From an optimization exercise on the open Yosys and OpenROAD flow, aimed at small area and a short achievable clock period; shortcuts taken in it are not production practice.
RTL that was checked went through simulation tests only; none was proved equivalent to the original.
Not every run is shown, and edits may drop behaviour that the tests do not exercise.
Function not checked in runs 7 to 11: the RTL went through the layout flow alone.
In runs 7 to 9 and 12 the design's own scripts or RTL, not TritonCTS, make the clock network.
No driver is modelled on the clock port, so clock power and skew are understated where the tree is cut down; a real chip needs a root buffer or a tree.

==> flow/design.v, too long to show whole: its modules and the start of the top module <==
// module csa_fa: 10 lines
// module csa_ha: 9 lines
// module FFT64: 4076 lines
module FFT64 #(
    parameter width = 16
) (
    input                           clk,
    input                           rst_n,
    input                           di_en,
    input       signed  [width-1:0] di_re,
    input       signed  [width-1:0] di_img,
    output reg                      do_en,
    output reg  signed  [width-1:0] do_re,
    output reg  signed  [width-1:0] do_img
);
  // ...
==> flow/flow/run.sh <==
#!/bin/bash
# Layout flow: the standard ORFS flow (standard.sh, unchanged synthesis)
# with these changes to how the layout is made:
#  - timing repair aims at 7.3 ns of setup slack (the clock stays 11 ns),
#  - the port buffers are plain buf_2 cells,
#  - the clock tree is built from clkbuf_8 cells, sinks clustered in groups
#    of up to 16 within 80 um.
# The whole output of the flow goes to standard.log in this folder.
bash standard.sh SETUP_SLACK_MARGIN=7.3 PLACE_DENSITY=0.72 \
  "BUFFER_PORTS_ARGS=-buffer_cell sky130_fd_sc_hd__buf_2" \
  "CTS_BUF_LIST=sky130_fd_sc_hd__clkbuf_8" \
  CTS_CLUSTER_SIZE=16 CTS_CLUSTER_DIAMETER=80 \
  finish > standard.log 2>&1
==> flow/standard.sh <==
#!/bin/bash
# synth_recipe.tcl (not shown) runs the flow's synth.tcl, then flattens the netlist and writes it again
# the make line also repeats each setting of config.mk as NAME=value (left out here)
make -C /OpenROAD-flow-scripts/flow DESIGN_CONFIG=/design/flow/config.mk WORK_HOME=/design/flow/orfs CLKGATE_MAP_FILE= SYNTH_SCRIPT=/design/flow/synth_recipe.tcl "${@:-finish}"
==> flow/config.mk <==
export PLATFORM = sky130hd
export DESIGN_NAME = FFT64
export DESIGN_NICKNAME = FFT64
export VERILOG_FILES = /design/flow/design.v
export SDC_FILE = /design/flow/constraint.sdc
export NUM_CORES = 8
export LEC_CHECK = 0
export CAP_MARGIN = 20
export CORE_MARGIN = 2
export CORE_UTILIZATION = 55
export SLEW_MARGIN = 20
export SYNTH_HIERARCHICAL = 1
export SYNTH_MINIMUM_KEEP_SIZE = 0
==> flow/constraint.sdc <==
create_clock -name core_clock -period 11.0 [get_ports {clk}]
set_input_delay 2.2000 -clock core_clock [delete_from_list [all_inputs] [get_ports {clk}]]
set_output_delay 2.2000 -clock core_clock [all_outputs]
set_load 0.01 [all_outputs]
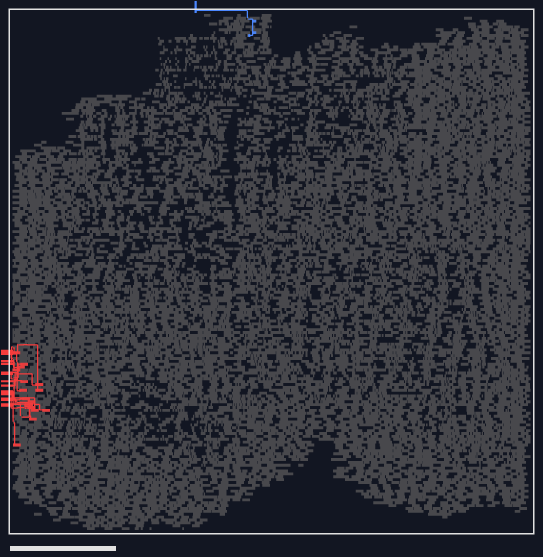
**Above:** run 1 (wires at chosen ports, followed through buffers).
Scale bar: 100 um.
Key: blue = di_en [bits 1, direction input, edge top, end cells 3, wire 81.6 um]; red = di_re [bits 16, direction input, edge left, end cells 16, wire 562 um]

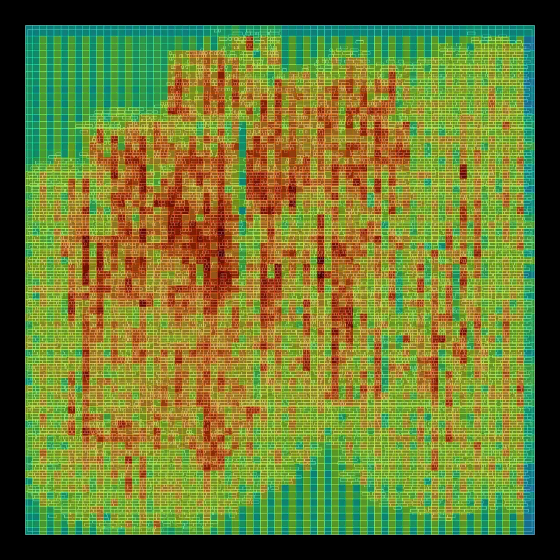
**Above:** run 1 (congestion heat map).
met2 GRT Util: 37.2%
GRT busiest layer: met2
GRT Total Usage: 22.6%

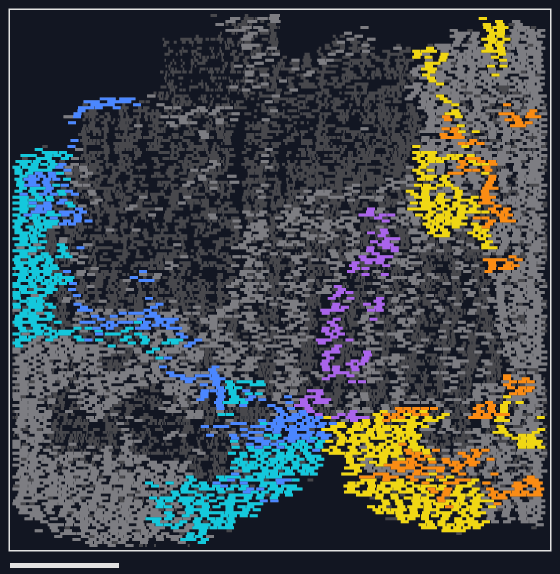
**Above:** run 1 (sequential cells colored by netlist name).
Scale bar: 100 um. Other sequential cells in the stronger gray, the rest of the logic in the fainter gray.
Key: orange = bb_re [flops 224, where a column on the right]; cyan = l1_im [flops 512]; purple = l3_im [flops 128]; yellow = ba_re [flops 496, where a column on the right]; blue = l2_im [flops 256]
Another 2,507 sequential cells are not colored.

==> impl_metrics.tcl, run 1 <==
set metrics [dict create \
    met3_length_mm 13.6 \
    status "no timing/DRC/antenna violations" \
    drt-initial-drc-count 4806 \
    period_needed_ns 3.74 \
    core_area_mm2 0.238 \
    post_cts_resized 119 \
    antenna_found_initial 9 \
    yosysUniqueCellTypes 79 \
    rsz0062_at_grt "true" \
    holdCritPathClass "reg2reg" \
    clkTransAtPathRegs_ns 0.10 \
    syn_area_mm2 0.132 \
    register_area_mm2 0.0828 \
    dr_wl_met2_mm 130 \
    critical-path-max-stage-delay_ns 0.37 \
    hold_viol 0 \
    yosysMostFrequentCell "dfxtp_1" \
    timing.fmax_mhz 267 \
    arrival_ns 1.54 \
    synth.area.top_cells "dfxtp_1, fa_1, ha_1" \
    r2r_slack_ns 7.34 \
    ant_nets 0 \
    final_cell_mix "dfxtp_1, nand2_1, xnor2_1" \
    synth_commonest_cells "dfxtp_1, nand2_1, xnor2_1" \
]
## run 1: cell families (layout without fill, tap and decap cells)
family	after synthesis	in the layout	share of synthesized area, %
fa+ha+maj	1056	1056	12.7
flops	4123	4123	62.8
other cells	1	10	0.00285
mux	537	537	4.42
xor+xnor	776	776	5.16
compound gates	1503	1503	7.52
simple gates	1532	1532	5.21
buf+inv	778	775	2.24
## run 1: area by class of cell
class	count	area share [%]
Antenna cell	8	0.0143
Multi-Input combinational cell	5406	33.0
Clock buffer	321	3.15
Sequential cell	4123	59.0
Tap cell	3167	2.82
Inverter	250	0.676
Clock inverter	34	0.209
Timing Repair Buffer	170	1.11
## run 1: per-stage QoR
stage / utilization (%) / worst slack [ns]
floorplan: - / 7.33
global placement: 56.6 / 5.90
detailed placement: 56.6 / 6.52
CTS: 58.8 / 7.14
global route: 59.0 / 7.16
finish: 59.0 / 7.26
==> run 2, diff against run 1 <==
--- a/flow/flow/run.sh
+++ b/flow/flow/run.sh
@@ -7,5 +7,5 @@
 #    of up to 16 within 80 um.
 # The whole output of the flow goes to standard.log in this folder.
-bash standard.sh SETUP_SLACK_MARGIN=7.3 PLACE_DENSITY=0.72 \
+bash standard.sh SETUP_SLACK_MARGIN=7.3 \
   "BUFFER_PORTS_ARGS=-buffer_cell sky130_fd_sc_hd__buf_2" \
   "CTS_BUF_LIST=sky130_fd_sc_hd__clkbuf_8" \
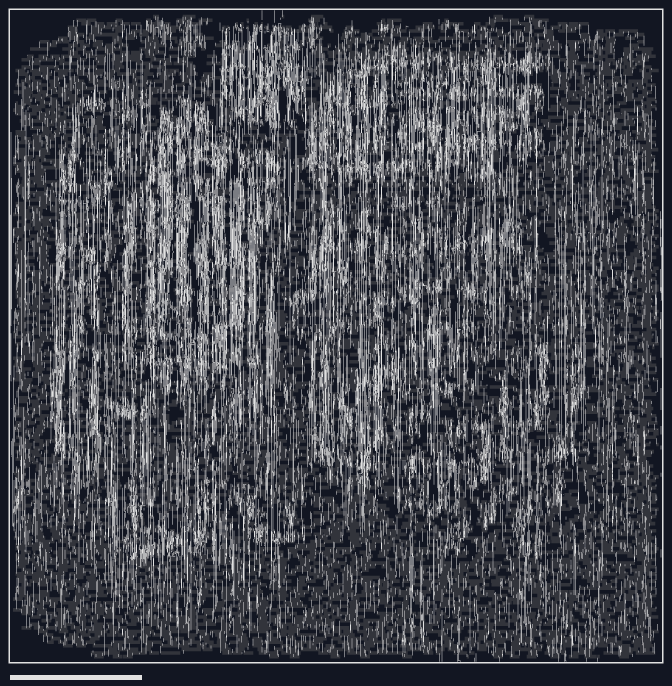
**Above:** run 2 (met2 routing).
Scale bar: 100 um.
The longest straight run is 198 um. The layer holds 47% of the routed length. The wires run mostly vertical.

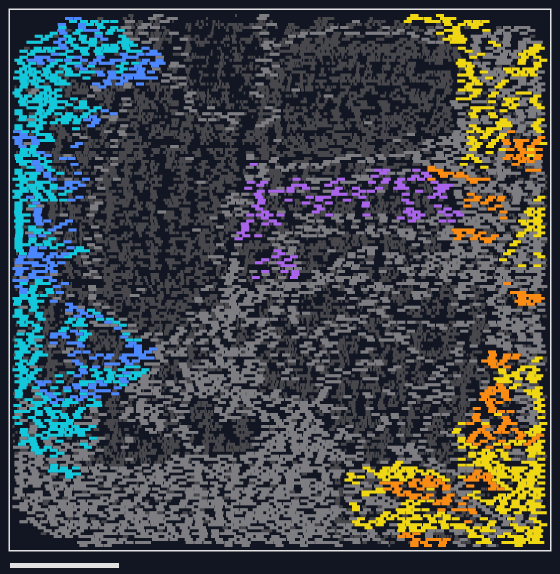
**Above:** run 2 (sequential cells colored by netlist name).
Scale bar: 100 um. Other sequential cells in the stronger gray, the rest of the logic in the fainter gray.
Key: orange = bb_re [flops 224, where a column on the right]; blue = l2_im [flops 256]; purple = l3_im [flops 128]; yellow = ba_re [flops 496, where a column on the right]; cyan = l1_im [flops 512, where a column on the left]

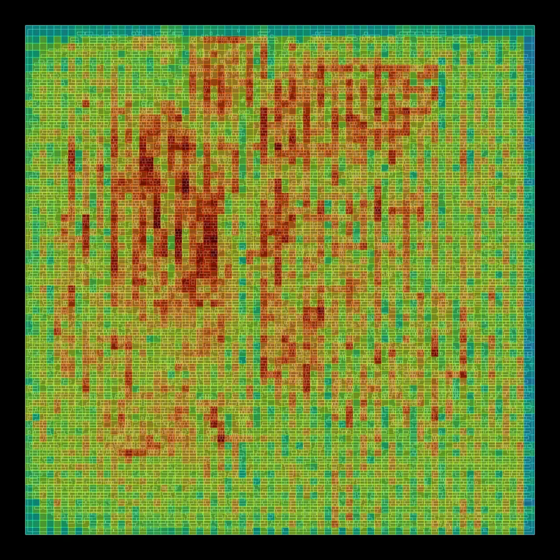
**Above:** run 2 (congestion heat map).
M1 GR Usage: 29.3%
final design utilization: 59.0%
Routed WL per cell: 20.0 um
GRT Total Usage: 22.0%
met3 GRT Util: 2.93%

==> run 2 against run 1 <==
  * Still clean
  * Clock skew is 0.012 ns lower
  * Fmax grew 0.57%
  * Critical path type unchanged
  * Highest routed layer is now met5
==> impl_metrics.tcl, run 2 <==
set metrics [dict create \
    status "no timing/DRC/antenna violations" \
    post_cts_resized 96 \
    cts-root-buf "clkbuf_8" \
    synth_edf_count 0 \
    grt.busiest_layer "met2" \
    core_area_mm2 0.238 \
    rsz0062_at_grt "true" \
    grt_max_degree 80 \
    pre_cts_ws_ns 6.71 \
    critical-path-max-stage-delay_ns 0.34 \
    fillers 19153 \
    met2_usage_pct 36.7 \
    timing.fmax_mhz 269 \
    finalMaxSlewViolations 0 \
    period_needed_ns 3.72 \
    holdCritPathClass "reg2reg" \
    hold_viol 0 \
    clkTransAtPathRegs_ns 0.09 \
    cp.required_ns 8.80 \
    multiInputGateArea_mm2 0.0463 \
    register_area_mm2 0.0828 \
    synth_commonest_cells "dfxtp_1, nand2_1, xnor2_1" \
    synth.area.top_cells "dfxtp_1, fa_1, ha_1" \
    final_cell_mix "dfxtp_1, nand2_1, xnor2_1" \
    antenna_found_initial 16 \
    layout_setup_ws_ns 7.28 \
    met3_length_mm 10.4 \
    reg2regPathDepth 9 \
    hold_ws_ns 0.261 \
    dr_wl_met2_mm 127 \
    drt-initial-drc-count 4324 \
    yosysMostFrequentCell "dfxtp_1" \
    yosysUniqueCellTypes 79 \
    postCtsSetupBuffers 7 \
    ant_nets 0 \
    r2r_slack_ns 7.37 \
    final_area_mm2 0.140 \
    syn_area_mm2 0.132 \
]
[run 2: worst reg2reg max path: cells and delay by family (launching register included)]
family          cells  cell delay (ns)
fa+ha+maj           5             2.26
flops               1             0.41
buf+inv             2             0.37
compound gates      1             0.29
xor+xnor            1             0.21
[run 2: final cells by class]
class	count	area share [%]
diodes	5	0.00892
repair buffers	164	1.02
clock buffers	322	3.16
multi-input cells	5406	33.0
inverters	250	0.674
clock inverters	41	0.288
well taps	3167	2.83
flip-flops and latches	4123	59.0
[run 2: cell families (layout without fill, tap and decap cells)]
family / Yosys count / in the layout / synth area share, %
DFF: 4123 / 4123 / 62.8
muxes: 537 / 537 / 4.42
AOI/OAI and AO/OA: 1503 / 1503 / 7.52
adders and majority gates: 1056 / 1056 / 12.7
other: 1 / 7 / 0.00285
xor gates and xnor gates: 776 / 776 / 5.16
buffers and inverters: 778 / 777 / 2.24
and+or+nand+nor: 1532 / 1532 / 5.21
==> run 3, diff against run 2 <==
--- a/flow/design.v
+++ b/flow/design.v
@@ -47,5 +47,5 @@
 reg  [15:0] l6_re [0:0];
 reg  [15:0] l6_im [0:0];
-reg  [15:0] o6_re, o6_im;
+wire [15:0] o6_re, o6_im;
 reg  [15:0] ba_re [0:30];
 reg  [15:0] ba_im [0:30];
@@ -68,5 +68,5 @@
 end
 always @(posedge clk) begin
-    do_en <= rst_n & (do_en | (f1 && cnt == 6'd54));
+    do_en <= rst_n & (do_en | (f1 && cnt == 6'd53));
 end
 reg [15:0] in_re, in_img;
@@ -176,67 +176,107 @@
     endcase
 end
+reg [4:0] knx, kx;
 always @(*) begin
-    case (c1)
-        6'd0: begin wrx_one = 5'h17; wrx_two = 5'h0; wrx_neg = 5'h11; wix_one = 5'h0; wix_two = 5'hd; wix_neg = 5'h9; end   
-        6'd1: begin wrx_one = 5'h13; wrx_two = 5'h0; wrx_neg = 5'h10; wix_one = 5'hc; wix_two = 5'h1; wix_neg = 5'h9; end   
-        6'd2: begin wrx_one = 5'h0; wrx_two = 5'h0; wrx_neg = 5'h0; wix_one = 5'h10; wix_two = 5'h0; wix_neg = 5'h10; end   
-        6'd3: begin wrx_one = 5'h1; wrx_two = 5'h6; wrx_neg = 5'h5; wix_one = 5'h11; wix_two = 5'h0; wix_neg = 5'h10; end   
-        6'd4: begin wrx_one = 5'hc; wrx_two = 5'h1; wrx_neg = 5'h9; wix_one = 5'h13; wix_two = 5'h0; wix_neg = 5'h10; end   
-        6'd5: begin wrx_one = 5'hc; wrx_two = 5'h3; wrx_neg = 5'hd; wix_one = 5'h17; wix_two = 5'h0; wix_neg = 5'h13; end   
-        6'd6: begin wrx_one = 5'h0; wrx_two = 5'hd; wrx_neg = 5'h9; wix_one = 5'h17; wix_two = 5'h0; wix_neg = 5'h11; end   
-        6'd7: begin wrx_one = 5'h1; wrx_two = 5'ha; wrx_neg = 5'h9; wix_one = 5'h10; wix_two = 5'h5; wix_neg = 5'h11; end   
-        6'd8: begin wrx_one = 5'h16; wrx_two = 5'h9; wrx_neg = 5'h15; wix_one = 5'h1f; wix_two = 5'h0; wix_neg = 5'h17; end   
-        6'd9: begin wrx_one = 5'h18; wrx_two = 5'h5; wrx_neg = 5'h11; wix_one = 5'h1a; wix_two = 5'h1; wix_neg = 5'h13; end   
-        6'd10: begin wrx_one = 5'h1f; wrx_two = 5'h0; wrx_neg = 5'h13; wix_one = 5'h1f; wix_two = 5'h0; wix_neg = 5'h13; end   
-        6'd11: begin wrx_one = 5'h1a; wrx_two = 5'h1; wrx_neg = 5'h13; wix_one = 5'h18; wix_two = 5'h5; wix_neg = 5'h11; end   
-        6'd12: begin wrx_one = 5'h1f; wrx_two = 5'h0; wrx_neg = 5'h17; wix_one = 5'h16; wix_two = 5'h9; wix_neg = 5'h15; end   
-        6'd13: begin wrx_one = 5'h10; wrx_two = 5'h5; wrx_neg = 5'h11; wix_one = 5'h1; wix_two = 5'ha; wix_neg = 5'h9; end   
-        6'd14: begin wrx_one = 5'h17; wrx_two = 5'h0; wrx_neg = 5'h11; wix_one = 5'h0; wix_two = 5'hd; wix_neg = 5'h9; end   
-        6'd15: begin wrx_one = 5'h17; wrx_two = 5'h0; wrx_neg = 5'h13; wix_one = 5'hc; wix_two = 5'h3; wix_neg = 5'hd; end   
-        6'd16: begin wrx_one = 5'h13; wrx_two = 5'h0; wrx_neg = 5'h10; wix_one = 5'hc; wix_two = 5'h1; wix_neg = 5'h9; end   
-        6'd17: begin wrx_one = 5'h11; wrx_two = 5'h0; wrx_neg = 5'h10; wix_one = 5'h1; wix_two = 5'h6; wix_neg = 5'h5; end   
-        6'd19: begin wrx_one = 5'h13; wrx_two = 5'h0; wrx_neg = 5'h3; wix_one = 5'hc; wix_two = 5'h1; wix_neg = 5'h9; end   
-        6'd20: begin wrx_one = 5'h17; wrx_two = 5'h0; wrx_neg = 5'h6; wix_one = 5'h0; wix_two = 5'hd; wix_neg = 5'h9; end   
-        6'd21: begin wrx_one = 5'h1f; wrx_two = 5'h0; wrx_neg = 5'h8; wix_one = 5'h16; wix_two = 5'h9; wix_neg = 5'h15; end   
-        6'd22: begin wrx_one = 5'h1f; wrx_two = 5'h0; wrx_neg = 5'hc; wix_one = 5'h1f; wix_two = 5'h0; wix_neg = 5'h13; end   
-        6'd23: begin wrx_one = 5'h14; wrx_two = 5'h9; wrx_neg = 5'h9; wix_one = 5'h1f; wix_two = 5'h0; wix_neg = 5'h17; end   
-        6'd24: begin wrx_one = 5'h2; wrx_two = 5'hd; wrx_neg = 5'h5; wix_one = 5'h17; wix_two = 5'h0; wix_neg = 5'h11; end   
-        6'd25: begin wrx_one = 5'he; wrx_two = 5'h1; wrx_neg = 5'h5; wix_one = 5'h13; wix_two = 5'h0; wix_neg = 5'h10; end   
-        6'd26: begin wrx_one = 5'h0; wrx_two = 5'h0; wrx_neg = 5'h0; wix_one = 5'h10; wix_two = 5'h0; wix_neg = 5'h10; end   
-        6'd27: begin wrx_one = 5'hc; wrx_two = 5'h1; wrx_neg = 5'h9; wix_one = 5'h13; wix_two = 5'h0; wix_neg = 5'h10; end   
-        6'd28: begin wrx_one = 5'h0; wrx_two = 5'hd; wrx_neg = 5'h9; wix_one = 5'h17; wix_two = 5'h0; wix_neg = 5'h11; end   
-        6'd29: begin wrx_one = 5'h16; wrx_two = 5'h9; wrx_neg = 5'h15; wix_one = 5'h1f; wix_two = 5'h0; wix_neg = 5'h17; end   
-        6'd30: begin wrx_one = 5'h1f; wrx_two = 5'h0; wrx_neg = 5'h13; wix_one = 5'h1f; wix_two = 5'h0; wix_neg = 5'h13; end   
-        6'd31: begin wrx_one = 5'h1f; wrx_two = 5'h0; wrx_neg = 5'h17; wix_one = 5'h16; wix_two = 5'h9; wix_neg = 5'h15; end   
-        6'd32: begin wrx_one = 5'h17; wrx_two = 5'h0; wrx_neg = 5'h11; wix_one = 5'h0; wix_two = 5'hd; wix_neg = 5'h9; end   
-        6'd33: begin wrx_one = 5'h13; wrx_two = 5'h0; wrx_neg = 5'h10; wix_one = 5'hc; wix_two = 5'h1; wix_neg = 5'h9; end   
-        6'd34: begin wrx_one = 5'h11; wrx_two = 5'h0; wrx_neg = 5'h1; wix_one = 5'h1; wix_two = 5'h6; wix_neg = 5'h5; end   
-        6'd35: begin wrx_one = 5'h13; wrx_two = 5'h0; wrx_neg = 5'h3; wix_one = 5'hc; wix_two = 5'h1; wix_neg = 5'h9; end   
-        6'd36: begin wrx_one = 5'h17; wrx_two = 5'h0; wrx_neg = 5'h4; wix_one = 5'hc; wix_two = 5'h3; wix_neg = 5'hd; end   
-        6'd37: begin wrx_one = 5'h17; wrx_two = 5'h0; wrx_neg = 5'h6; wix_one = 5'h0; wix_two = 5'hd; wix_neg = 5'h9; end   
-        6'd38: begin wrx_one = 5'h12; wrx_two = 5'h5; wrx_neg = 5'h5; wix_one = 5'h1; wix_two = 5'ha; wix_neg = 5'h9; end   
-        6'd39: begin wrx_one = 5'h1f; wrx_two = 5'h0; wrx_neg = 5'h8; wix_one = 5'h16; wix_two = 5'h9; wix_neg = 5'h15; end   
-        6'd40: begin wrx_one = 5'h18; wrx_two = 5'h3; wrx_neg = 5'h9; wix_one = 5'h18; wix_two = 5'h5; wix_neg = 5'h11; end   
-        6'd41: begin wrx_one = 5'h1f; wrx_two = 5'h0; wrx_neg = 5'hc; wix_one = 5'h1f; wix_two = 5'h0; wix_neg = 5'h13; end   
-        6'd42: begin wrx_one = 5'h1a; wrx_two = 5'h5; wrx_neg = 5'hd; wix_one = 5'h1a; wix_two = 5'h1; wix_neg = 5'h13; end   
-        6'd43: begin wrx_one = 5'h14; wrx_two = 5'h9; wrx_neg = 5'h9; wix_one = 5'h1f; wix_two = 5'h0; wix_neg = 5'h17; end   
-        6'd44: begin wrx_one = 5'h1; wrx_two = 5'ha; wrx_neg = 5'h2; wix_one = 5'h10; wix_two = 5'h5; wix_neg = 5'h11; end   
-        6'd45: begin wrx_one = 5'h2; wrx_two = 5'hd; wrx_neg = 5'h5; wix_one = 5'h17; wix_two = 5'h0; wix_neg = 5'h11; end   
-        6'd46: begin wrx_one = 5'he; wrx_two = 5'h1; wrx_neg = 5'h3; wix_one = 5'h17; wix_two = 5'h0; wix_neg = 5'h13; end   
-        6'd47: begin wrx_one = 5'he; wrx_two = 5'h1; wrx_neg = 5'h5; wix_one = 5'h13; wix_two = 5'h0; wix_neg = 5'h10; end   
-        6'd48: begin wrx_one = 5'h1; wrx_two = 5'h6; wrx_neg = 5'h2; wix_one = 5'h11; wix_two = 5'h0; wix_neg = 5'h10; end   
-        6'd51: begin wrx_one = 5'h13; wrx_two = 5'h0; wrx_neg = 5'h3; wix_one = 5'hc; wix_two = 5'h1; wix_neg = 5'h9; end   
-        6'd52: begin wrx_one = 5'h17; wrx_two = 5'h0; wrx_neg = 5'h6; wix_one = 5'h0; wix_two = 5'hd; wix_neg = 5'h9; end   
-        6'd53: begin wrx_one = 5'h1f; wrx_two = 5'h0; wrx_neg = 5'h8; wix_one = 5'h16; wix_two = 5'h9; wix_neg = 5'h15; end   
-        6'd54: begin wrx_one = 5'h1f; wrx_two = 5'h0; wrx_neg = 5'hc; wix_one = 5'h1f; wix_two = 5'h0; wix_neg = 5'h13; end   
-        6'd55: begin wrx_one = 5'h14; wrx_two = 5'h9; wrx_neg = 5'h9; wix_one = 5'h1f; wix_two = 5'h0; wix_neg = 5'h17; end   
-        6'd56: begin wrx_one = 5'h2; wrx_two = 5'hd; wrx_neg = 5'h5; wix_one = 5'h17; wix_two = 5'h0; wix_neg = 5'h11; end   
-        6'd57: begin wrx_one = 5'he; wrx_two = 5'h1; wrx_neg = 5'h5; wix_one = 5'h13; wix_two = 5'h0; wix_neg = 5'h10; end   
-        6'd58: begin wrx_one = 5'h0; wrx_two = 5'h0; wrx_neg = 5'h0; wix_one = 5'h10; wix_two = 5'h0; wix_neg = 5'h10; end   
-        6'd59: begin wrx_one = 5'hc; wrx_two = 5'h1; wrx_neg = 5'h9; wix_one = 5'h13; wix_two = 5'h0; wix_neg = 5'h10; end   
-        6'd60: begin wrx_one = 5'h0; wrx_two = 5'hd; wrx_neg = 5'h9; wix_one = 5'h17; wix_two = 5'h0; wix_neg = 5'h11; end   
-        6'd61: begin wrx_one = 5'h16; wrx_two = 5'h9; wrx_neg = 5'h15; wix_one = 5'h1f; wix_two = 5'h0; wix_neg = 5'h17; end   
-        6'd62: begin wrx_one = 5'h1f; wrx_two = 5'h0; wrx_neg = 5'h13; wix_one = 5'h1f; wix_two = 5'h0; wix_neg = 5'h13; end   
-        6'd63: begin wrx_one = 5'h1f; wrx_two = 5'h0; wrx_neg = 5'h17; wix_one = 5'h16; wix_two = 5'h9; wix_neg = 5'h15; end   
+    case (c2)
+        6'd0: knx = 5'd28;
+        6'd1: knx = 5'd30;
+        6'd2: knx = 5'd16;
+        6'd3: knx = 5'd17;
+        6'd4: knx = 5'd18;
+        6'd5: knx = 5'd19;
+        6'd6: knx = 5'd20;
+        6'd7: knx = 5'd21;
+        6'd8: knx = 5'd22;
+        6'd9: knx = 5'd23;
+        6'd10: knx = 5'd24;
+        6'd11: knx = 5'd25;
+        6'd12: knx = 5'd26;
+        6'd13: knx = 5'd27;
+        6'd14: knx = 5'd28;
+        6'd15: knx = 5'd29;
+        6'd16: knx = 5'd30;
+        6'd17: knx = 5'd31;
+        6'd19: knx = 5'd2;
+        6'd20: knx = 5'd4;
+        6'd21: knx = 5'd6;
+        6'd22: knx = 5'd8;
+        6'd23: knx = 5'd10;
+        6'd24: knx = 5'd12;
+        6'd25: knx = 5'd14;
+        6'd26: knx = 5'd16;
+        6'd27: knx = 5'd18;
+        6'd28: knx = 5'd20;
+        6'd29: knx = 5'd22;
+        6'd30: knx = 5'd24;
+        6'd31: knx = 5'd26;
+        6'd32: knx = 5'd28;
+        6'd33: knx = 5'd30;
+        6'd34: knx = 5'd1;
+        6'd35: knx = 5'd2;
+        6'd36: knx = 5'd3;
+        6'd37: knx = 5'd4;
+        6'd38: knx = 5'd5;
+        6'd39: knx = 5'd6;
+        6'd40: knx = 5'd7;
+        6'd41: knx = 5'd8;
+        6'd42: knx = 5'd9;
+        6'd43: knx = 5'd10;
+        6'd44: knx = 5'd11;
+        6'd45: knx = 5'd12;
+        6'd46: knx = 5'd13;
+        6'd47: knx = 5'd14;
+        6'd48: knx = 5'd15;
+        6'd51: knx = 5'd2;
+        6'd52: knx = 5'd4;
+        6'd53: knx = 5'd6;
+        6'd54: knx = 5'd8;
+        6'd55: knx = 5'd10;
+        6'd56: knx = 5'd12;
+        6'd57: knx = 5'd14;
+        6'd58: knx = 5'd16;
+        6'd59: knx = 5'd18;
+        6'd60: knx = 5'd20;
+        6'd61: knx = 5'd22;
+        6'd62: knx = 5'd24;
+        6'd63: knx = 5'd26;
+        default: knx = 5'd0;
+    endcase
+end
+always @(posedge clk) begin
+    kx <= knx;
+end
+always @(*) begin
+    case (kx)
+        5'd1: begin wrx_one = 5'h11; wrx_two = 5'h0; wrx_neg = 5'h1; wix_one = 5'h1; wix_two = 5'h6; wix_neg = 5'h5; end
+        5'd2: begin wrx_one = 5'h13; wrx_two = 5'h0; wrx_neg = 5'h3; wix_one = 5'hc; wix_two = 5'h1; wix_neg = 5'h9; end
+        5'd3: begin wrx_one = 5'h17; wrx_two = 5'h0; wrx_neg = 5'h4; wix_one = 5'hc; wix_two = 5'h3; wix_neg = 5'hd; end
+        5'd4: begin wrx_one = 5'h17; wrx_two = 5'h0; wrx_neg = 5'h6; wix_one = 5'h0; wix_two = 5'hd; wix_neg = 5'h9; end
+        5'd5: begin wrx_one = 5'h12; wrx_two = 5'h5; wrx_neg = 5'h5; wix_one = 5'h1; wix_two = 5'ha; wix_neg = 5'h9; end
+        5'd6: begin wrx_one = 5'h1f; wrx_two = 5'h0; wrx_neg = 5'h8; wix_one = 5'h16; wix_two = 5'h9; wix_neg = 5'h15; end
+        5'd7: begin wrx_one = 5'h18; wrx_two = 5'h3; wrx_neg = 5'h9; wix_one = 5'h18; wix_two = 5'h5; wix_neg = 5'h11; end
+        5'd8: begin wrx_one = 5'h1f; wrx_two = 5'h0; wrx_neg = 5'hc; wix_one = 5'h1f; wix_two = 5'h0; wix_neg = 5'h13; end
+        5'd9: begin wrx_one = 5'h1a; wrx_two = 5'h5; wrx_neg = 5'hd; wix_one = 5'h1a; wix_two = 5'h1; wix_neg = 5'h13; end
+        5'd10: begin wrx_one = 5'h14; wrx_two = 5'h9; wrx_neg = 5'h9; wix_one = 5'h1f; wix_two = 5'h0; wix_neg = 5'h17; end
+        5'd11: begin wrx_one = 5'h1; wrx_two = 5'ha; wrx_neg = 5'h2; wix_one = 5'h10; wix_two = 5'h5; wix_neg = 5'h11; end
+        5'd12: begin wrx_one = 5'h2; wrx_two = 5'hd; wrx_neg = 5'h5; wix_one = 5'h17; wix_two = 5'h0; wix_neg = 5'h11; end
+        5'd13: begin wrx_one = 5'he; wrx_two = 5'h1; wrx_neg = 5'h3; wix_one = 5'h17; wix_two = 5'h0; wix_neg = 5'h13; end
+        5'd14: begin wrx_one = 5'he; wrx_two = 5'h1; wrx_neg = 5'h5; wix_one = 5'h13; wix_two = 5'h0; wix_neg = 5'h10; end
+        5'd15: begin wrx_one = 5'h1; wrx_two = 5'h6; wrx_neg = 5'h2; wix_one = 5'h11; wix_two = 5'h0; wix_neg = 5'h10; end
+        5'd16: begin wrx_one = 5'h0; wrx_two = 5'h0; wrx_neg = 5'h0; wix_one = 5'h10; wix_two = 5'h0; wix_neg = 5'h10; end
+        5'd17: begin wrx_one = 5'h1; wrx_two = 5'h6; wrx_neg = 5'h5; wix_one = 5'h11; wix_two = 5'h0; wix_neg = 5'h10; end
+        5'd18: begin wrx_one = 5'hc; wrx_two = 5'h1; wrx_neg = 5'h9; wix_one = 5'h13; wix_two = 5'h0; wix_neg = 5'h10; end
+        5'd19: begin wrx_one = 5'hc; wrx_two = 5'h3; wrx_neg = 5'hd; wix_one = 5'h17; wix_two = 5'h0; wix_neg = 5'h13; end
+        5'd20: begin wrx_one = 5'h0; wrx_two = 5'hd; wrx_neg = 5'h9; wix_one = 5'h17; wix_two = 5'h0; wix_neg = 5'h11; end
+        5'd21: begin wrx_one = 5'h1; wrx_two = 5'ha; wrx_neg = 5'h9; wix_one = 5'h10; wix_two = 5'h5; wix_neg = 5'h11; end
+        5'd22: begin wrx_one = 5'h16; wrx_two = 5'h9; wrx_neg = 5'h15; wix_one = 5'h1f; wix_two = 5'h0; wix_neg = 5'h17; end
+        5'd23: begin wrx_one = 5'h18; wrx_two = 5'h5; wrx_neg = 5'h11; wix_one = 5'h1a; wix_two = 5'h1; wix_neg = 5'h13; end
+        5'd24: begin wrx_one = 5'h1f; wrx_two = 5'h0; wrx_neg = 5'h13; wix_one = 5'h1f; wix_two = 5'h0; wix_neg = 5'h13; end
+        5'd25: begin wrx_one = 5'h1a; wrx_two = 5'h1; wrx_neg = 5'h13; wix_one = 5'h18; wix_two = 5'h5; wix_neg = 5'h11; end
+        5'd26: begin wrx_one = 5'h1f; wrx_two = 5'h0; wrx_neg = 5'h17; wix_one = 5'h16; wix_two = 5'h9; wix_neg = 5'h15; end
+        5'd27: begin wrx_one = 5'h10; wrx_two = 5'h5; wrx_neg = 5'h11; wix_one = 5'h1; wix_two = 5'ha; wix_neg = 5'h9; end
+        5'd28: begin wrx_one = 5'h17; wrx_two = 5'h0; wrx_neg = 5'h11; wix_one = 5'h0; wix_two = 5'hd; wix_neg = 5'h9; end
+        5'd29: begin wrx_one = 5'h17; wrx_two = 5'h0; wrx_neg = 5'h13; wix_one = 5'hc; wix_two = 5'h3; wix_neg = 5'hd; end
+        5'd30: begin wrx_one = 5'h13; wrx_two = 5'h0; wrx_neg = 5'h10; wix_one = 5'hc; wix_two = 5'h1; wix_neg = 5'h9; end
+        5'd31: begin wrx_one = 5'h11; wrx_two = 5'h0; wrx_neg = 5'h10; wix_one = 5'h1; wix_two = 5'h6; wix_neg = 5'h5; end
         default: begin wrx_one = 5'h0; wrx_two = 5'h0; wrx_neg = 5'h0; wix_one = 5'h0; wix_two = 5'h0; wix_neg = 5'h0; end
     endcase
@@ -310,58 +350,74 @@
     endcase
 end
+reg [4:0] kny, ky;
+always @(*) begin
+    case (c2)
+        6'd1: kny = 5'd8;
+        6'd2: kny = 5'd16;
+        6'd3: kny = 5'd24;
+        6'd4: kny = 5'd16;
+        6'd5: kny = 5'd20;
+        6'd6: kny = 5'd24;
+        6'd7: kny = 5'd28;
+        6'd9: kny = 5'd8;
+        6'd10: kny = 5'd16;
+        6'd11: kny = 5'd24;
+        6'd12: kny = 5'd4;
+        6'd13: kny = 5'd8;
+        6'd14: kny = 5'd12;
+        6'd17: kny = 5'd8;
+        6'd18: kny = 5'd16;
+        6'd19: kny = 5'd24;
+        6'd20: kny = 5'd16;
+        6'd21: kny = 5'd20;
+        6'd22: kny = 5'd24;
+        6'd23: kny = 5'd28;
+        6'd25: kny = 5'd8;
+        6'd26: kny = 5'd16;
+        6'd27: kny = 5'd24;
+        6'd28: kny = 5'd4;
+        6'd29: kny = 5'd8;
+        6'd30: kny = 5'd12;
+        6'd33: kny = 5'd8;
+        6'd34: kny = 5'd16;
+        6'd35: kny = 5'd24;
+        6'd36: kny = 5'd16;
+        6'd37: kny = 5'd20;
+        6'd38: kny = 5'd24;
+        6'd39: kny = 5'd28;
+        6'd41: kny = 5'd8;
+        6'd42: kny = 5'd16;
+        6'd43: kny = 5'd24;
+        6'd44: kny = 5'd4;
+        6'd45: kny = 5'd8;
+        6'd46: kny = 5'd12;
+        6'd49: kny = 5'd8;
+        6'd50: kny = 5'd16;
+        6'd51: kny = 5'd24;
+        6'd52: kny = 5'd16;
+        6'd53: kny = 5'd20;
+        6'd54: kny = 5'd24;
+        6'd55: kny = 5'd28;
+        6'd57: kny = 5'd8;
+        6'd58: kny = 5'd16;
+        6'd59: kny = 5'd24;
+        6'd60: kny = 5'd4;
+        6'd61: kny = 5'd8;
+        6'd62: kny = 5'd12;
+        default: kny = 5'd0;
+    endcase
+end
+always @(posedge clk) begin
+    ky <= kny;
+end
 always @(*) begin
-    case (c1)
-        6'd1: begin wry_one = 5'h1f; wry_two = 5'h0; wry_neg = 5'hc; wiy_one = 5'h1f; wiy_two = 5'h0; wiy_neg = 5'h13; end   
-        6'd2: begin wry_one = 5'h0; wry_two = 5'h0; wry_neg = 5'h0; wiy_one = 5'h10; wiy_two = 5'h0; wiy_neg = 5'h10; end   
-        6'd3: begin wry_one = 5'h1f; wry_two = 5'h0; wry_neg = 5'h13; wiy_one = 5'h1f; wiy_two = 5'h0; wiy_neg = 5'h13; end   
-        6'd4: begin wry_one = 5'h0; wry_two = 5'h0; wry_neg = 5'h0; wiy_one = 5'h10; wiy_two = 5'h0; wiy_neg = 5'h10; end   
-        6'd5: begin wry_one = 5'h0; wry_two = 5'hd; wry_neg = 5'h9; wiy_one = 5'h17; wiy_two = 5'h0; wiy_neg = 5'h11; end   
-        6'd6: begin wry_one = 5'h1f; wry_two = 5'h0; wry_neg = 5'h13; wiy_one = 5'h1f; wiy_two = 5'h0; wiy_neg = 5'h13; end   
-        6'd7: begin wry_one = 5'h17; wry_two = 5'h0; wry_neg = 5'h11; wiy_one = 5'h0; wiy_two = 5'hd; wiy_neg = 5'h9; end   
-        6'd9: begin wry_one = 5'h1f; wry_two = 5'h0; wry_neg = 5'hc; wiy_one = 5'h1f; wiy_two = 5'h0; wiy_neg = 5'h13; end   
-        6'd10: begin wry_one = 5'h0; wry_two = 5'h0; wry_neg = 5'h0; wiy_one = 5'h10; wiy_two = 5'h0; wiy_neg = 5'h10; end   
-        6'd11: begin wry_one = 5'h1f; wry_two = 5'h0; wry_neg = 5'h13; wiy_one = 5'h1f; wiy_two = 5'h0; wiy_neg = 5'h13; end   
-        6'd12: begin wry_one = 5'h17; wry_two = 5'h0; wry_neg = 5'h6; wiy_one = 5'h0; wiy_two = 5'hd; wiy_neg = 5'h9; end   
-        6'd13: begin wry_one = 5'h1f; wry_two = 5'h0; wry_neg = 5'hc; wiy_one = 5'h1f; wiy_two = 5'h0; wiy_neg = 5'h13; end   
-        6'd14: begin wry_one = 5'h2; wry_two = 5'hd; wry_neg = 5'h5; wiy_one = 5'h17; wiy_two = 5'h0; wiy_neg = 5'h11; end   
-        6'd17: begin wry_one = 5'h1f; wry_two = 5'h0; wry_neg = 5'hc; wiy_one = 5'h1f; wiy_two = 5'h0; wiy_neg = 5'h13; end   
-        6'd18: begin wry_one = 5'h0; wry_two = 5'h0; wry_neg = 5'h0; wiy_one = 5'h10; wiy_two = 5'h0; wiy_neg = 5'h10; end   
-        6'd19: begin wry_one = 5'h1f; wry_two = 5'h0; wry_neg = 5'h13; wiy_one = 5'h1f; wiy_two = 5'h0; wiy_neg = 5'h13; end   
-        6'd20: begin wry_one = 5'h0; wry_two = 5'h0; wry_neg = 5'h0; wiy_one = 5'h10; wiy_two = 5'h0; wiy_neg = 5'h10; end   
-        6'd21: begin wry_one = 5'h0; wry_two = 5'hd; wry_neg = 5'h9; wiy_one = 5'h17; wiy_two = 5'h0; wiy_neg = 5'h11; end   
-        6'd22: begin wry_one = 5'h1f; wry_two = 5'h0; wry_neg = 5'h13; wiy_one = 5'h1f; wiy_two = 5'h0; wiy_neg = 5'h13; end   
-        6'd23: begin wry_one = 5'h17; wry_two = 5'h0; wry_neg = 5'h11; wiy_one = 5'h0; wiy_two = 5'hd; wiy_neg = 5'h9; end   
-        6'd25: begin wry_one = 5'h1f; wry_two = 5'h0; wry_neg = 5'hc; wiy_one = 5'h1f; wiy_two = 5'h0; wiy_neg = 5'h13; end   
-        6'd26: begin wry_one = 5'h0; wry_two = 5'h0; wry_neg = 5'h0; wiy_one = 5'h10; wiy_two = 5'h0; wiy_neg = 5'h10; end   
-        6'd27: begin wry_one = 5'h1f; wry_two = 5'h0; wry_neg = 5'h13; wiy_one = 5'h1f; wiy_two = 5'h0; wiy_neg = 5'h13; end   
-        6'd28: begin wry_one = 5'h17; wry_two = 5'h0; wry_neg = 5'h6; wiy_one = 5'h0; wiy_two = 5'hd; wiy_neg = 5'h9; end   
-        6'd29: begin wry_one = 5'h1f; wry_two = 5'h0; wry_neg = 5'hc; wiy_one = 5'h1f; wiy_two = 5'h0; wiy_neg = 5'h13; end   
-        6'd30: begin wry_one = 5'h2; wry_two = 5'hd; wry_neg = 5'h5; wiy_one = 5'h17; wiy_two = 5'h0; wiy_neg = 5'h11; end   
-        6'd33: begin wry_one = 5'h1f; wry_two = 5'h0; wry_neg = 5'hc; wiy_one = 5'h1f; wiy_two = 5'h0; wiy_neg = 5'h13; end   
-        6'd34: begin wry_one = 5'h0; wry_two = 5'h0; wry_neg = 5'h0; wiy_one = 5'h10; wiy_two = 5'h0; wiy_neg = 5'h10; end   
-        6'd35: begin wry_one = 5'h1f; wry_two = 5'h0; wry_neg = 5'h13; wiy_one = 5'h1f; wiy_two = 5'h0; wiy_neg = 5'h13; end   
-        6'd36: begin wry_one = 5'h0; wry_two = 5'h0; wry_neg = 5'h0; wiy_one = 5'h10; wiy_two = 5'h0; wiy_neg = 5'h10; end   
-        6'd37: begin wry_one = 5'h0; wry_two = 5'hd; wry_neg = 5'h9; wiy_one = 5'h17; wiy_two = 5'h0; wiy_neg = 5'h11; end   
-        6'd38: begin wry_one = 5'h1f; wry_two = 5'h0; wry_neg = 5'h13; wiy_one = 5'h1f; wiy_two = 5'h0; wiy_neg = 5'h13; end   
-        6'd39: begin wry_one = 5'h17; wry_two = 5'h0; wry_neg = 5'h11; wiy_one = 5'h0; wiy_two = 5'hd; wiy_neg = 5'h9; end   
-        6'd41: begin wry_one = 5'h1f; wry_two = 5'h0; wry_neg = 5'hc; wiy_one = 5'h1f; wiy_two = 5'h0; wiy_neg = 5'h13; end   
-        6'd42: begin wry_one = 5'h0; wry_two = 5'h0; wry_neg = 5'h0; wiy_one = 5'h10; wiy_two = 5'h0; wiy_neg = 5'h10; end   
-        6'd43: begin wry_one = 5'h1f; wry_two = 5'h0; wry_neg = 5'h13; wiy_one = 5'h1f; wiy_two = 5'h0; wiy_neg = 5'h13; end   
-        6'd44: begin wry_one = 5'h17; wry_two = 5'h0; wry_neg = 5'h6; wiy_one = 5'h0; wiy_two = 5'hd; wiy_neg = 5'h9; end   
-        6'd45: begin wry_one = 5'h1f; wry_two = 5'h0; wry_neg = 5'hc; wiy_one = 5'h1f; wiy_two = 5'h0; wiy_neg = 5'h13; end   
-        6'd46: begin wry_one = 5'h2; wry_two = 5'hd; wry_neg = 5'h5; wiy_one = 5'h17; wiy_two = 5'h0; wiy_neg = 5'h11; end   
-        6'd49: begin wry_one = 5'h1f; wry_two = 5'h0; wry_neg = 5'hc; wiy_one = 5'h1f; wiy_two = 5'h0; wiy_neg = 5'h13; end   
-        6'd50: begin wry_one = 5'h0; wry_two = 5'h0; wry_neg = 5'h0; wiy_one = 5'h10; wiy_two = 5'h0; wiy_neg = 5'h10; end   
-        6'd51: begin wry_one = 5'h1f; wry_two = 5'h0; wry_neg = 5'h13; wiy_one = 5'h1f; wiy_two = 5'h0; wiy_neg = 5'h13; end   
-        6'd52: begin wry_one = 5'h0; wry_two = 5'h0; wry_neg = 5'h0; wiy_one = 5'h10; wiy_two = 5'h0; wiy_neg = 5'h10; end   
-        6'd53: begin wry_one = 5'h0; wry_two = 5'hd; wry_neg = 5'h9; wiy_one = 5'h17; wiy_two = 5'h0; wiy_neg = 5'h11; end   
-        6'd54: begin wry_one = 5'h1f; wry_two = 5'h0; wry_neg = 5'h13; wiy_one = 5'h1f; wiy_two = 5'h0; wiy_neg = 5'h13; end   
-        6'd55: begin wry_one = 5'h17; wry_two = 5'h0; wry_neg = 5'h11; wiy_one = 5'h0; wiy_two = 5'hd; wiy_neg = 5'h9; end   
-        6'd57: begin wry_one = 5'h1f; wry_two = 5'h0; wry_neg = 5'hc; wiy_one = 5'h1f; wiy_two = 5'h0; wiy_neg = 5'h13; end   
-        6'd58: begin wry_one = 5'h0; wry_two = 5'h0; wry_neg = 5'h0; wiy_one = 5'h10; wiy_two = 5'h0; wiy_neg = 5'h10; end   
-        6'd59: begin wry_one = 5'h1f; wry_two = 5'h0; wry_neg = 5'h13; wiy_one = 5'h1f; wiy_two = 5'h0; wiy_neg = 5'h13; end   
-        6'd60: begin wry_one = 5'h17; wry_two = 5'h0; wry_neg = 5'h6; wiy_one = 5'h0; wiy_two = 5'hd; wiy_neg = 5'h9; end   
-        6'd61: begin wry_one = 5'h1f; wry_two = 5'h0; wry_neg = 5'hc; wiy_one = 5'h1f; wiy_two = 5'h0; wiy_neg = 5'h13; end   
-        6'd62: begin wry_one = 5'h2; wry_two = 5'hd; wry_neg = 5'h5; wiy_one = 5'h17; wiy_two = 5'h0; wiy_neg = 5'h11; end   
+    case (ky)
+        5'd4: begin wry_one = 5'h17; wry_two = 5'h0; wry_neg = 5'h6; wiy_one = 5'h0; wiy_two = 5'hd; wiy_neg = 5'h9; end
+        5'd8: begin wry_one = 5'h1f; wry_two = 5'h0; wry_neg = 5'hc; wiy_one = 5'h1f; wiy_two = 5'h0; wiy_neg = 5'h13; end
+        5'd12: begin wry_one = 5'h2; wry_two = 5'hd; wry_neg = 5'h5; wiy_one = 5'h17; wiy_two = 5'h0; wiy_neg = 5'h11; end
+        5'd16: begin wry_one = 5'h0; wry_two = 5'h0; wry_neg = 5'h0; wiy_one = 5'h10; wiy_two = 5'h0; wiy_neg = 5'h10; end
+        5'd20: begin wry_one = 5'h0; wry_two = 5'hd; wry_neg = 5'h9; wiy_one = 5'h17; wiy_two = 5'h0; wiy_neg = 5'h11; end
+        5'd24: begin wry_one = 5'h1f; wry_two = 5'h0; wry_neg = 5'h13; wiy_one = 5'h1f; wiy_two = 5'h0; wiy_neg = 5'h13; end
+        5'd28: begin wry_one = 5'h17; wry_two = 5'h0; wry_neg = 5'h11; wiy_one = 5'h0; wiy_two = 5'hd; wiy_neg = 5'h9; end
         default: begin wry_one = 5'h0; wry_two = 5'h0; wry_neg = 5'h0; wiy_one = 5'h0; wiy_two = 5'h0; wiy_neg = 5'h0; end
     endcase
@@ -4051,11 +4107,11 @@
 always @(posedge clk) begin
     l6_re[0] <= p2_6 ? dif6_re : o5_re;
-    o6_re <= p2_6 ? sum6_re : l6_re[0];
     l6_im[0] <= p2_6 ? dif6_im : o5_im;
-    o6_im <= p2_6 ? sum6_im : l6_im[0];
 end
-wire [5:0] ua = cnx - 6'd5;
-wire [5:0] ub = cnx - 6'd36;
-wire [5:0] uc = cnx - 6'd50;
+assign o6_re = p2_6 ? sum6_re : l6_re[0];
+assign o6_im = p2_6 ? sum6_im : l6_im[0];
+wire [5:0] ua = cnx - 6'd4;
+wire [5:0] ub = cnx - 6'd35;
+wire [5:0] uc = cnx - 6'd49;
 reg sa, sb, sc;
 always @(posedge clk) begin
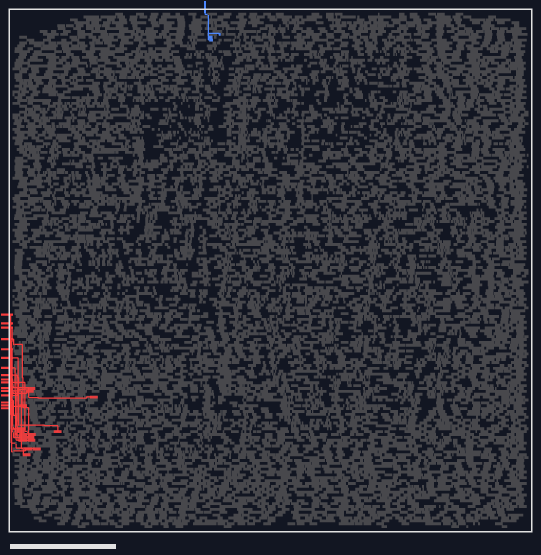
**Above:** run 3 (wires at chosen ports, followed through buffers).
Scale bar: 100 um.
I/O pins: 68
PortBufs: 67

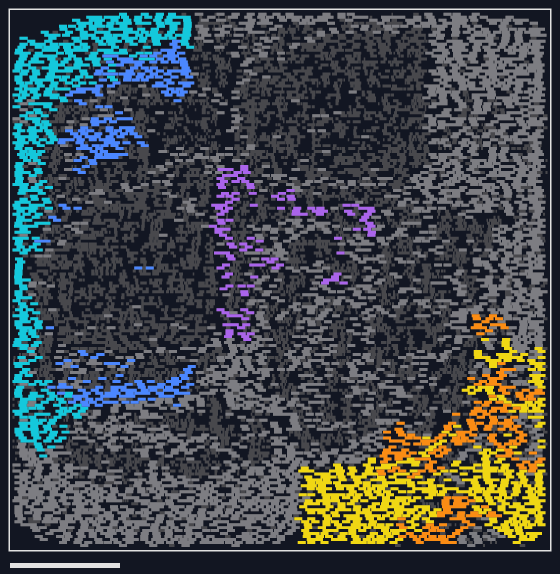
**Above:** run 3 (sequential cells colored by netlist name).
Scale bar: 100 um. Other sequential cells in the stronger gray, the rest of the logic in the fainter gray.
Key: blue = l2_im [flops 256, where a column on the left]; yellow = ba_re [flops 496]; cyan = l1_im [flops 512, where a column on the left]; purple = l3_im [flops 128, where middle]; orange = bb_re [flops 224, where bottom right]

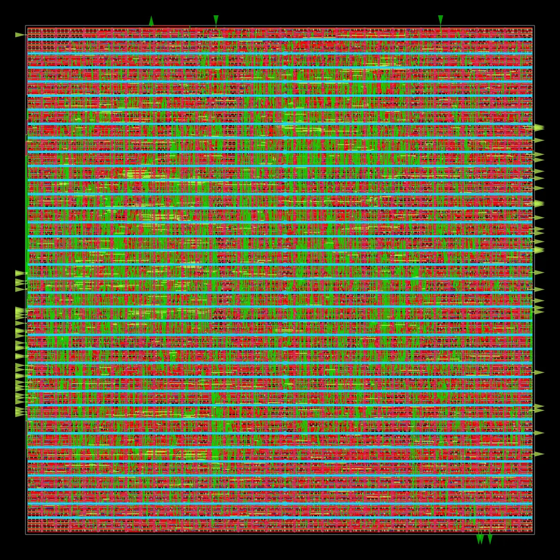
**Above:** run 3 (the whole layout, all layers).
finished layout cell area: 0.140 mm2
Detailed Route WL: 268 mm

==> run 3 against run 2 <==
  * Synthesized cell count shrank 2.0%
  * Critical path depth stayed put
  * Non-clock buffer count is the same
  * Fmax shrank 0.35%
  * Global-route usage is 0.16 points higher
==> impl_metrics.tcl, run 3 <==
set metrics [dict create \
    core_area_mm2 0.237 \
    diodes 21 \
    ant_nets 0 \
    synth_commonest_cells "dfxtp_1, xnor2_1, ha_1" \
    seq_cell_count 4103 \
    critical-path-max-stage-delay_ns 0.37 \
    final-clk-cell-share_pct 3.37 \
    nWellTaps 3167 \
    multi_input_area_share_pct 33.3 \
    fillers 19147 \
    drt-initial-drc-count 3729 \
    yosysMostFrequentCell "dfxtp_1" \
    post_cts_resized 86 \
    postCtsSetupBuffers 3 \
    hold_viol 0 \
    finalMaxSlewViolations 0 \
    period_needed_ns 3.73 \
    register_area_mm2 0.0824 \
    seqAreaFraction_pct 59.0 \
    syn_area_mm2 0.131 \
    final-nonclk-buf-share_pct 0.953 \
    synth.area.top_cells "dfxtp_1, fa_1, ha_1" \
    pre_cts_ws_ns 6.90 \
    status "no timing/DRC/antenna violations" \
    grt_max_degree 115 \
    area_dominant_class "flip-flops and latches" \
    timing.fmax_mhz 268 \
    synth_edf_count 0 \
    multiInputGateArea_mm2 0.0465 \
    multi_input_gates 5302 \
    yosysUniqueCellTypes 88 \
    cp.required_ns 8.80 \
    clock_buffers 316 \
    buffers_excl_clock 164 \
    final_cell_mix "dfxtp_1, xnor2_1, ha_1" \
    fin_util_pct 58.8 \
    hold_ws_ns 0.270 \
]
## run 3: changes by cell type after synthesis, sizes merged, moves of 25 or more
cell / delta
nand2: -73
o21ai: -116
buf: -29
inv: -56
mux2: +70
xnor2: +83
nor2: -46
o21a: -25
a22oi: +34
a21o: +25
## run 3: routing by layer
layer / up-vias / GRT usage, % / part of all wire (%) / wire, um
met5: - / 0 / 0 / 0
met4: 0 / 8.74 / 4.1 / 10900
met3: 539 / 2.84 / 3.4 / 9000
met2: 1280 / 37.2 / 48 / 127000
met1: 33652 / 29.2 / 45 / 120000
li1: 33373 / - / - / -
## run 3: logic make-up (layout without fill, tap and decap cells)
family	Yosys count	in the layout	synth area share, %
adders and majority gates	1050	1050	12.7
and+or+nand+nor	1391	1391	4.77
muxes	584	584	4.86
DFF	4103	4103	62.7
buffers and inverters	701	716	2.02
other	1	23	0.00286
AOI/OAI and AO/OA	1404	1404	7.08
xor gates and xnor gates	871	871	5.82
==> run 4, diff against run 3 <==
==> flow/flow/run.sh (replaced) <==
#!/bin/bash
# Layout flow: the standard ORFS flow (standard.sh, unchanged synthesis)
# with these changes to how the layout is made:
#  - timing repair aims at 7.45 ns of setup slack (the clock stays 11 ns),
#  - the port buffers are plain buf_2 cells,
#  - clock-tree sinks are clustered in groups of up to 24 within 100 um.
# The whole output of the flow goes to standard.log in this folder.
bash standard.sh SETUP_SLACK_MARGIN=7.45 \
  "BUFFER_PORTS_ARGS=-buffer_cell sky130_fd_sc_hd__buf_2" \
  CTS_CLUSTER_SIZE=24 CTS_CLUSTER_DIAMETER=100 \
  finish > standard.log 2>&1
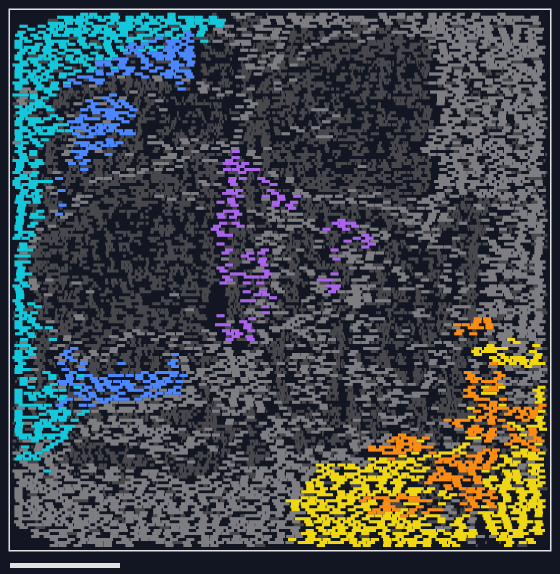
**Above:** run 4 (sequential cells colored by netlist name).
Scale bar: 100 um. Other sequential cells in the stronger gray, the rest of the logic in the fainter gray.
Key: purple = l3_im [flops 128, where middle]; yellow = ba_re [flops 496]; cyan = l1_im [flops 512, where a column on the left]; blue = l2_im [flops 256, where a column on the left]; orange = bb_re [flops 224, where bottom right]
Another 2,487 sequential cells are not colored.

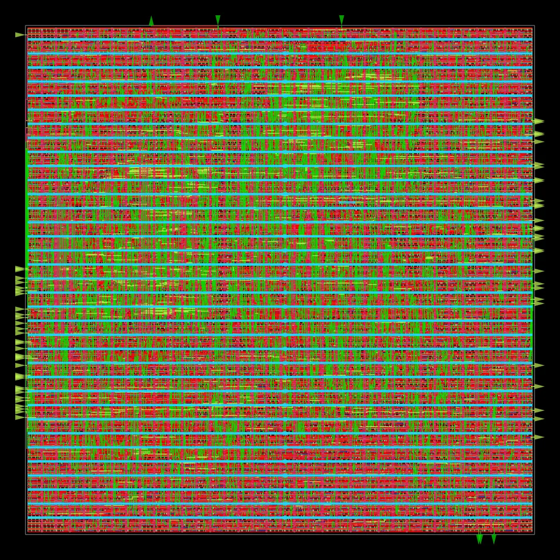
**Above:** run 4 (the whole layout, all layers).
finished layout cell area: 0.141 mm2
final design utilization: 59.5%
Detailed Route WL: 272 mm
Chip Height: 492 um
Die Span X: 492 um

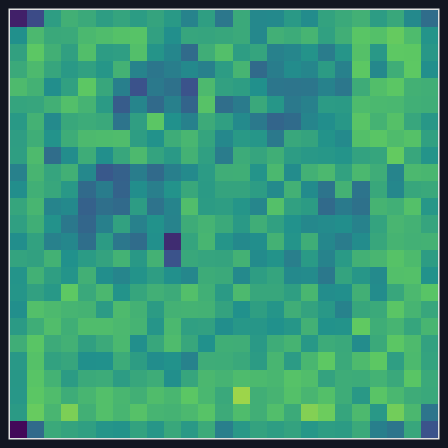
**Above:** run 4 (cell density map).
The die is cut into 25 by 25 equal tiles; dark purple is low, yellow is high, 0 to 100% covered.
The fullest tile reaches 85%. 1.4% of the tiles are over 75% full. The mean over all tiles is 57%.
core footprint: 0.237 mm2
Initial Util: 55.2%

==> run 4 against run 3 <==
  * Global-route usage up 0.065 points
  * Sequential share of layout area down 0.59 points
  * Clock skew down 0.023 ns
  * Cell area up 1.1%
  * First-iteration DRC count down 0.29%
  * Sequential cell count unchanged
  * Die area unchanged
  * Synthesized cell count unchanged
  * Still clean
  * Critical path type unchanged
  * Via count down 0.45%
==> impl_metrics.tcl, run 4 <==
set metrics [dict create \
    status "no timing/DRC/antenna violations" \
    multi_input_gates 5302 \
    final-nonclk-buf-share_pct 1.25 \
    cp.required_ns 8.80 \
    synth_xor_area_share_pct 5.82 \
    clock_buffers 207 \
    critical-path-max-stage-delay_ns 0.37 \
    synth_top_family_by_area "adder cells" \
    hold_viol 0 \
    buffers_excl_clock 183 \
    synth_compound_area_share_pct 7.08 \
    synth_edf_count 0 \
    yosys.area_share.simple_pct 4.77 \
    timing.fmax_mhz 281 \
    synth_commonest_cells "dfxtp_1, xnor2_1, ha_1" \
    port_buffers 67 \
    post_cts_resized 158 \
    yosysMostFrequentCell "dfxtp_1" \
    cts_sinks 4103 \
    diodes 10 \
    register_area_mm2 0.0825 \
    seq_cell_count 4103 \
    finalMaxSlewViolations 0 \
    syn_area_mm2 0.131 \
    multiInputGateArea_mm2 0.0468 \
    drt-initial-drc-count 3718 \
    synthAdderAreaFrac_pct 12.7 \
    period_needed_ns 3.56 \
    yosysUniqueCellTypes 88 \
    io_pins 68 \
    fillers 18939 \
    postCtsSetupBuffers 14 \
    ant_nets 0 \
    final-clk-cell-share_pct 3.85 \
    nWellTaps 3167 \
]
-- run 4: routing by layer --
metal | global-route usage, % | part of all wire, % | vias up
li1 | - | - | 33189
met1 | 29.5 | 44 | 33655
met2 | 37.6 | 48 | 1261
met3 | 2.82 | 3.6 | 428
met4 | 7.88 | 3.7 | 2
met5 | 0 | 0.0048 | -
-- run 4: cells by family (layout without fill, tap and decap cells) --
logic type,after synthesis,in the layout
DFF,4103,4103
other,1,12
muxes,584,584
xor gates and xnor gates,871,871
adders and majority gates,1050,1050
AOI/OAI and AO/OA,1404,1404
and+or+nand+nor,1391,1391
buffers and inverters,701,613
-- run 4: metrics by stage --
stage,hold WS (ns),setup slack (ns)
global placement,0.310,6.87
CTS,0.269,7.37
detailed placement,0.312,6.82
floorplan,0.310,7.42
global route,0.281,7.30
finish,0.290,7.44
==> run 5, diff against run 4 <==
==> flow/flow/run.sh (replaced) <==
#!/bin/bash
bash standard.sh SETUP_SLACK_MARGIN=7.45 "BUFFER_PORTS_ARGS=-buffer_cell sky130_fd_sc_hd__buf_2" CTS_CLUSTER_SIZE=24 CTS_CLUSTER_DIAMETER=100 finish > standard.log 2>&1
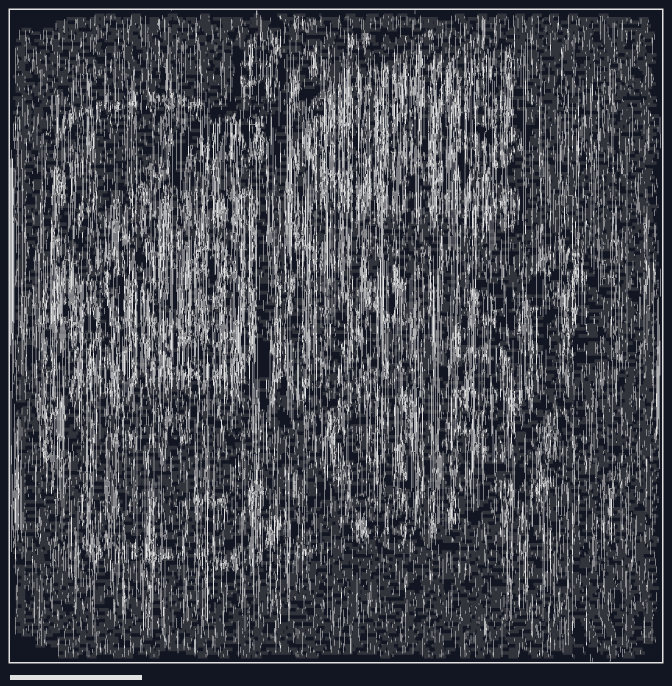
**Above:** run 5 (met2 routing).
Scale bar: 100 um.
The layer carries 131 mm of wire. 9,401 nets have wire on it. The layer holds 48% of the routed length. The longest straight run is 234 um. The wires run mostly vertical.
met2 GRT Util: 37.6%
DR vias: 68,535

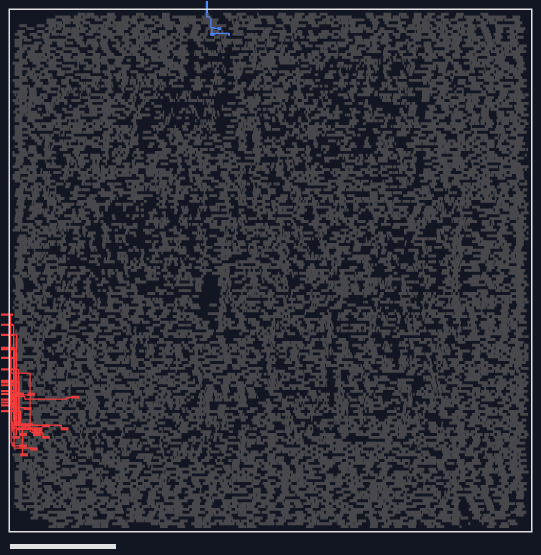
**Above:** run 5 (wires at chosen ports, followed through buffers).
Scale bar: 100 um.
Key: red = di_re [bits 16, direction input, edge left, end cells 16, wire 1,180 um]; blue = di_en [bits 1, direction input, edge top, end cells 3, wire 49.2 um]

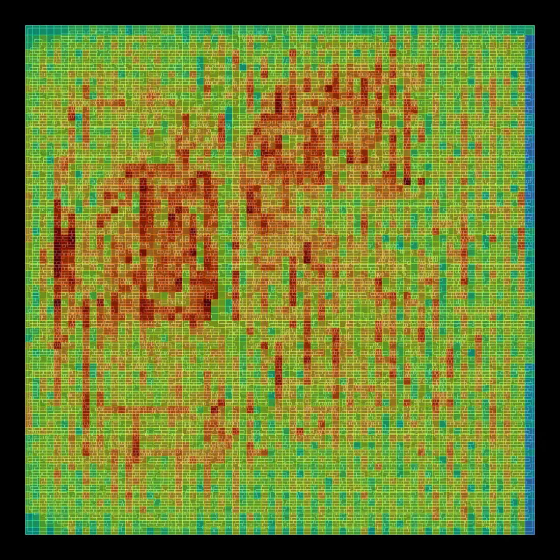
**Above:** run 5 (congestion heat map).
GRT Total Usage: 22.2%
Routed WL per cell: 20.6 um

==> run 5 against run 4 <==
  * Still clean
  * Cell area is the same
  * Critical path depth unchanged
  * Die area unchanged
  * Setup slack did not move
  * Synthesized cell count unchanged
  * Critical endpoint unchanged
  * Largest cell class unchanged
  * Highest routed layer unchanged
==> impl_metrics.tcl, run 5 <==
set metrics [dict create \
    status "no timing/DRC/antenna violations" \
    critical-path-max-stage-delay_ns 0.37 \
    maxCapViolations 0 \
    critPathKind "reg2out" \
    synth_commonest_cells "dfxtp_1, xnor2_1, ha_1" \
    finalMaxSlewViolations 0 \
    cts_buffers 193 \
    yosysSeqAreaShare_pct 62.7 \
    ant_nets 0 \
    die_y_um 492 \
    dp.cells 12923 \
    fin_util_pct 59.5 \
    first_pass_iters 6 \
    holdCritPathClass "reg2reg" \
    pre_cts_ws_ns 6.82 \
    grt_max_degree 72 \
    hold_ws_ns 0.290 \
    port_buffers 67 \
    grt_pass1_wl_mm 418 \
    async_flop_share_pct 0.487 \
    period_needed_ns 3.56 \
    yosysUniqueCellTypes 88 \
    endpoint_kind "primary output" \
    cts_max_level 4 \
    clk_latency_ns 0.88 \
    drt-initial-drc-count 3718 \
    layout_setup_ws_ns 7.44 \
    clock_path_buffers 3 \
    r2r_slack_ns 7.47 \
    initial_core_util_pct 55.2 \
    fin_nets 11060 \
    yosysMostFrequentCell "dfxtp_1" \
    synth_edf_count 0 \
    timing.fmax_mhz 281 \
    hold_viol 0 \
    drt-total-wl_mm 272 \
    cts_sinks 4103 \
    final_area_mm2 0.141 \
    syn_area_mm2 0.131 \
    clkTransAtPathRegs_ns 0.09 \
    core_area_mm2 0.237 \
    die_w_um 492 \
    reg2regPathDepth 16 \
    grt-ovfl-total 0 \
    io_pins 68 \
    cp.required_ns 8.80 \
]
## run 5: cells by family after synthesis
family / after synthesis / share of synthesized area [%]
simple gates: 1391 / 4.77
fa+ha+maj: 1050 / 12.7
other cells: 1 / 0.00286
flops: 4103 / 62.7
xor+xnor: 871 / 5.82
compound gates: 1404 / 7.08
mux: 584 / 4.86
buf+inv: 701 / 2.02
## run 5: routing by layer
layer	wire, um	GRT usage (%)	vias up	share of wire [%]
met3	9700	2.82	428	3.6
met5	13	0	-	0.0048
li1	-	-	33189	-
met1	121000	29.5	33655	44
met4	10200	7.88	2	3.7
met2	131000	37.6	1261	48
## run 5: final cells by class
type | count | area, um2
tap | 3167 | 3960
sequential | 4103 | 82500
multi-input combinational | 5302 | 46800
fill | 18939 | 96200
clock buffer | 207 | 4930
inverter | 196 | 747
clock inverter | 27 | 505
timing repair buffer | 183 | 1770
antenna | 10 | 25.0
## run 5: what timing repair did
item,CTS,global route
setup endpoints to repair,188,167
gates cloned,0,5
pin swaps,17,30
resized for setup,158,171
buffers inserted,14,9
hold endpoints to repair,0,0
==> run 6, diff against run 5 <==
==> flow/flow/run.sh (replaced) <==
#!/bin/bash
bash standard.sh SETUP_SLACK_MARGIN=7.45 "BUFFER_PORTS_ARGS=-buffer_cell sky130_fd_sc_hd__buf_2" "CTS_ARGS=-sink_clustering_enable -repair_clock_nets -sink_clustering_size 16 -sink_clustering_max_diameter 70 -sink_clustering_buffer sky130_fd_sc_hd__clkbuf_8" finish > standard.log 2>&1
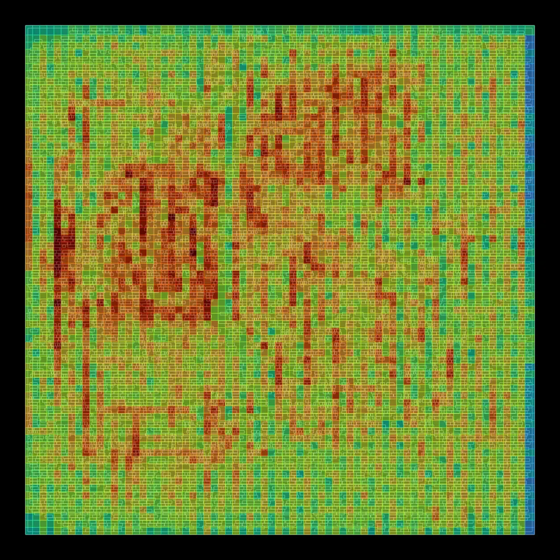
**Above:** run 6 (congestion heat map).
Routed WL per cell: 20.6 um
final design utilization: 59.6%

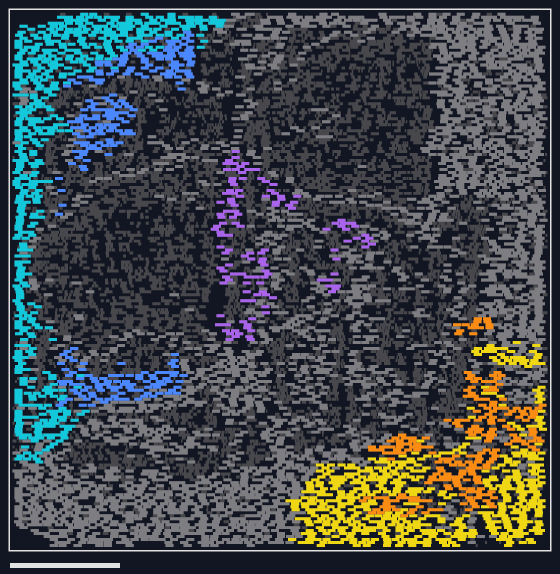
**Above:** run 6 (sequential cells colored by netlist name).
Scale bar: 100 um. Other sequential cells in the stronger gray, the rest of the logic in the fainter gray.
Register Area: 0.0825 mm2
fraction of area in registers: 58.3%

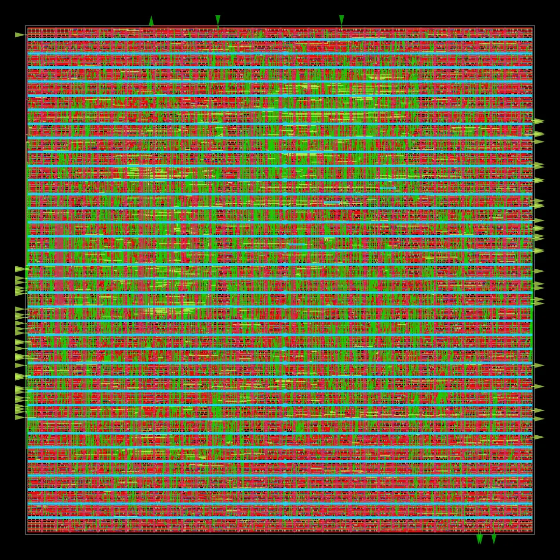
**Above:** run 6 (the whole layout, all layers).
die area: 0.242 mm2
Detailed Route WL: 274 mm
Std-Cell Rows: 179
finished layout cell area: 0.142 mm2
Non-Filler Instances: 13,344

==> run 6 against run 5 <==
  * Via count is 1.1% higher
  * Still clean
  * Synthesized cell count unchanged
  * Clock-buffer cell count is 134 higher
  * Fmax fell by 1.2%
  * Clock skew rose by 0.0013 ns
==> impl_metrics.tcl, run 6 <==
set metrics [dict create \
    syn_area_mm2 0.131 \
    postCtsSetupBuffers 15 \
    synth_top_family_by_area "adder cells" \
    synthAdderAreaFrac_pct 12.7 \
    yosysUniqueCellTypes 88 \
    hold_viol 0 \
    track_usage_pct 22.5 \
    clock_path_buffers 4 \
    yosys.area_share.simple_pct 4.77 \
    finalMaxSlewViolations 0 \
    grt_use_met1_pct 29.5 \
    post_cts_resized 162 \
    cts_max_level 5 \
    grt.busiest_layer "met2" \
    clk_latency_ns 0.93 \
    status "no timing/DRC/antenna violations" \
    synth_compound_area_share_pct 7.08 \
    maxCapViolations 0 \
    routed.top_layer "met5" \
    cp.required_ns 8.80 \
    critical-path-max-stage-delay_ns 0.37 \
    yosysSeqAreaShare_pct 62.7 \
    first_pass_iters 6 \
    core_area_mm2 0.237 \
]
run 6: cell counts after synthesis:
Identical to the previous run, type by type.
run 6: logic make-up (layout without fill, tap and decap cells):
| logic type | count (synthesis) | after routing |
|---|---|---|
| DFF | 4103 | 4103 |
| AOI/OAI and AO/OA | 1404 | 1404 |
| and+or+nand+nor | 1391 | 1391 |
| adders and majority gates | 1050 | 1050 |
| xor gates and xnor gates | 871 | 871 |
| buffers and inverters | 701 | 762 |
| muxes | 584 | 584 |
| other | 1 | 12 |
run 6: through the flow:
stage	instance area, um2	cells	util [%]	hold slack, ns
global placement	134000	12921	56.5	0.310
floorplan	131000	10106	-	0.310
finish	142000	13344	59.6	0.277
global route	142000	13341	59.6	0.265
CTS	141000	13315	59.2	0.273
detailed placement	134000	12923	56.5	0.312
run 6: cell type report:
class | instances | area, um2
diodes | 10 | 25.0
flip-flops and latches | 4103 | 82500
repair buffers | 189 | 1830
fillers | 18947 | 95900
clock buffers | 341 | 5240
inverters | 196 | 747
well taps | 3167 | 3960
clock inverters | 36 | 458
multi-input cells | 5302 | 46800
==> run 7, diff against run 6 <==
--- a/flow/design.v
+++ b/flow/design.v
@@ -47,5 +47,5 @@
 reg  [15:0] l6_re [0:0];
 reg  [15:0] l6_im [0:0];
-wire [15:0] o6_re, o6_im;
+reg  [15:0] o6_re, o6_im;
 reg  [15:0] ba_re [0:30];
 reg  [15:0] ba_im [0:30];
@@ -68,5 +68,5 @@
 end
 always @(posedge clk) begin
-    do_en <= rst_n & (do_en | (f1 && cnt == 6'd53));
+    do_en <= rst_n & (do_en | (f1 && cnt == 6'd54));
 end
 reg [15:0] in_re, in_img;
@@ -4107,11 +4107,11 @@
 always @(posedge clk) begin
     l6_re[0] <= p2_6 ? dif6_re : o5_re;
+    o6_re <= p2_6 ? sum6_re : l6_re[0];
     l6_im[0] <= p2_6 ? dif6_im : o5_im;
+    o6_im <= p2_6 ? sum6_im : l6_im[0];
 end
-assign o6_re = p2_6 ? sum6_re : l6_re[0];
-assign o6_im = p2_6 ? sum6_im : l6_im[0];
-wire [5:0] ua = cnx - 6'd4;
-wire [5:0] ub = cnx - 6'd35;
-wire [5:0] uc = cnx - 6'd49;
+wire [5:0] ua = cnx - 6'd5;
+wire [5:0] ub = cnx - 6'd36;
+wire [5:0] uc = cnx - 6'd50;
 reg sa, sb, sc;
 always @(posedge clk) begin
==> flow/flow/run.sh (replaced) <==
#!/bin/bash
# Layout flow: the standard ORFS flow (standard.sh, unchanged synthesis)
# with these changes to how the layout is made:
#  - timing repair aims at 7.65 ns of setup slack (the clock stays 11 ns),
#  - the port buffers are plain buf_2 cells,
#  - the clock tree is the balanced three-level tree of flow/cts_tree.tcl
#    (hooked in by flow/cts_hook.tcl) instead of TritonCTS's.
# The whole output of the flow goes to standard.log in this folder.
bash standard.sh SETUP_SLACK_MARGIN=7.65 \
  "BUFFER_PORTS_ARGS=-buffer_cell sky130_fd_sc_hd__buf_2" \
  "PRE_CTS_TCL=$PWD/flow/cts_hook.tcl" \
  finish > standard.log 2>&1
==> flow/flow/cts_hook.tcl (new file) <==
# Sourced by ORFS's cts.tcl before clock tree synthesis (PRE_CTS_TCL).
# Replaces TritonCTS with the tree of cts_tree.tcl: the clock port drives
# 4 clkbuf_16 roots, each drives 8 clkbuf_16, each of those 8 leaf clkbuf_16
# buffers; the 256 leaves share the flip-flops equally (recursive median
# cuts of their placement). Every flip-flop sees three buffers. The rest of
# cts.tcl (legalisation, timing repair) runs as usual.
source [file join [file dirname [info script]] cts_tree.tcl]
rename clock_tree_synthesis tritoncts_clock_tree_synthesis
proc clock_tree_synthesis {args} {
  cts_build {4 8 8} sky130_fd_sc_hd__clkbuf_16
}
==> flow/flow/cts_tree.tcl (new file) <==

proc cts_split {pts n} {
  # split pts (list of {obj x y}) into n groups of (nearly) equal size by
  # recursive cuts along the wider dimension
  if {$n <= 1} { return [list $pts] }
  set xs [lmap p $pts {lindex $p 1}]
  set ys [lmap p $pts {lindex $p 2}]
  set dx [expr {[tcl::mathfunc::max {*}$xs] - [tcl::mathfunc::min {*}$xs]}]
  set dy [expr {[tcl::mathfunc::max {*}$ys] - [tcl::mathfunc::min {*}$ys]}]
  set k [expr {$dx >= $dy ? 1 : 2}]
  set s [lsort -integer -index $k $pts]
  set n1 [expr {$n / 2}]
  set n2 [expr {$n - $n1}]
  set h [expr {([llength $s] * $n1 + $n / 2) / $n}]
  set a [lrange $s 0 [expr {$h - 1}]]
  set b [lrange $s $h end]
  return [concat [cts_split $a $n1] [cts_split $b $n2]]
}

proc cts_centroid {pts} {
  set sx 0; set sy 0
  foreach p $pts { set sx [expr {$sx + [lindex $p 1]}]; set sy [expr {$sy + [lindex $p 2]}] }
  set n [llength $pts]
  return [list [expr {$sx / $n}] [expr {$sy / $n}]]
}

proc cts_build {fanouts bufname {leafbuf ""}} {
  set db [ord::get_db]
  set block [ord::get_db_block]
  set master [$db findMaster $bufname]
  if {$leafbuf eq ""} { set leafbuf $bufname }
  set leafmaster [$db findMaster $leafbuf]
  set clk [$block findNet clk]
  set sinks {}
  foreach it [$clk getITerms] {
    set inst [$it getInst]
    set bb [$inst getBBox]
    lappend sinks [list $it [expr {([$bb xMin] + [$bb xMax]) / 2}] [expr {([$bb yMin] + [$bb yMax]) / 2}]]
  }
  set nleaf 1
  foreach f $fanouts { set nleaf [expr {$nleaf * $f}] }
  # groups of sinks per leaf, in bisection order
  set groups [cts_split $sinks $nleaf]
  set level [llength $fanouts]
  set count 0
  # build from the leaves up: children = list of {iterm x y}
  set children {}
  foreach g $groups { lappend children $g }
  for {set l [expr {$level - 1}]} {$l >= 0} {incr l -1} {
    set next {}
    set idx 0
    foreach g $children {
      lassign [cts_centroid $g] cx cy
      set name "cts_L${l}_${idx}"
      set inst [odb::dbInst_create $block [expr {$l == $level - 1 ? $leafmaster : $master}] $name]
      $inst setLocation [expr {int($cx)}] [expr {int($cy)}]
      $inst setPlacementStatus PLACED
      set net [odb::dbNet_create $block "clknet_L${l}_${idx}"]
      $net setSigType CLOCK
      [$inst findITerm X] connect $net
      foreach p $g {
        set it [lindex $p 0]
        $it disconnect
        $it connect $net
      }
      lappend next [list [$inst findITerm A] $cx $cy]
      incr idx
      incr count
    }
    # group the new buffers for the level above
    if {$l > 0} {
      set f [lindex $fanouts $l]
      set ng [expr {[llength $next] / $f}]
      set children {}
      for {set i 0} {$i < [llength $next]} {incr i $f} {
        lappend children [lrange $next $i [expr {$i + $f - 1}]]
      }
    } else {
      foreach p $next { [lindex $p 0] connect $clk }
    }
  }
  puts "my_cts: built [llength $fanouts] levels, $count buffers, $nleaf leaves for [llength $sinks] sinks"
}
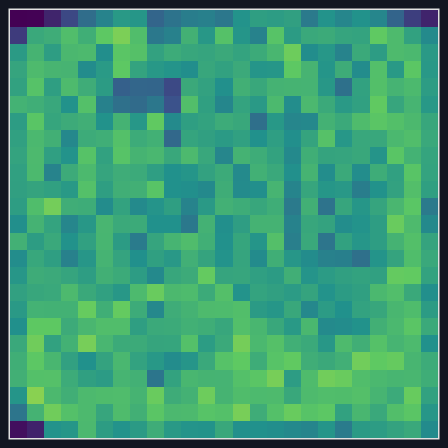
**Above:** run 7 (cell density map).
The die is cut into 25 by 25 equal tiles; dark purple is low, yellow is high, 0 to 100% covered.
0.30% of the tiles are nearly empty. The fullest tile reaches 82%. The mean over all tiles is 59%. 5.0% of the tiles are over 75% full.

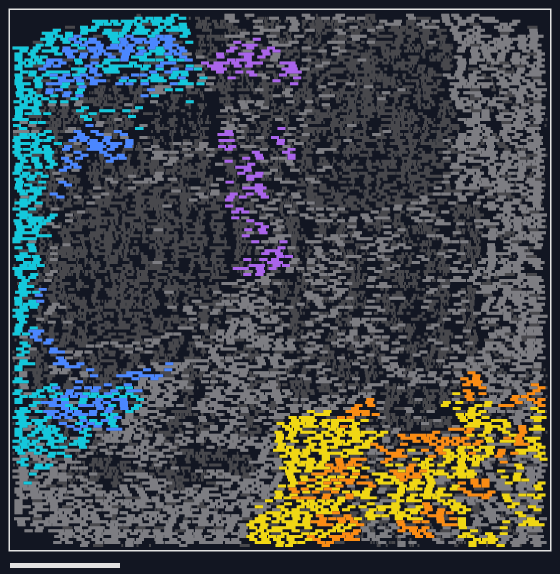
**Above:** run 7 (sequential cells colored by netlist name).
Scale bar: 100 um. Other sequential cells in the stronger gray, the rest of the logic in the fainter gray.
Register Area: 0.0832 mm2

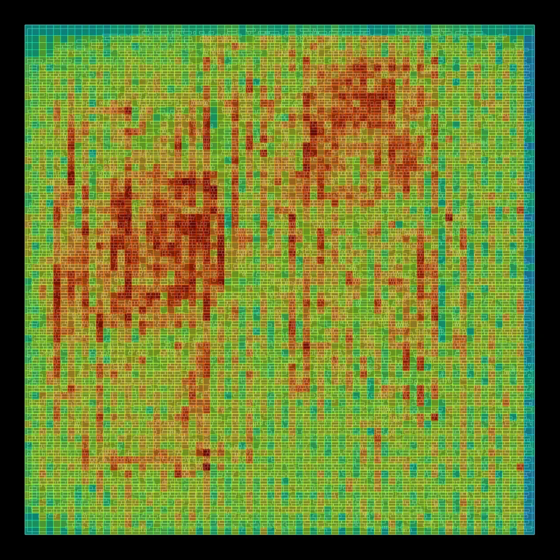
**Above:** run 7 (congestion heat map).
M1 GR Usage: 29.5%
GRT Total Usage: 21.9%

==> run 7 against run 6 <==
  * Cell area up 3.5%
  * Utilization up 2.0 points
  * Synthesized area up 0.38%
  * Die area up 0.38%
  * Register-to-register slack better by 0.06 ns
  * Largest cell class unchanged
==> impl_metrics.tcl, run 7 <==
set metrics [dict create \
    critical-path-max-stage-delay_ns 0.54 \
    rows 179 \
    synth_compound_area_share_pct 7.11 \
    final_area_mm2 0.146 \
    first_pass_iters 17 \
    post_dp_cell_area_mm2 0.135 \
    yosysSeqAreaShare_pct 63.0 \
    drt-total-wl_mm 272 \
    postCtsSetupBuffers 40 \
    syn_area_mm2 0.132 \
    hold_viol 0 \
    post_cts_resized 344 \
    synth_top_family_by_area "adder cells" \
    status "no timing/DRC/antenna violations" \
    yosys.area_share.simple_pct 4.81 \
    yosysUniqueCellTypes 84 \
    synthAdderAreaFrac_pct 12.7 \
    clk_latency_ns 0.71 \
    core_area_mm2 0.238 \
    finalMaxSlewViolations 0 \
    cp.required_ns 11.53 \
    synth_ff_type "dfxtp_1" \
    hold_ws_ns 0.264 \
    die_area_mm2 0.243 \
]
[run 7: cell count changes after synthesis, sizes merged, moves of 7 or more]
cell,before,now
nand2,550,616
nand3,73,64
nor2,409,380
o21ai,330,391
mux2i,160,189
nand2b,70,77
dfxtp,4083,4115
a21oi,313,276
mux2,424,362
inv,193,220
[run 7: final cells by class]
type / instances / area, um2
flip-flops and latches: 4135 / 83200
repair buffers: 284 / 3420
diodes: 15 / 37.5
fillers: 18495 / 91400
inverters: 223 / 851
plain buffers: 292 / 7310
multi-input cells: 5317 / 47700
well taps: 3167 / 3960
[run 7: metrics by stage]
step	setup WS [ns]	utilization [%]	instances
2_1_floorplan	7.61	-	10182
3_3_place_gp	6.79	56.6	12993
3_5_place_dp	6.72	56.6	12994
4_1_cts	7.56	60.7	13352
5_1_grt	7.48	61.6	13430
6_report	7.55	61.6	13433
[run 7: layer usage]
metal	wire length, um	global-route usage [%]	vias up
met5	40	0	-
met2	128000	36.8	1439
met1	123000	29.5	34312
met3	10700	2.23	510
met4	10500	7.58	6
li1	-	-	33759
==> run 8, diff against run 7 <==
==> flow/flow/cts_hook.tcl (replaced) <==
# Sourced by ORFS's cts.tcl before clock tree synthesis (PRE_CTS_TCL).
# Replaces TritonCTS with the tree of cts_tree.tcl (cts_build2): the
# flip-flops are cut recursively at the median of their placement into leaf
# groups of at most 32 within 80 um half-perimeter, each driven by a
# clkbuf_16; the leaves are grouped the same way under mid-level clkbuf_16s
# (8 leaves each), and those under 4 root clkbuf_16s that the clock port
# drives. Every flip-flop sees three buffers. The rest of cts.tcl
# (legalisation, timing repair) runs as usual.
source [file join [file dirname [info script]] cts_tree.tcl]
rename clock_tree_synthesis tritoncts_clock_tree_synthesis
proc clock_tree_synthesis {args} {
  cts_build2 4 8 32 80 sky130_fd_sc_hd__clkbuf_16
}
--- a/flow/flow/cts_tree.tcl
+++ b/flow/flow/cts_tree.tcl
@@ -82,2 +82,64 @@
   puts "my_cts: built [llength $fanouts] levels, $count buffers, $nleaf leaves for [llength $sinks] sinks"
 }
+
+proc cts_hp {pts} {
+  set xs [lmap p $pts {lindex $p 1}]
+  set ys [lmap p $pts {lindex $p 2}]
+  return [expr {[tcl::mathfunc::max {*}$xs] - [tcl::mathfunc::min {*}$xs] + [tcl::mathfunc::max {*}$ys] - [tcl::mathfunc::min {*}$ys]}]
+}
+
+proc cts_leaves {pts maxn maxhp} {
+  # bisect until every group has at most maxn sinks and a bounding box
+  # half-perimeter of at most maxhp (database units)
+  if {[llength $pts] <= $maxn && [cts_hp $pts] <= $maxhp} { return [list $pts] }
+  set parts [cts_split $pts 2]
+  return [concat [cts_leaves [lindex $parts 0] $maxn $maxhp] [cts_leaves [lindex $parts 1] $maxn $maxhp]]
+}
+
+proc cts_level {block master prefix groups} {
+  # one buffer per group at its centroid, driving the group's pins;
+  # returns the buffers' input pins as {iterm x y}
+  set out {}
+  set idx 0
+  foreach g $groups {
+    lassign [cts_centroid $g] cx cy
+    set inst [odb::dbInst_create $block $master "${prefix}_${idx}"]
+    $inst setLocation [expr {int($cx)}] [expr {int($cy)}]
+    $inst setPlacementStatus PLACED
+    set net [odb::dbNet_create $block "clknet_${prefix}_${idx}"]
+    $net setSigType CLOCK
+    [$inst findITerm X] connect $net
+    foreach p $g {
+      set it [lindex $p 0]
+      $it disconnect
+      $it connect $net
+    }
+    lappend out [list [$inst findITerm A] $cx $cy]
+    incr idx
+  }
+  return $out
+}
+
+proc cts_build2 {nroots midfan maxn maxhp_um bufname} {
+  # leaves: groups of at most maxn flip-flops within maxhp_um half-perimeter;
+  # mids: midfan leaves each; roots: nroots, driven by the clock port
+  set db [ord::get_db]
+  set block [ord::get_db_block]
+  set master [$db findMaster $bufname]
+  set clk [$block findNet clk]
+  set dbu [$block getDbUnitsPerMicron]
+  set sinks {}
+  foreach it [$clk getITerms] {
+    set inst [$it getInst]
+    set bb [$inst getBBox]
+    lappend sinks [list $it [expr {([$bb xMin] + [$bb xMax]) / 2}] [expr {([$bb yMin] + [$bb yMax]) / 2}]]
+  }
+  set leaves [cts_leaves $sinks $maxn [expr {int($maxhp_um * $dbu)}]]
+  set lb [cts_level $block $master cts_leaf $leaves]
+  set nmid [expr {int(ceil(double([llength $lb]) / $midfan))}]
+  set nmid [expr {int(ceil(double($nmid) / $nroots)) * $nroots}]
+  set mb [cts_level $block $master cts_mid [cts_split $lb $nmid]]
+  set rb [cts_level $block $master cts_root [cts_split $mb $nroots]]
+  foreach p $rb { [lindex $p 0] connect $clk }
+  puts "my_cts: [llength $sinks] sinks, [llength $leaves] leaves, $nmid mids, $nroots roots"
+}
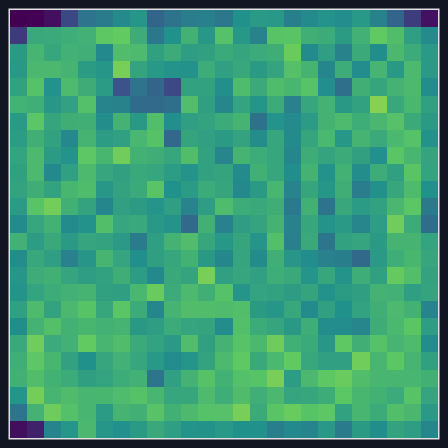
**Above:** run 8 (cell density map).
The die is cut into 25 by 25 equal tiles; dark purple is low, yellow is high, 0 to 100% covered.
The fullest tile reaches 81%. The mean over all tiles is 58%. 0.30% of the tiles are nearly empty. 3.7% of the tiles are over 75% full.
final design utilization: 61.0%
core footprint: 0.238 mm2

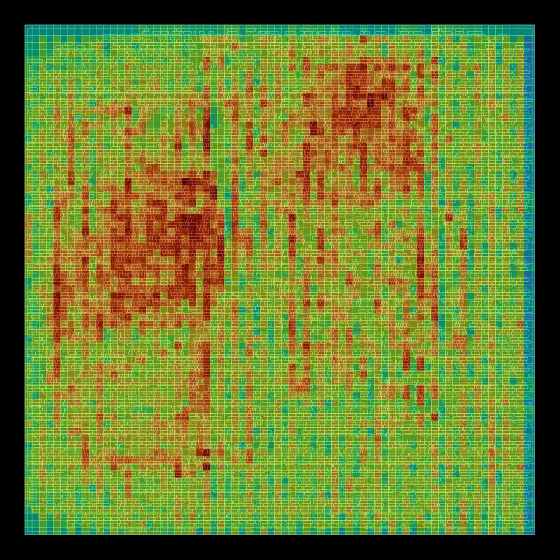
**Above:** run 8 (congestion heat map).
Routed WL per cell: 20.4 um
GRT Total Usage: 21.8%
M1 GR Usage: 29.3%

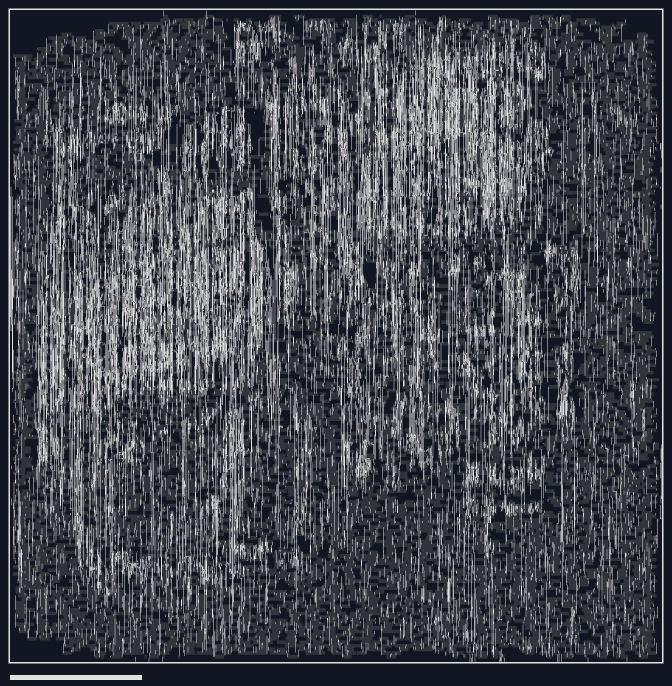
**Above:** run 8 (met2 routing).
Scale bar: 100 um.
The layer holds 47% of the routed length. 9,625 nets have wire on it. The layer carries 129 mm of wire. The longest straight run is 233 um. The wires run mostly vertical.
Detailed Route WL: 272 mm
met2 GRT Util: 36.8%

==> run 8 against run 7 <==
  * Cell count shrank 0.45%
  * First-iteration DRC count decreased by 1.4%
  * Critical path depth decreased by 1
  * Fmax grew 0.67%
  * Utilization decreased by 0.54 points
  * Largest cell class unchanged
==> impl_metrics.tcl, run 8 <==
set metrics [dict create \
    status "no timing/DRC/antenna violations" \
    multi_input_area_share_pct 32.7 \
    post_dp_cell_area_mm2 0.135 \
    yosys.area_share.simple_pct 4.81 \
    rsz0062_at_grt "true" \
    ant_nets 0 \
    syn2layout_area_growth_pct 10.4 \
    grt.busiest_layer "met2" \
    seq_cell_count 4135 \
    grt_max_degree 115 \
    cp.required_ns 11.47 \
    diodes 8 \
    holdCritPathClass "reg2reg" \
    hold_viol 0 \
    dr_wl_met2_mm 129 \
    met3_usage_pct 2.64 \
    met3_length_mm 12.2 \
    syn_area_mm2 0.132 \
    multi_input_gates 5317 \
    ys_warn_count 54 \
    routed.top_layer "met5" \
    io_pins 68 \
    critPathKind "reg2reg" \
    synth_top_family_by_area "adder cells" \
    wl_met1_mm 121 \
    finalMaxSlewViolations 0 \
    final_cell_count_no_fill 13372 \
    synth.avg_cell_area_um2 12.9 \
    final_area_mm2 0.145 \
    register_area_mm2 0.0832 \
    via_per_inst 5.21 \
    seqAreaFraction_pct 57.3 \
    layout_setup_ws_ns 7.57 \
    area_dominant_class "flip-flops and latches" \
    dp.cells 12994 \
    first_pass_iters 17 \
    nWellTaps 3167 \
    synth_compound_area_share_pct 7.11 \
    n_all_inverters 223 \
    synth_mux_area_share_pct 4.54 \
    rows 179 \
    fillers 18643 \
    multiInputGateArea_mm2 0.0475 \
    die_area_mm2 0.243 \
    synth_ff_type "dfxtp_1" \
    pre_cts_ws_ns 6.72 \
    clk_latency_ns 0.64 \
    synth_commonest_cells "dfxtp_1, xnor2_1, nand2_1" \
    synth.area.top_cells "dfxtp_1, fa_1, ha_1" \
    synthAdderAreaFrac_pct 12.7 \
    yosysSeqAreaShare_pct 63.0 \
    hold_ws_ns 0.257 \
    yosysUniqueCellTypes 84 \
]
-- run 8: cell types whose count changed in the layout (fill, tap and decap cells not counted), moves of 7 or more --
| cell | previous run | this run |
|---|---|---|
| fa_2 | 80 | 87 |
| ha_1 | 558 | 566 |
| diode_2 | 15 | 8 |
| dfxtp_4 | 54 | 47 |
| buf_4 | 113 | 102 |
| xnor2_1 | 653 | 660 |
| clkbuf_16 | 303 | 265 |
| xnor2_2 | 39 | 32 |
| fa_1 | 388 | 381 |
-- run 8: worst max-delay path, stage by stage (launching register included) --
cell     delay [ns]
dfxtp_2        0.32
buf_6          0.38
xnor2_1        0.18
fa_2           0.61
fa_2           0.44
fa_2           0.36
fa_1           0.51
fa_1           0.40
-- run 8: logic make-up after synthesis --
family / Yosys count
XOR/XNOR: 867
other: 1
AND/OR/NAND/NOR: 1420
buffers and inverters: 730
AO/OA/AOI/OAI: 1424
flip-flops: 4135
adder cells (fa/ha/maj): 1053
multiplexers: 551
-- run 8: repair_timing --
action | 4_1_cts | 5_1_grt
setup buffers | 39 | 40
cloned | 26 | 11
endpoints found under the setup margin | 186 | 201
pin swaps | 69 | 120
resized for setup | 344 | 280
==> run 9: too many edits to list; what changed since run 8 <==
flow/design.v: 4151 -> 4211 lines; modules unchanged: 2
  FFT64: edited, 4132 -> 4192 lines
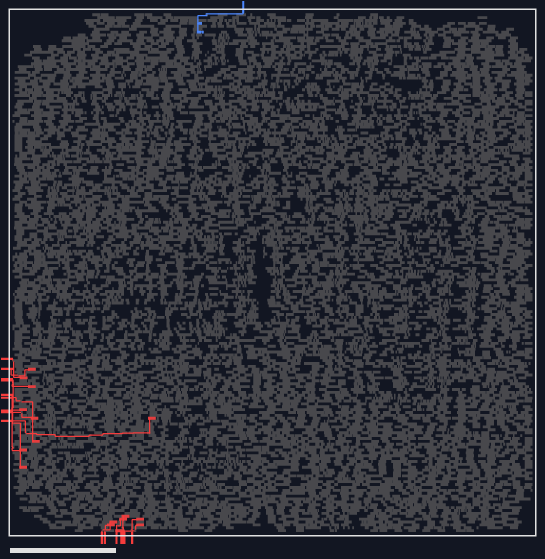
**Above:** run 9 (wires at chosen ports, followed through buffers).
Scale bar: 100 um.
Key: red = di_re [bits 16, direction input, edge 9 left, 7 bottom, end cells 16, wire 614 um]; blue = di_en [bits 1, direction input, edge top, end cells 3, wire 67.7 um]

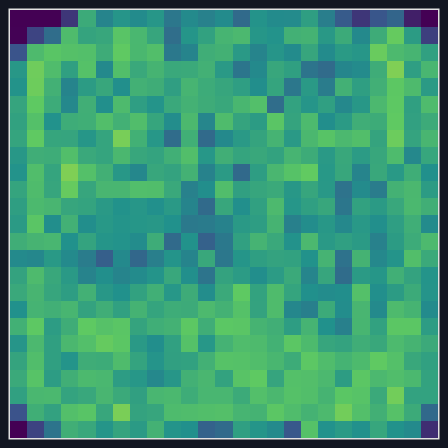
**Above:** run 9 (cell density map).
The die is cut into 25 by 25 equal tiles; dark purple is low, yellow is high, 0 to 100% covered.
The fullest tile reaches 80%. 1.0% of the tiles are nearly empty. The mean over all tiles is 57%. 2.9% of the tiles are over 75% full.
final design utilization: 60.2%
core footprint: 0.240 mm2
Initial Util: 55.3%

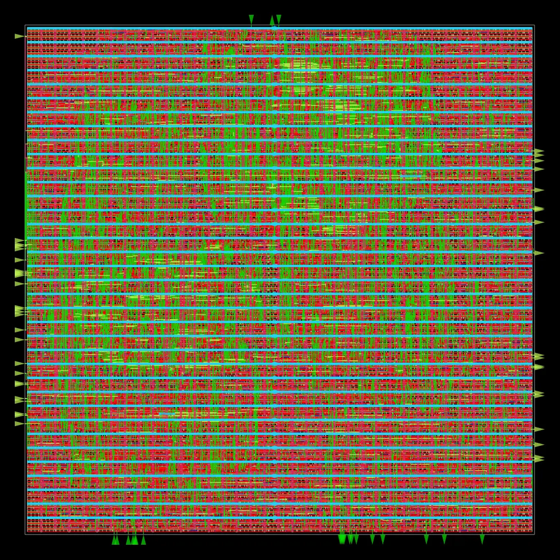
**Above:** run 9 (the whole layout, all layers).
finished layout cell area: 0.145 mm2
Detailed Route WL: 262 mm
Chip Height: 495 um

==> run 9 against run 8 <==
  * Critical path depth rose by 8
  * Cell count rose by 0.10%
  * Utilization down 0.87 points
  * Cell area is 0.41% lower
  * Sequential cell count rose by 64
  * Via count decreased by 0.71%
  * Wire length shrank 3.6%
  * Largest cell class unchanged
==> impl_metrics.tcl, run 9 <==
set metrics [dict create \
    status "no timing/DRC/antenna violations" \
    multi_input_area_share_pct 32.4 \
    via_per_inst 5.16 \
    synth.area.top_cells "dfxtp_1, fa_1, ha_1" \
    syn_area_mm2 0.133 \
    critPathTopFamily "adder cells" \
    n_all_inverters 219 \
    multi_input_gates 5322 \
    met3_usage_pct 2.30 \
    yosysUniqueCellTypes 84 \
    track_usage_pct 21.1 \
    yosysSeqAreaShare_pct 63.4 \
    dp.cells 13057 \
    cp.buffers_inverters 0 \
    area_dominant_class "flip-flops and latches" \
    critical_path_depth 15 \
    register_area_mm2 0.0843 \
    synth.avg_cell_area_um2 13.0 \
    grt.busiest_layer "met2" \
    synth_top_family_by_area "adder cells" \
    holdCritPathClass "reg2reg" \
    cp.required_ns 11.48 \
    critPathKind "reg2reg" \
    grt_use_met1_pct 29.1 \
    final_cell_count_no_fill 13386 \
    die_area_mm2 0.245 \
    dr_wl_met2_mm 124 \
]
-- run 9: repair_timing --
item	in CTS	in global routing
hold endpoints to repair	0	0
buffers inserted	18	10
gates resized for setup	154	129
gates cloned	0	2
pin swaps	78	49
setup endpoints to repair	147	217
-- run 9: per-stage QoR --
stage          worst slack, ns  cell area, um2  hold slack (ns)
6_report                  7.30          145000            0.277
5_1_grt                   7.22          145000            0.274
4_1_cts                   7.25          144000            0.312
3_5_place_dp              6.72          136000            0.312
3_3_place_gp              6.66          136000            0.310
2_1_floorplan             7.65          133000            0.310
-- run 9: logic make-up (layout without fill, tap and decap cells) --
logic type      count (synthesis)  in the layout
flops                        4199           4199
fa+ha+maj                    1071           1071
simple gates                 1378           1378
compound gates               1431           1431
buf+inv                       720            679
other cells                     1              3
xor+xnor                      873            873
mux                           567            567
==> run 10: too many edits to list; what changed since run 9 <==
flow/design.v: 4211 -> 4155 lines; modules unchanged: 2
  FFT64: edited, 4192 -> 4136 lines
==> flow/flow/run.sh (replaced) <==
#!/bin/bash
# Layout flow: the standard ORFS flow (standard.sh, unchanged synthesis)
# with these changes to how the layout is made:
#  - timing repair aims at 7.3 ns of setup slack (the clock stays 11 ns),
#  - the port buffers are plain buf_2 cells,
#  - clock-tree sinks are clustered in groups of up to 24 within 100 um.
# The whole output of the flow goes to standard.log in this folder.
bash standard.sh SETUP_SLACK_MARGIN=7.3 \
  "BUFFER_PORTS_ARGS=-buffer_cell sky130_fd_sc_hd__buf_2" \
  CTS_CLUSTER_SIZE=24 CTS_CLUSTER_DIAMETER=100 \
  finish > standard.log 2>&1
removed: flow/flow/cts_hook.tcl
removed: flow/flow/cts_tree.tcl
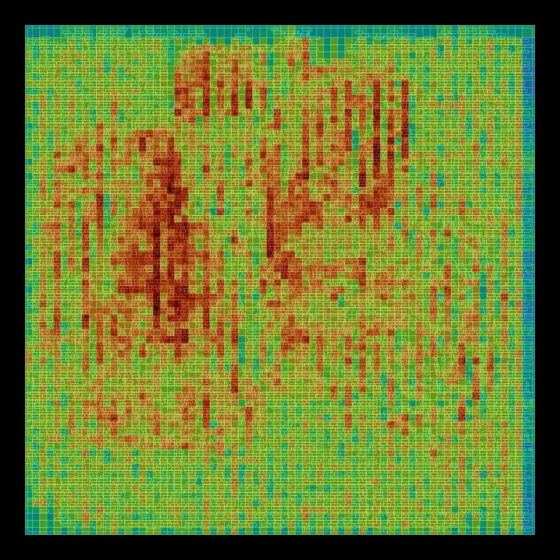
**Above:** run 10 (congestion heat map).
GRT Total Usage: 22.5%
M1 GR Usage: 30.5%
Routed WL per cell: 20.6 um

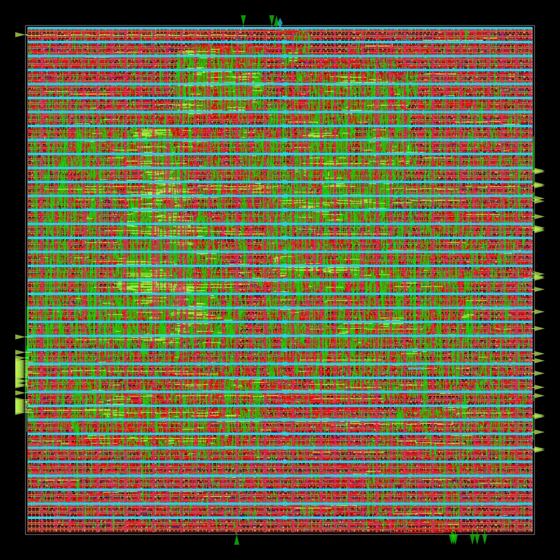
**Above:** run 10 (the whole layout, all layers).
Chip Height: 495 um
Die Span X: 495 um
Non-Filler Instances: 13,423
Detailed Route WL: 276 mm

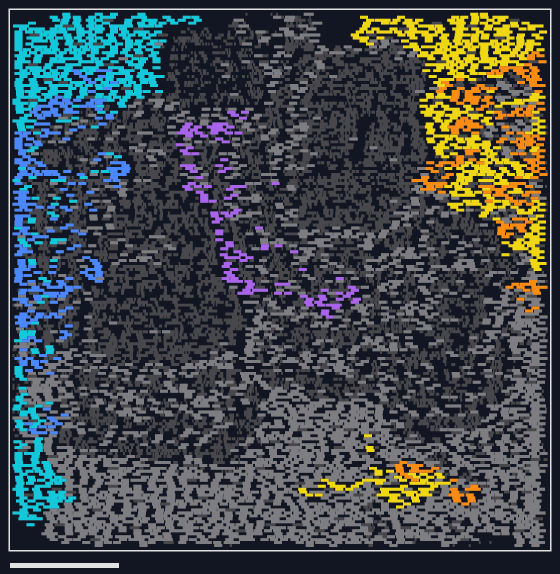
**Above:** run 10 (sequential cells colored by netlist name).
Scale bar: 100 um. Other sequential cells in the stronger gray, the rest of the logic in the fainter gray.
final design utilization: 59.1%
fraction of area in registers: 58.7%
Register Area: 0.0834 mm2

==> run 10 against run 9 <==
  * Critical endpoint is now o4_im[14]
  * Utilization down 1.1 points
  * First-iteration DRC count is 16% higher
  * Critical path type unchanged
  * Sequential cell count down 44
  * Die area decreased by 0.25%
  * Cell area is 1.8% lower
  * Highest routed layer unchanged
  * Largest cell class unchanged
  * Fmax down 0.44%
==> impl_metrics.tcl, run 10 <==
set metrics [dict create \
    status "no timing/DRC/antenna violations" \
    dp.cells 13157 \
    critical_path_depth 16 \
    via_per_inst 5.28 \
    die_area_mm2 0.245 \
    yosysSeqAreaShare_pct 62.8 \
    layout_setup_ws_ns 7.28 \
    pre_cts_ws_ns 6.71 \
    final_area_mm2 0.142 \
    synth.area.top_cells "dfxtp_1, fa_1, ha_1" \
    critPathKind "reg2reg" \
    critPathTopFamily "adder cells" \
    initial_core_util_pct 55.2 \
    core_area_mm2 0.240 \
    yosysUniqueCellTypes 86 \
    cp.buffers_inverters 0 \
]
## run 10: per-layer routing
| metal | vias to the layer above | wire [um] | GRT usage, % |
|---|---|---|---|
| met5 | - | 13 | 0 |
| met4 | 2 | 9600 | 7.50 |
| met3 | 499 | 12300 | 3.20 |
| met2 | 1610 | 130000 | 37.3 |
| met1 | 34595 | 124000 | 30.5 |
| li1 | 34109 | - | - |
## run 10: what timing repair did
item / CTS / global route
buffers inserted: 17 / 15
endpoints found under the setup margin: 97 / 86
gates resized for setup: 41 / 91
gates cloned: 0 / 3
pin swaps: 34 / 35
## run 10: layout make-up
class	count	area share, %
Multi-Input combinational cell	5438	33.0
Clock inverter	24	0.376
Clock buffer	206	3.53
Tap cell	3185	2.81
Sequential cell	4155	58.7
Antenna cell	1	0.00176
Timing Repair Buffer	180	0.923
Inverter	234	0.623
## run 10: kinds of logic after synthesis
kind of cell             after synthesis  synth area share (%)
AO/OA/AOI/OAI                       1566                  7.94
XOR/XNOR                             777                  5.14
adder cells (fa/ha/maj)             1058                  12.6
buffers and inverters                761                  2.16
flip-flops                          4155                  62.8
multiplexers                         515                  4.24
other                                  1               0.00283
AND/OR/NAND/NOR                     1520                  5.09
==> run 11, diff against run 10 <==
==> flow/flow/run.sh (replaced) <==
#!/bin/bash
# Layout flow: the standard ORFS flow (standard.sh, unchanged synthesis)
# with these changes to how the layout is made:
#  - timing repair aims at 7.5 ns of setup slack (the clock stays 11 ns),
#  - the port buffers are plain buf_2 cells,
#  - clock-tree sinks are clustered in groups of up to 24 within 100 um.
# The whole output of the flow goes to standard.log in this folder.
bash standard.sh SETUP_SLACK_MARGIN=7.5 \
  "BUFFER_PORTS_ARGS=-buffer_cell sky130_fd_sc_hd__buf_2" \
  CTS_CLUSTER_SIZE=24 CTS_CLUSTER_DIAMETER=100 \
  finish > standard.log 2>&1
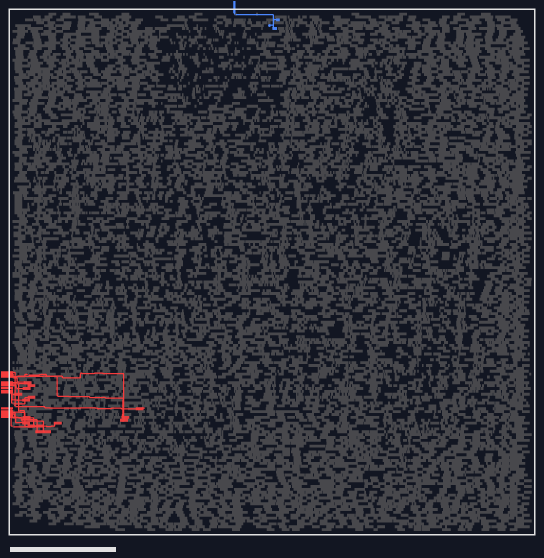
**Above:** run 11 (wires at chosen ports, followed through buffers).
Scale bar: 100 um.
Key: red = di_re [bits 16, direction input, edge left, end cells 16, wire 874 um]; blue = di_en [bits 1, direction input, edge top, end cells 3, wire 61.2 um]

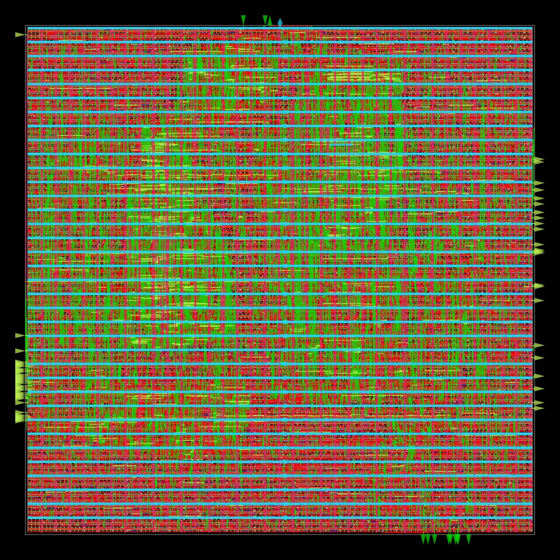
**Above:** run 11 (the whole layout, all layers).
final design utilization: 59.5%
Std-Cell Rows: 180

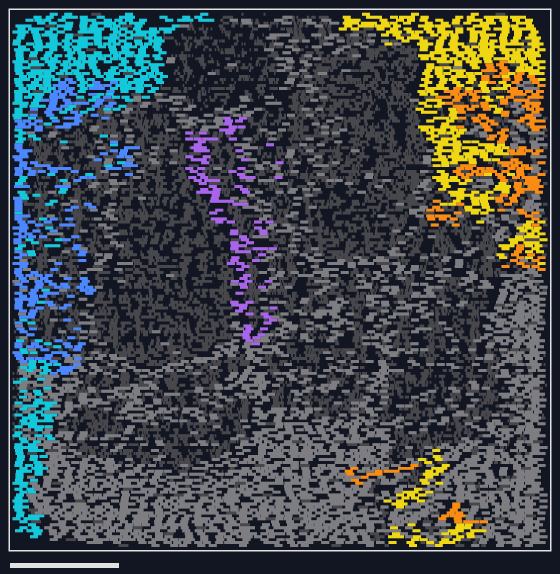
**Above:** run 11 (sequential cells colored by netlist name).
Scale bar: 100 um. Other sequential cells in the stronger gray, the rest of the logic in the fainter gray.
Key: yellow = ba_re [flops 496, where a column on the right]; purple = l3_im [flops 128]; cyan = l1_im [flops 512, where a column on the left]; orange = bb_re [flops 224, where a column on the right]; blue = l2_im [flops 256]
Another 2,539 sequential cells are not colored.
fraction of area in registers: 58.4%
Register Area: 0.0835 mm2

==> run 11 against run 10 <==
  * Still clean on timing, DRC and antenna
  * Largest cell class unchanged
  * Clock-buffer cell count up 2
  * Non-clock buffer count up 29
  * Fmax down 1.2%
  * Critical path depth unchanged
  * Clock skew down 0.0066 ns
  * Wire length up 1.0%
  * Synthesized area unchanged
  * Synthesized cell count unchanged
  * Utilization up 0.41 points
==> impl_metrics.tcl, run 11 <==
set metrics [dict create \
    status "no timing/DRC/antenna violations" \
    drt-total-wl_mm 279 \
    final.setup.tns_ns 0 \
    grt_use_met1_pct 30.5 \
    via_per_inst 5.27 \
    die_y_um 495 \
    grt_pass1_wl_mm 431 \
    final_cell_count_no_fill 13460 \
    grt.busiest_layer "met2" \
    die_w_um 495 \
    rsz0062_at_grt "true" \
    cp.buffers_inverters 0 \
    initial_core_util_pct 55.2 \
    final_common_cell "dfxtp_1" \
    dp.cells 13159 \
    synth_top_cell_by_area "dfxtp_1" \
    vias 70871 \
    final_area_mm2 0.143 \
    ys_warn_count 61 \
    yosysSeqAreaShare_pct 62.8 \
    track_usage_pct 22.7 \
    clock_path_buffers 3 \
    syn2layout_area_growth_pct 7.86 \
    layout_setup_ws_ns 7.23 \
    r2r_slack_ns 7.23 \
    synth_commonest_cells "dfxtp_1, xnor2_1, ha_1, nand2_1, nor2_1" \
    core_area_mm2 0.240 \
    first_pass_iters 8 \
    timing.fmax_mhz 266 \
    met3_usage_pct 2.98 \
    critical_path_depth 16 \
    critPathKind "reg2reg" \
    die_area_mm2 0.245 \
    met2_usage_pct 37.9 \
    multiInputGateArea_mm2 0.0473 \
    port_buffers 67 \
    pre_cts_ws_ns 7.04 \
    synth.area.top_cells "dfxtp_1, fa_1, ha_1" \
    yosysUniqueCellTypes 86 \
    critPathTopFamily "adder cells" \
    synth.avg_cell_area_um2 12.8 \
    hpwl_mm 190 \
    post_drt_wl_per_cell_um 20.7 \
    ys_seq_elements 4155 \
]
run 11: cell counts after synthesis:
Identical to the previous run, type by type.
run 11: cell type report:
cell class,instances,share of cell area (%)
multi-input cells,5438,33.1
flip-flops and latches,4155,58.4
clock buffers,208,3.46
clock inverters,27,0.369
repair buffers,209,1.25
diodes,4,0.00700
well taps,3185,2.79
inverters,234,0.621
run 11: logic make-up (layout without fill, tap and decap cells):
group                    after synthesis  count (layout)  synth area share [%]
flip-flops                          4155            4155                  62.8
AO/OA/AOI/OAI                       1566            1566                  7.94
AND/OR/NAND/NOR                     1520            1520                  5.09
adder cells (fa/ha/maj)             1058            1058                  12.6
XOR/XNOR                             777             777                  5.14
buffers and inverters                761             678                  2.16
multiplexers                         515             515                  4.24
other                                  1               6               0.00283
run 11: what timing repair did:
action                     in CTS  in global routing
cloned                          2                  2
setup endpoints to repair     192                209
setup buffers                  35                 23
pin swaps                      61                 60
hold endpoints to repair        0                  0
gates resized for setup       179                169
run 11: metal layers:
layer  vias up  routed length (um)  part of all wire (%)
met5         -                  20                0.0072
met4         2                9870                   3.5
met3       507               11000                   4.0
met2      1532              132000                    47
met1     34688              126000                    45
li1      34142                   -                     -
## Run 12: large edit since run 11, in outline
flow/design.v: 4155 -> 4095 lines; modules unchanged: 2
  FFT64: edited, 4136 -> 4076 lines
==> flow/flow/run.sh (replaced) <==
#!/bin/bash
# Layout flow: the standard ORFS flow (standard.sh, unchanged synthesis)
# with these changes to how the layout is made:
#  - timing repair aims at 7.65 ns of setup slack (the clock stays 11 ns),
#  - the port buffers are plain buf_2 cells,
#  - the clock tree is the balanced three-level tree of flow/cts_tree.tcl
#    (hooked in by flow/cts_hook.tcl) instead of TritonCTS's.
# The whole output of the flow goes to standard.log in this folder.
bash standard.sh SETUP_SLACK_MARGIN=7.65 \
  "BUFFER_PORTS_ARGS=-buffer_cell sky130_fd_sc_hd__buf_2" \
  "PRE_CTS_TCL=$PWD/flow/cts_hook.tcl" \
  finish > standard.log 2>&1
==> flow/flow/cts_hook.tcl (new file) <==
# Sourced by ORFS's cts.tcl before clock tree synthesis (PRE_CTS_TCL).
# Replaces TritonCTS with the tree of cts_tree.tcl (cts_build2): the
# flip-flops are cut recursively at the median of their placement into leaf
# groups of at most 32 within 80 um half-perimeter, each driven by a
# clkbuf_16; the leaves are grouped the same way under mid-level clkbuf_16s
# (8 leaves each), and those under 4 root clkbuf_16s that the clock port
# drives. Every flip-flop sees three buffers. The rest of cts.tcl
# (legalisation, timing repair) runs as usual.
source [file join [file dirname [info script]] cts_tree.tcl]
rename clock_tree_synthesis tritoncts_clock_tree_synthesis
proc clock_tree_synthesis {args} {
  cts_build2 4 8 32 80 sky130_fd_sc_hd__clkbuf_16
}
==> flow/flow/cts_tree.tcl (new file) <==

proc cts_split {pts n} {
  # split pts (list of {obj x y}) into n groups of (nearly) equal size by
  # recursive cuts along the wider dimension
  if {$n <= 1} { return [list $pts] }
  set xs [lmap p $pts {lindex $p 1}]
  set ys [lmap p $pts {lindex $p 2}]
  set dx [expr {[tcl::mathfunc::max {*}$xs] - [tcl::mathfunc::min {*}$xs]}]
  set dy [expr {[tcl::mathfunc::max {*}$ys] - [tcl::mathfunc::min {*}$ys]}]
  set k [expr {$dx >= $dy ? 1 : 2}]
  set s [lsort -integer -index $k $pts]
  set n1 [expr {$n / 2}]
  set n2 [expr {$n - $n1}]
  set h [expr {([llength $s] * $n1 + $n / 2) / $n}]
  set a [lrange $s 0 [expr {$h - 1}]]
  set b [lrange $s $h end]
  return [concat [cts_split $a $n1] [cts_split $b $n2]]
}

proc cts_centroid {pts} {
  set sx 0; set sy 0
  foreach p $pts { set sx [expr {$sx + [lindex $p 1]}]; set sy [expr {$sy + [lindex $p 2]}] }
  set n [llength $pts]
  return [list [expr {$sx / $n}] [expr {$sy / $n}]]
}

proc cts_build {fanouts bufname {leafbuf ""}} {
  set db [ord::get_db]
  set block [ord::get_db_block]
  set master [$db findMaster $bufname]
  if {$leafbuf eq ""} { set leafbuf $bufname }
  set leafmaster [$db findMaster $leafbuf]
  set clk [$block findNet clk]
  set sinks {}
  foreach it [$clk getITerms] {
    set inst [$it getInst]
    set bb [$inst getBBox]
    lappend sinks [list $it [expr {([$bb xMin] + [$bb xMax]) / 2}] [expr {([$bb yMin] + [$bb yMax]) / 2}]]
  }
  set nleaf 1
  foreach f $fanouts { set nleaf [expr {$nleaf * $f}] }
  # groups of sinks per leaf, in bisection order
  set groups [cts_split $sinks $nleaf]
  set level [llength $fanouts]
  set count 0
  # build from the leaves up: children = list of {iterm x y}
  set children {}
  foreach g $groups { lappend children $g }
  for {set l [expr {$level - 1}]} {$l >= 0} {incr l -1} {
    set next {}
    set idx 0
    foreach g $children {
      lassign [cts_centroid $g] cx cy
      set name "cts_L${l}_${idx}"
      set inst [odb::dbInst_create $block [expr {$l == $level - 1 ? $leafmaster : $master}] $name]
      $inst setLocation [expr {int($cx)}] [expr {int($cy)}]
      $inst setPlacementStatus PLACED
      set net [odb::dbNet_create $block "clknet_L${l}_${idx}"]
      $net setSigType CLOCK
      [$inst findITerm X] connect $net
      foreach p $g {
        set it [lindex $p 0]
        $it disconnect
        $it connect $net
      }
      lappend next [list [$inst findITerm A] $cx $cy]
      incr idx
      incr count
    }
    # group the new buffers for the level above
    if {$l > 0} {
      set f [lindex $fanouts $l]
      set ng [expr {[llength $next] / $f}]
      set children {}
      for {set i 0} {$i < [llength $next]} {incr i $f} {
        lappend children [lrange $next $i [expr {$i + $f - 1}]]
      }
    } else {
      foreach p $next { [lindex $p 0] connect $clk }
    }
  }
  puts "my_cts: built [llength $fanouts] levels, $count buffers, $nleaf leaves for [llength $sinks] sinks"
}

proc cts_hp {pts} {
  set xs [lmap p $pts {lindex $p 1}]
  set ys [lmap p $pts {lindex $p 2}]
  return [expr {[tcl::mathfunc::max {*}$xs] - [tcl::mathfunc::min {*}$xs] + [tcl::mathfunc::max {*}$ys] - [tcl::mathfunc::min {*}$ys]}]
}

proc cts_leaves {pts maxn maxhp} {
  # bisect until every group has at most maxn sinks and a bounding box
  # half-perimeter of at most maxhp (database units)
  if {[llength $pts] <= $maxn && [cts_hp $pts] <= $maxhp} { return [list $pts] }
  set parts [cts_split $pts 2]
  return [concat [cts_leaves [lindex $parts 0] $maxn $maxhp] [cts_leaves [lindex $parts 1] $maxn $maxhp]]
}

proc cts_level {block master prefix groups} {
  # one buffer per group at its centroid, driving the group's pins;
  # returns the buffers' input pins as {iterm x y}
  set out {}
  set idx 0
  foreach g $groups {
    lassign [cts_centroid $g] cx cy
    set inst [odb::dbInst_create $block $master "${prefix}_${idx}"]
    $inst setLocation [expr {int($cx)}] [expr {int($cy)}]
    $inst setPlacementStatus PLACED
    set net [odb::dbNet_create $block "clknet_${prefix}_${idx}"]
    $net setSigType CLOCK
    [$inst findITerm X] connect $net
    foreach p $g {
      set it [lindex $p 0]
      $it disconnect
      $it connect $net
    }
    lappend out [list [$inst findITerm A] $cx $cy]
    incr idx
  }
  return $out
}

proc cts_build2 {nroots midfan maxn maxhp_um bufname} {
  # leaves: groups of at most maxn flip-flops within maxhp_um half-perimeter;
  # mids: midfan leaves each; roots: nroots, driven by the clock port
  set db [ord::get_db]
  set block [ord::get_db_block]
  set master [$db findMaster $bufname]
  set clk [$block findNet clk]
  set dbu [$block getDbUnitsPerMicron]
  set sinks {}
  foreach it [$clk getITerms] {
    set inst [$it getInst]
    set bb [$inst getBBox]
    lappend sinks [list $it [expr {([$bb xMin] + [$bb xMax]) / 2}] [expr {([$bb yMin] + [$bb yMax]) / 2}]]
  }
  set leaves [cts_leaves $sinks $maxn [expr {int($maxhp_um * $dbu)}]]
  set lb [cts_level $block $master cts_leaf $leaves]
  set nmid [expr {int(ceil(double([llength $lb]) / $midfan))}]
  set nmid [expr {int(ceil(double($nmid) / $nroots)) * $nroots}]
  set mb [cts_level $block $master cts_mid [cts_split $lb $nmid]]
  set rb [cts_level $block $master cts_root [cts_split $mb $nroots]]
  foreach p $rb { [lindex $p 0] connect $clk }
  puts "my_cts: [llength $sinks] sinks, [llength $leaves] leaves, $nmid mids, $nroots roots"
}
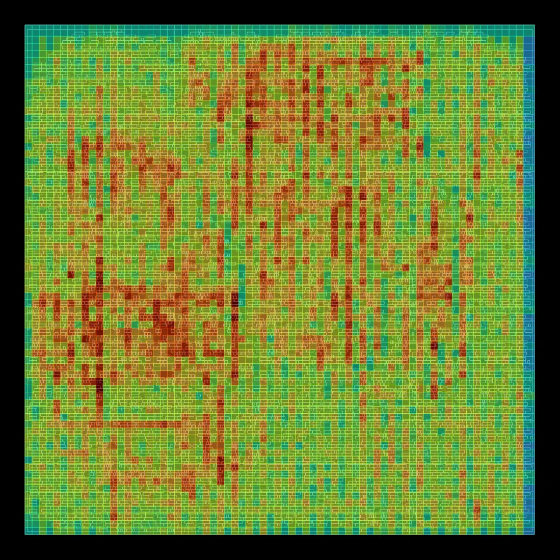
**Above:** run 12 (congestion heat map).
Routed WL per cell: 19.4 um
met2 GRT Util: 35.0%
M1 GR Usage: 28.8%
GRT Total Usage: 21.0%
met3 GRT Util: 2.36%

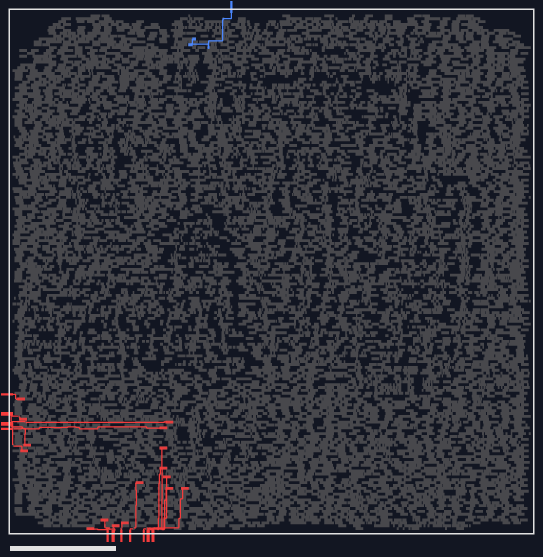
**Above:** run 12 (wires at chosen ports, followed through buffers).
Scale bar: 100 um.
Key: red = di_re [bits 16, direction input, edge 10 bottom, 6 left, end cells 16, wire 877 um]; blue = di_en [bits 1, direction input, edge top, end cells 3, wire 78.0 um]

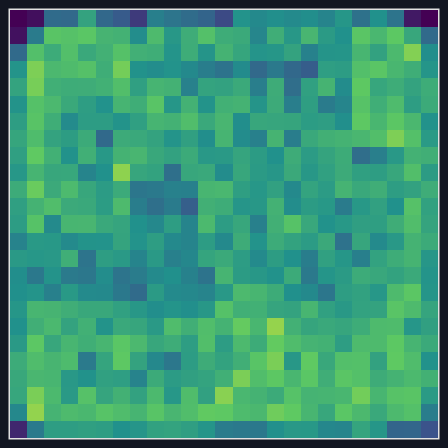
**Above:** run 12 (cell density map).
The die is cut into 25 by 25 equal tiles; dark purple is low, yellow is high, 0 to 100% covered.
0.30% of the tiles are nearly empty. 3.4% of the tiles are over 75% full. The fullest tile reaches 84%. The mean over all tiles is 57%.

==> run 12 against run 11 <==
  * Die area decreased by 0.41%
  * Highest routed layer unchanged
  * Critical path depth decreased by 15
  * Sequential share of layout area increased by 0.34 points
  * Setup slack improved by 0.46 ns
  * Cell count decreased by 0.89%
  * Via count decreased by 3.2%
  * Sequential cell count increased by 36
  * Critical endpoint is now do_img[11]
==> impl_metrics.tcl, run 12 <==
set metrics [dict create \
    core_area_mm2 0.238 \
    pre_cts_ws_ns 7.18 \
    layout_setup_ws_ns 7.69 \
    met3_length_mm 10.6 \
    dr_wl_met2_mm 121 \
    routed.top_layer "met5" \
    fin_util_pct 60.1 \
    die_w_um 494 \
    cp.buffers_inverters 1 \
    via_per_inst 5.15 \
    synth.area.top_cells "dfxtp_1, fa_1, ha_1" \
    port_buffers 67 \
    syn2layout_area_growth_pct 8.54 \
    yosysUniqueCellTypes 76 \
    final.setup.tns_ns 0 \
    hpwl_mm 174 \
    synth.avg_cell_area_um2 12.9 \
    rows 179 \
    status "no timing/DRC/antenna violations" \
    rsz0062_at_grt "true" \
    critPathTopFamily "flip-flops" \
    ys_warn_count 54 \
    die_y_um 494 \
    final_common_cell "dfxtp_1" \
    grt_pass1_wl_mm 404 \
    ys_seq_elements 4191 \
    critical_path_depth 1 \
    synth_top_family_by_area "adder cells" \
    timing.fmax_mhz 302 \
    grt.busiest_layer "met2" \
    yosysSeqAreaShare_pct 63.7 \
    initial_core_util_pct 55.4 \
    synth_xor_area_share_pct 5.79 \
    first_pass_iters 5 \
    synthAdderAreaFrac_pct 12.3 \
]
-- run 12: stage by stage --
stage	instances	cell area [um2]	hold slack (ns)
finish	13340	143000	0.270
global route	13337	143000	0.280
CTS	13327	143000	0.312
detailed placement	13027	135000	0.312
global placement	13026	135000	0.310
floorplan	10213	132000	0.310
-- run 12: final cells by class --
class | instances | area [um2] | area share [%]
antenna | 6 | 15.0 | 0.0105
buffer | 298 | 7460 | 5.21
inverter | 224 | 850 | 0.593
multi-input combinational | 5302 | 45700 | 31.9
sequential | 4191 | 84100 | 58.7
tap | 3167 | 3960 | 2.77
timing repair buffer | 152 | 1090 | 0.764
-- run 12: cell families after synthesis --
kind of cell,count (synthesis)
xor+xnor,872
simple gates,1443
buf+inv,720
other cells,1
fa+ha+maj,1017
compound gates,1409
flops,4191
mux,559
-- run 12: timing repair --
item,CTS,global route
buffers inserted,2,6
setup endpoints to repair,124,183
resized for setup,55,136
pin swaps,6,30

## what the ideal ports hide
Ports are ideal in the flow. The routed layouts listed here were re-timed in OpenROAD.
Step 1 assumes that a clkbuf_16 drives the clock port and a buf_2 every other input.
Step 2 also shifts input and output timing later by t, the mid clock arrival at the registers, as if the neighbouring blocks saw the same clock.
Three values: ideal, step 1, step 2; two values: the first two.
| run | t (ns) | setup slack, ns | worst setup path after step 2 |
|---|---|---|---|
| run 1 | 1.124 | 7.261 / 7.175 / 7.344 | register to register |
| run 2 | 1.119 | 7.282 / 7.189 / 7.370 | register to register |
| run 3 | 1.126 | 7.269 / 7.169 / 7.363 | register to register |
| run 4 | 0.940 | 7.443 / 7.352 / 7.469 | register to register |
| run 5 | 0.940 | 7.443 / 7.352 / 7.469 | register to register |
| run 6 | 0.986 | 7.398 / 7.299 / 7.489 | register to register |
| run 7 | 0.856 | 7.551 / 7.449 / 7.551 | register to register |
| run 8 | 0.832 | 7.574 / 7.477 / 7.574 | register to register |
| run 9 | 0.833 | 7.297 / 7.297 / 7.297 | register to register |
| run 10 | 0.954 | 7.281 / 7.281 / 7.281 | register to register |
| run 11 | 0.937 | 7.235 / 7.235 / 7.235 | register to register |
| run 12 | 0.836 | 7.693 / 7.491 / 7.726 | register to register |
After both steps every run listed still meets setup and hold.
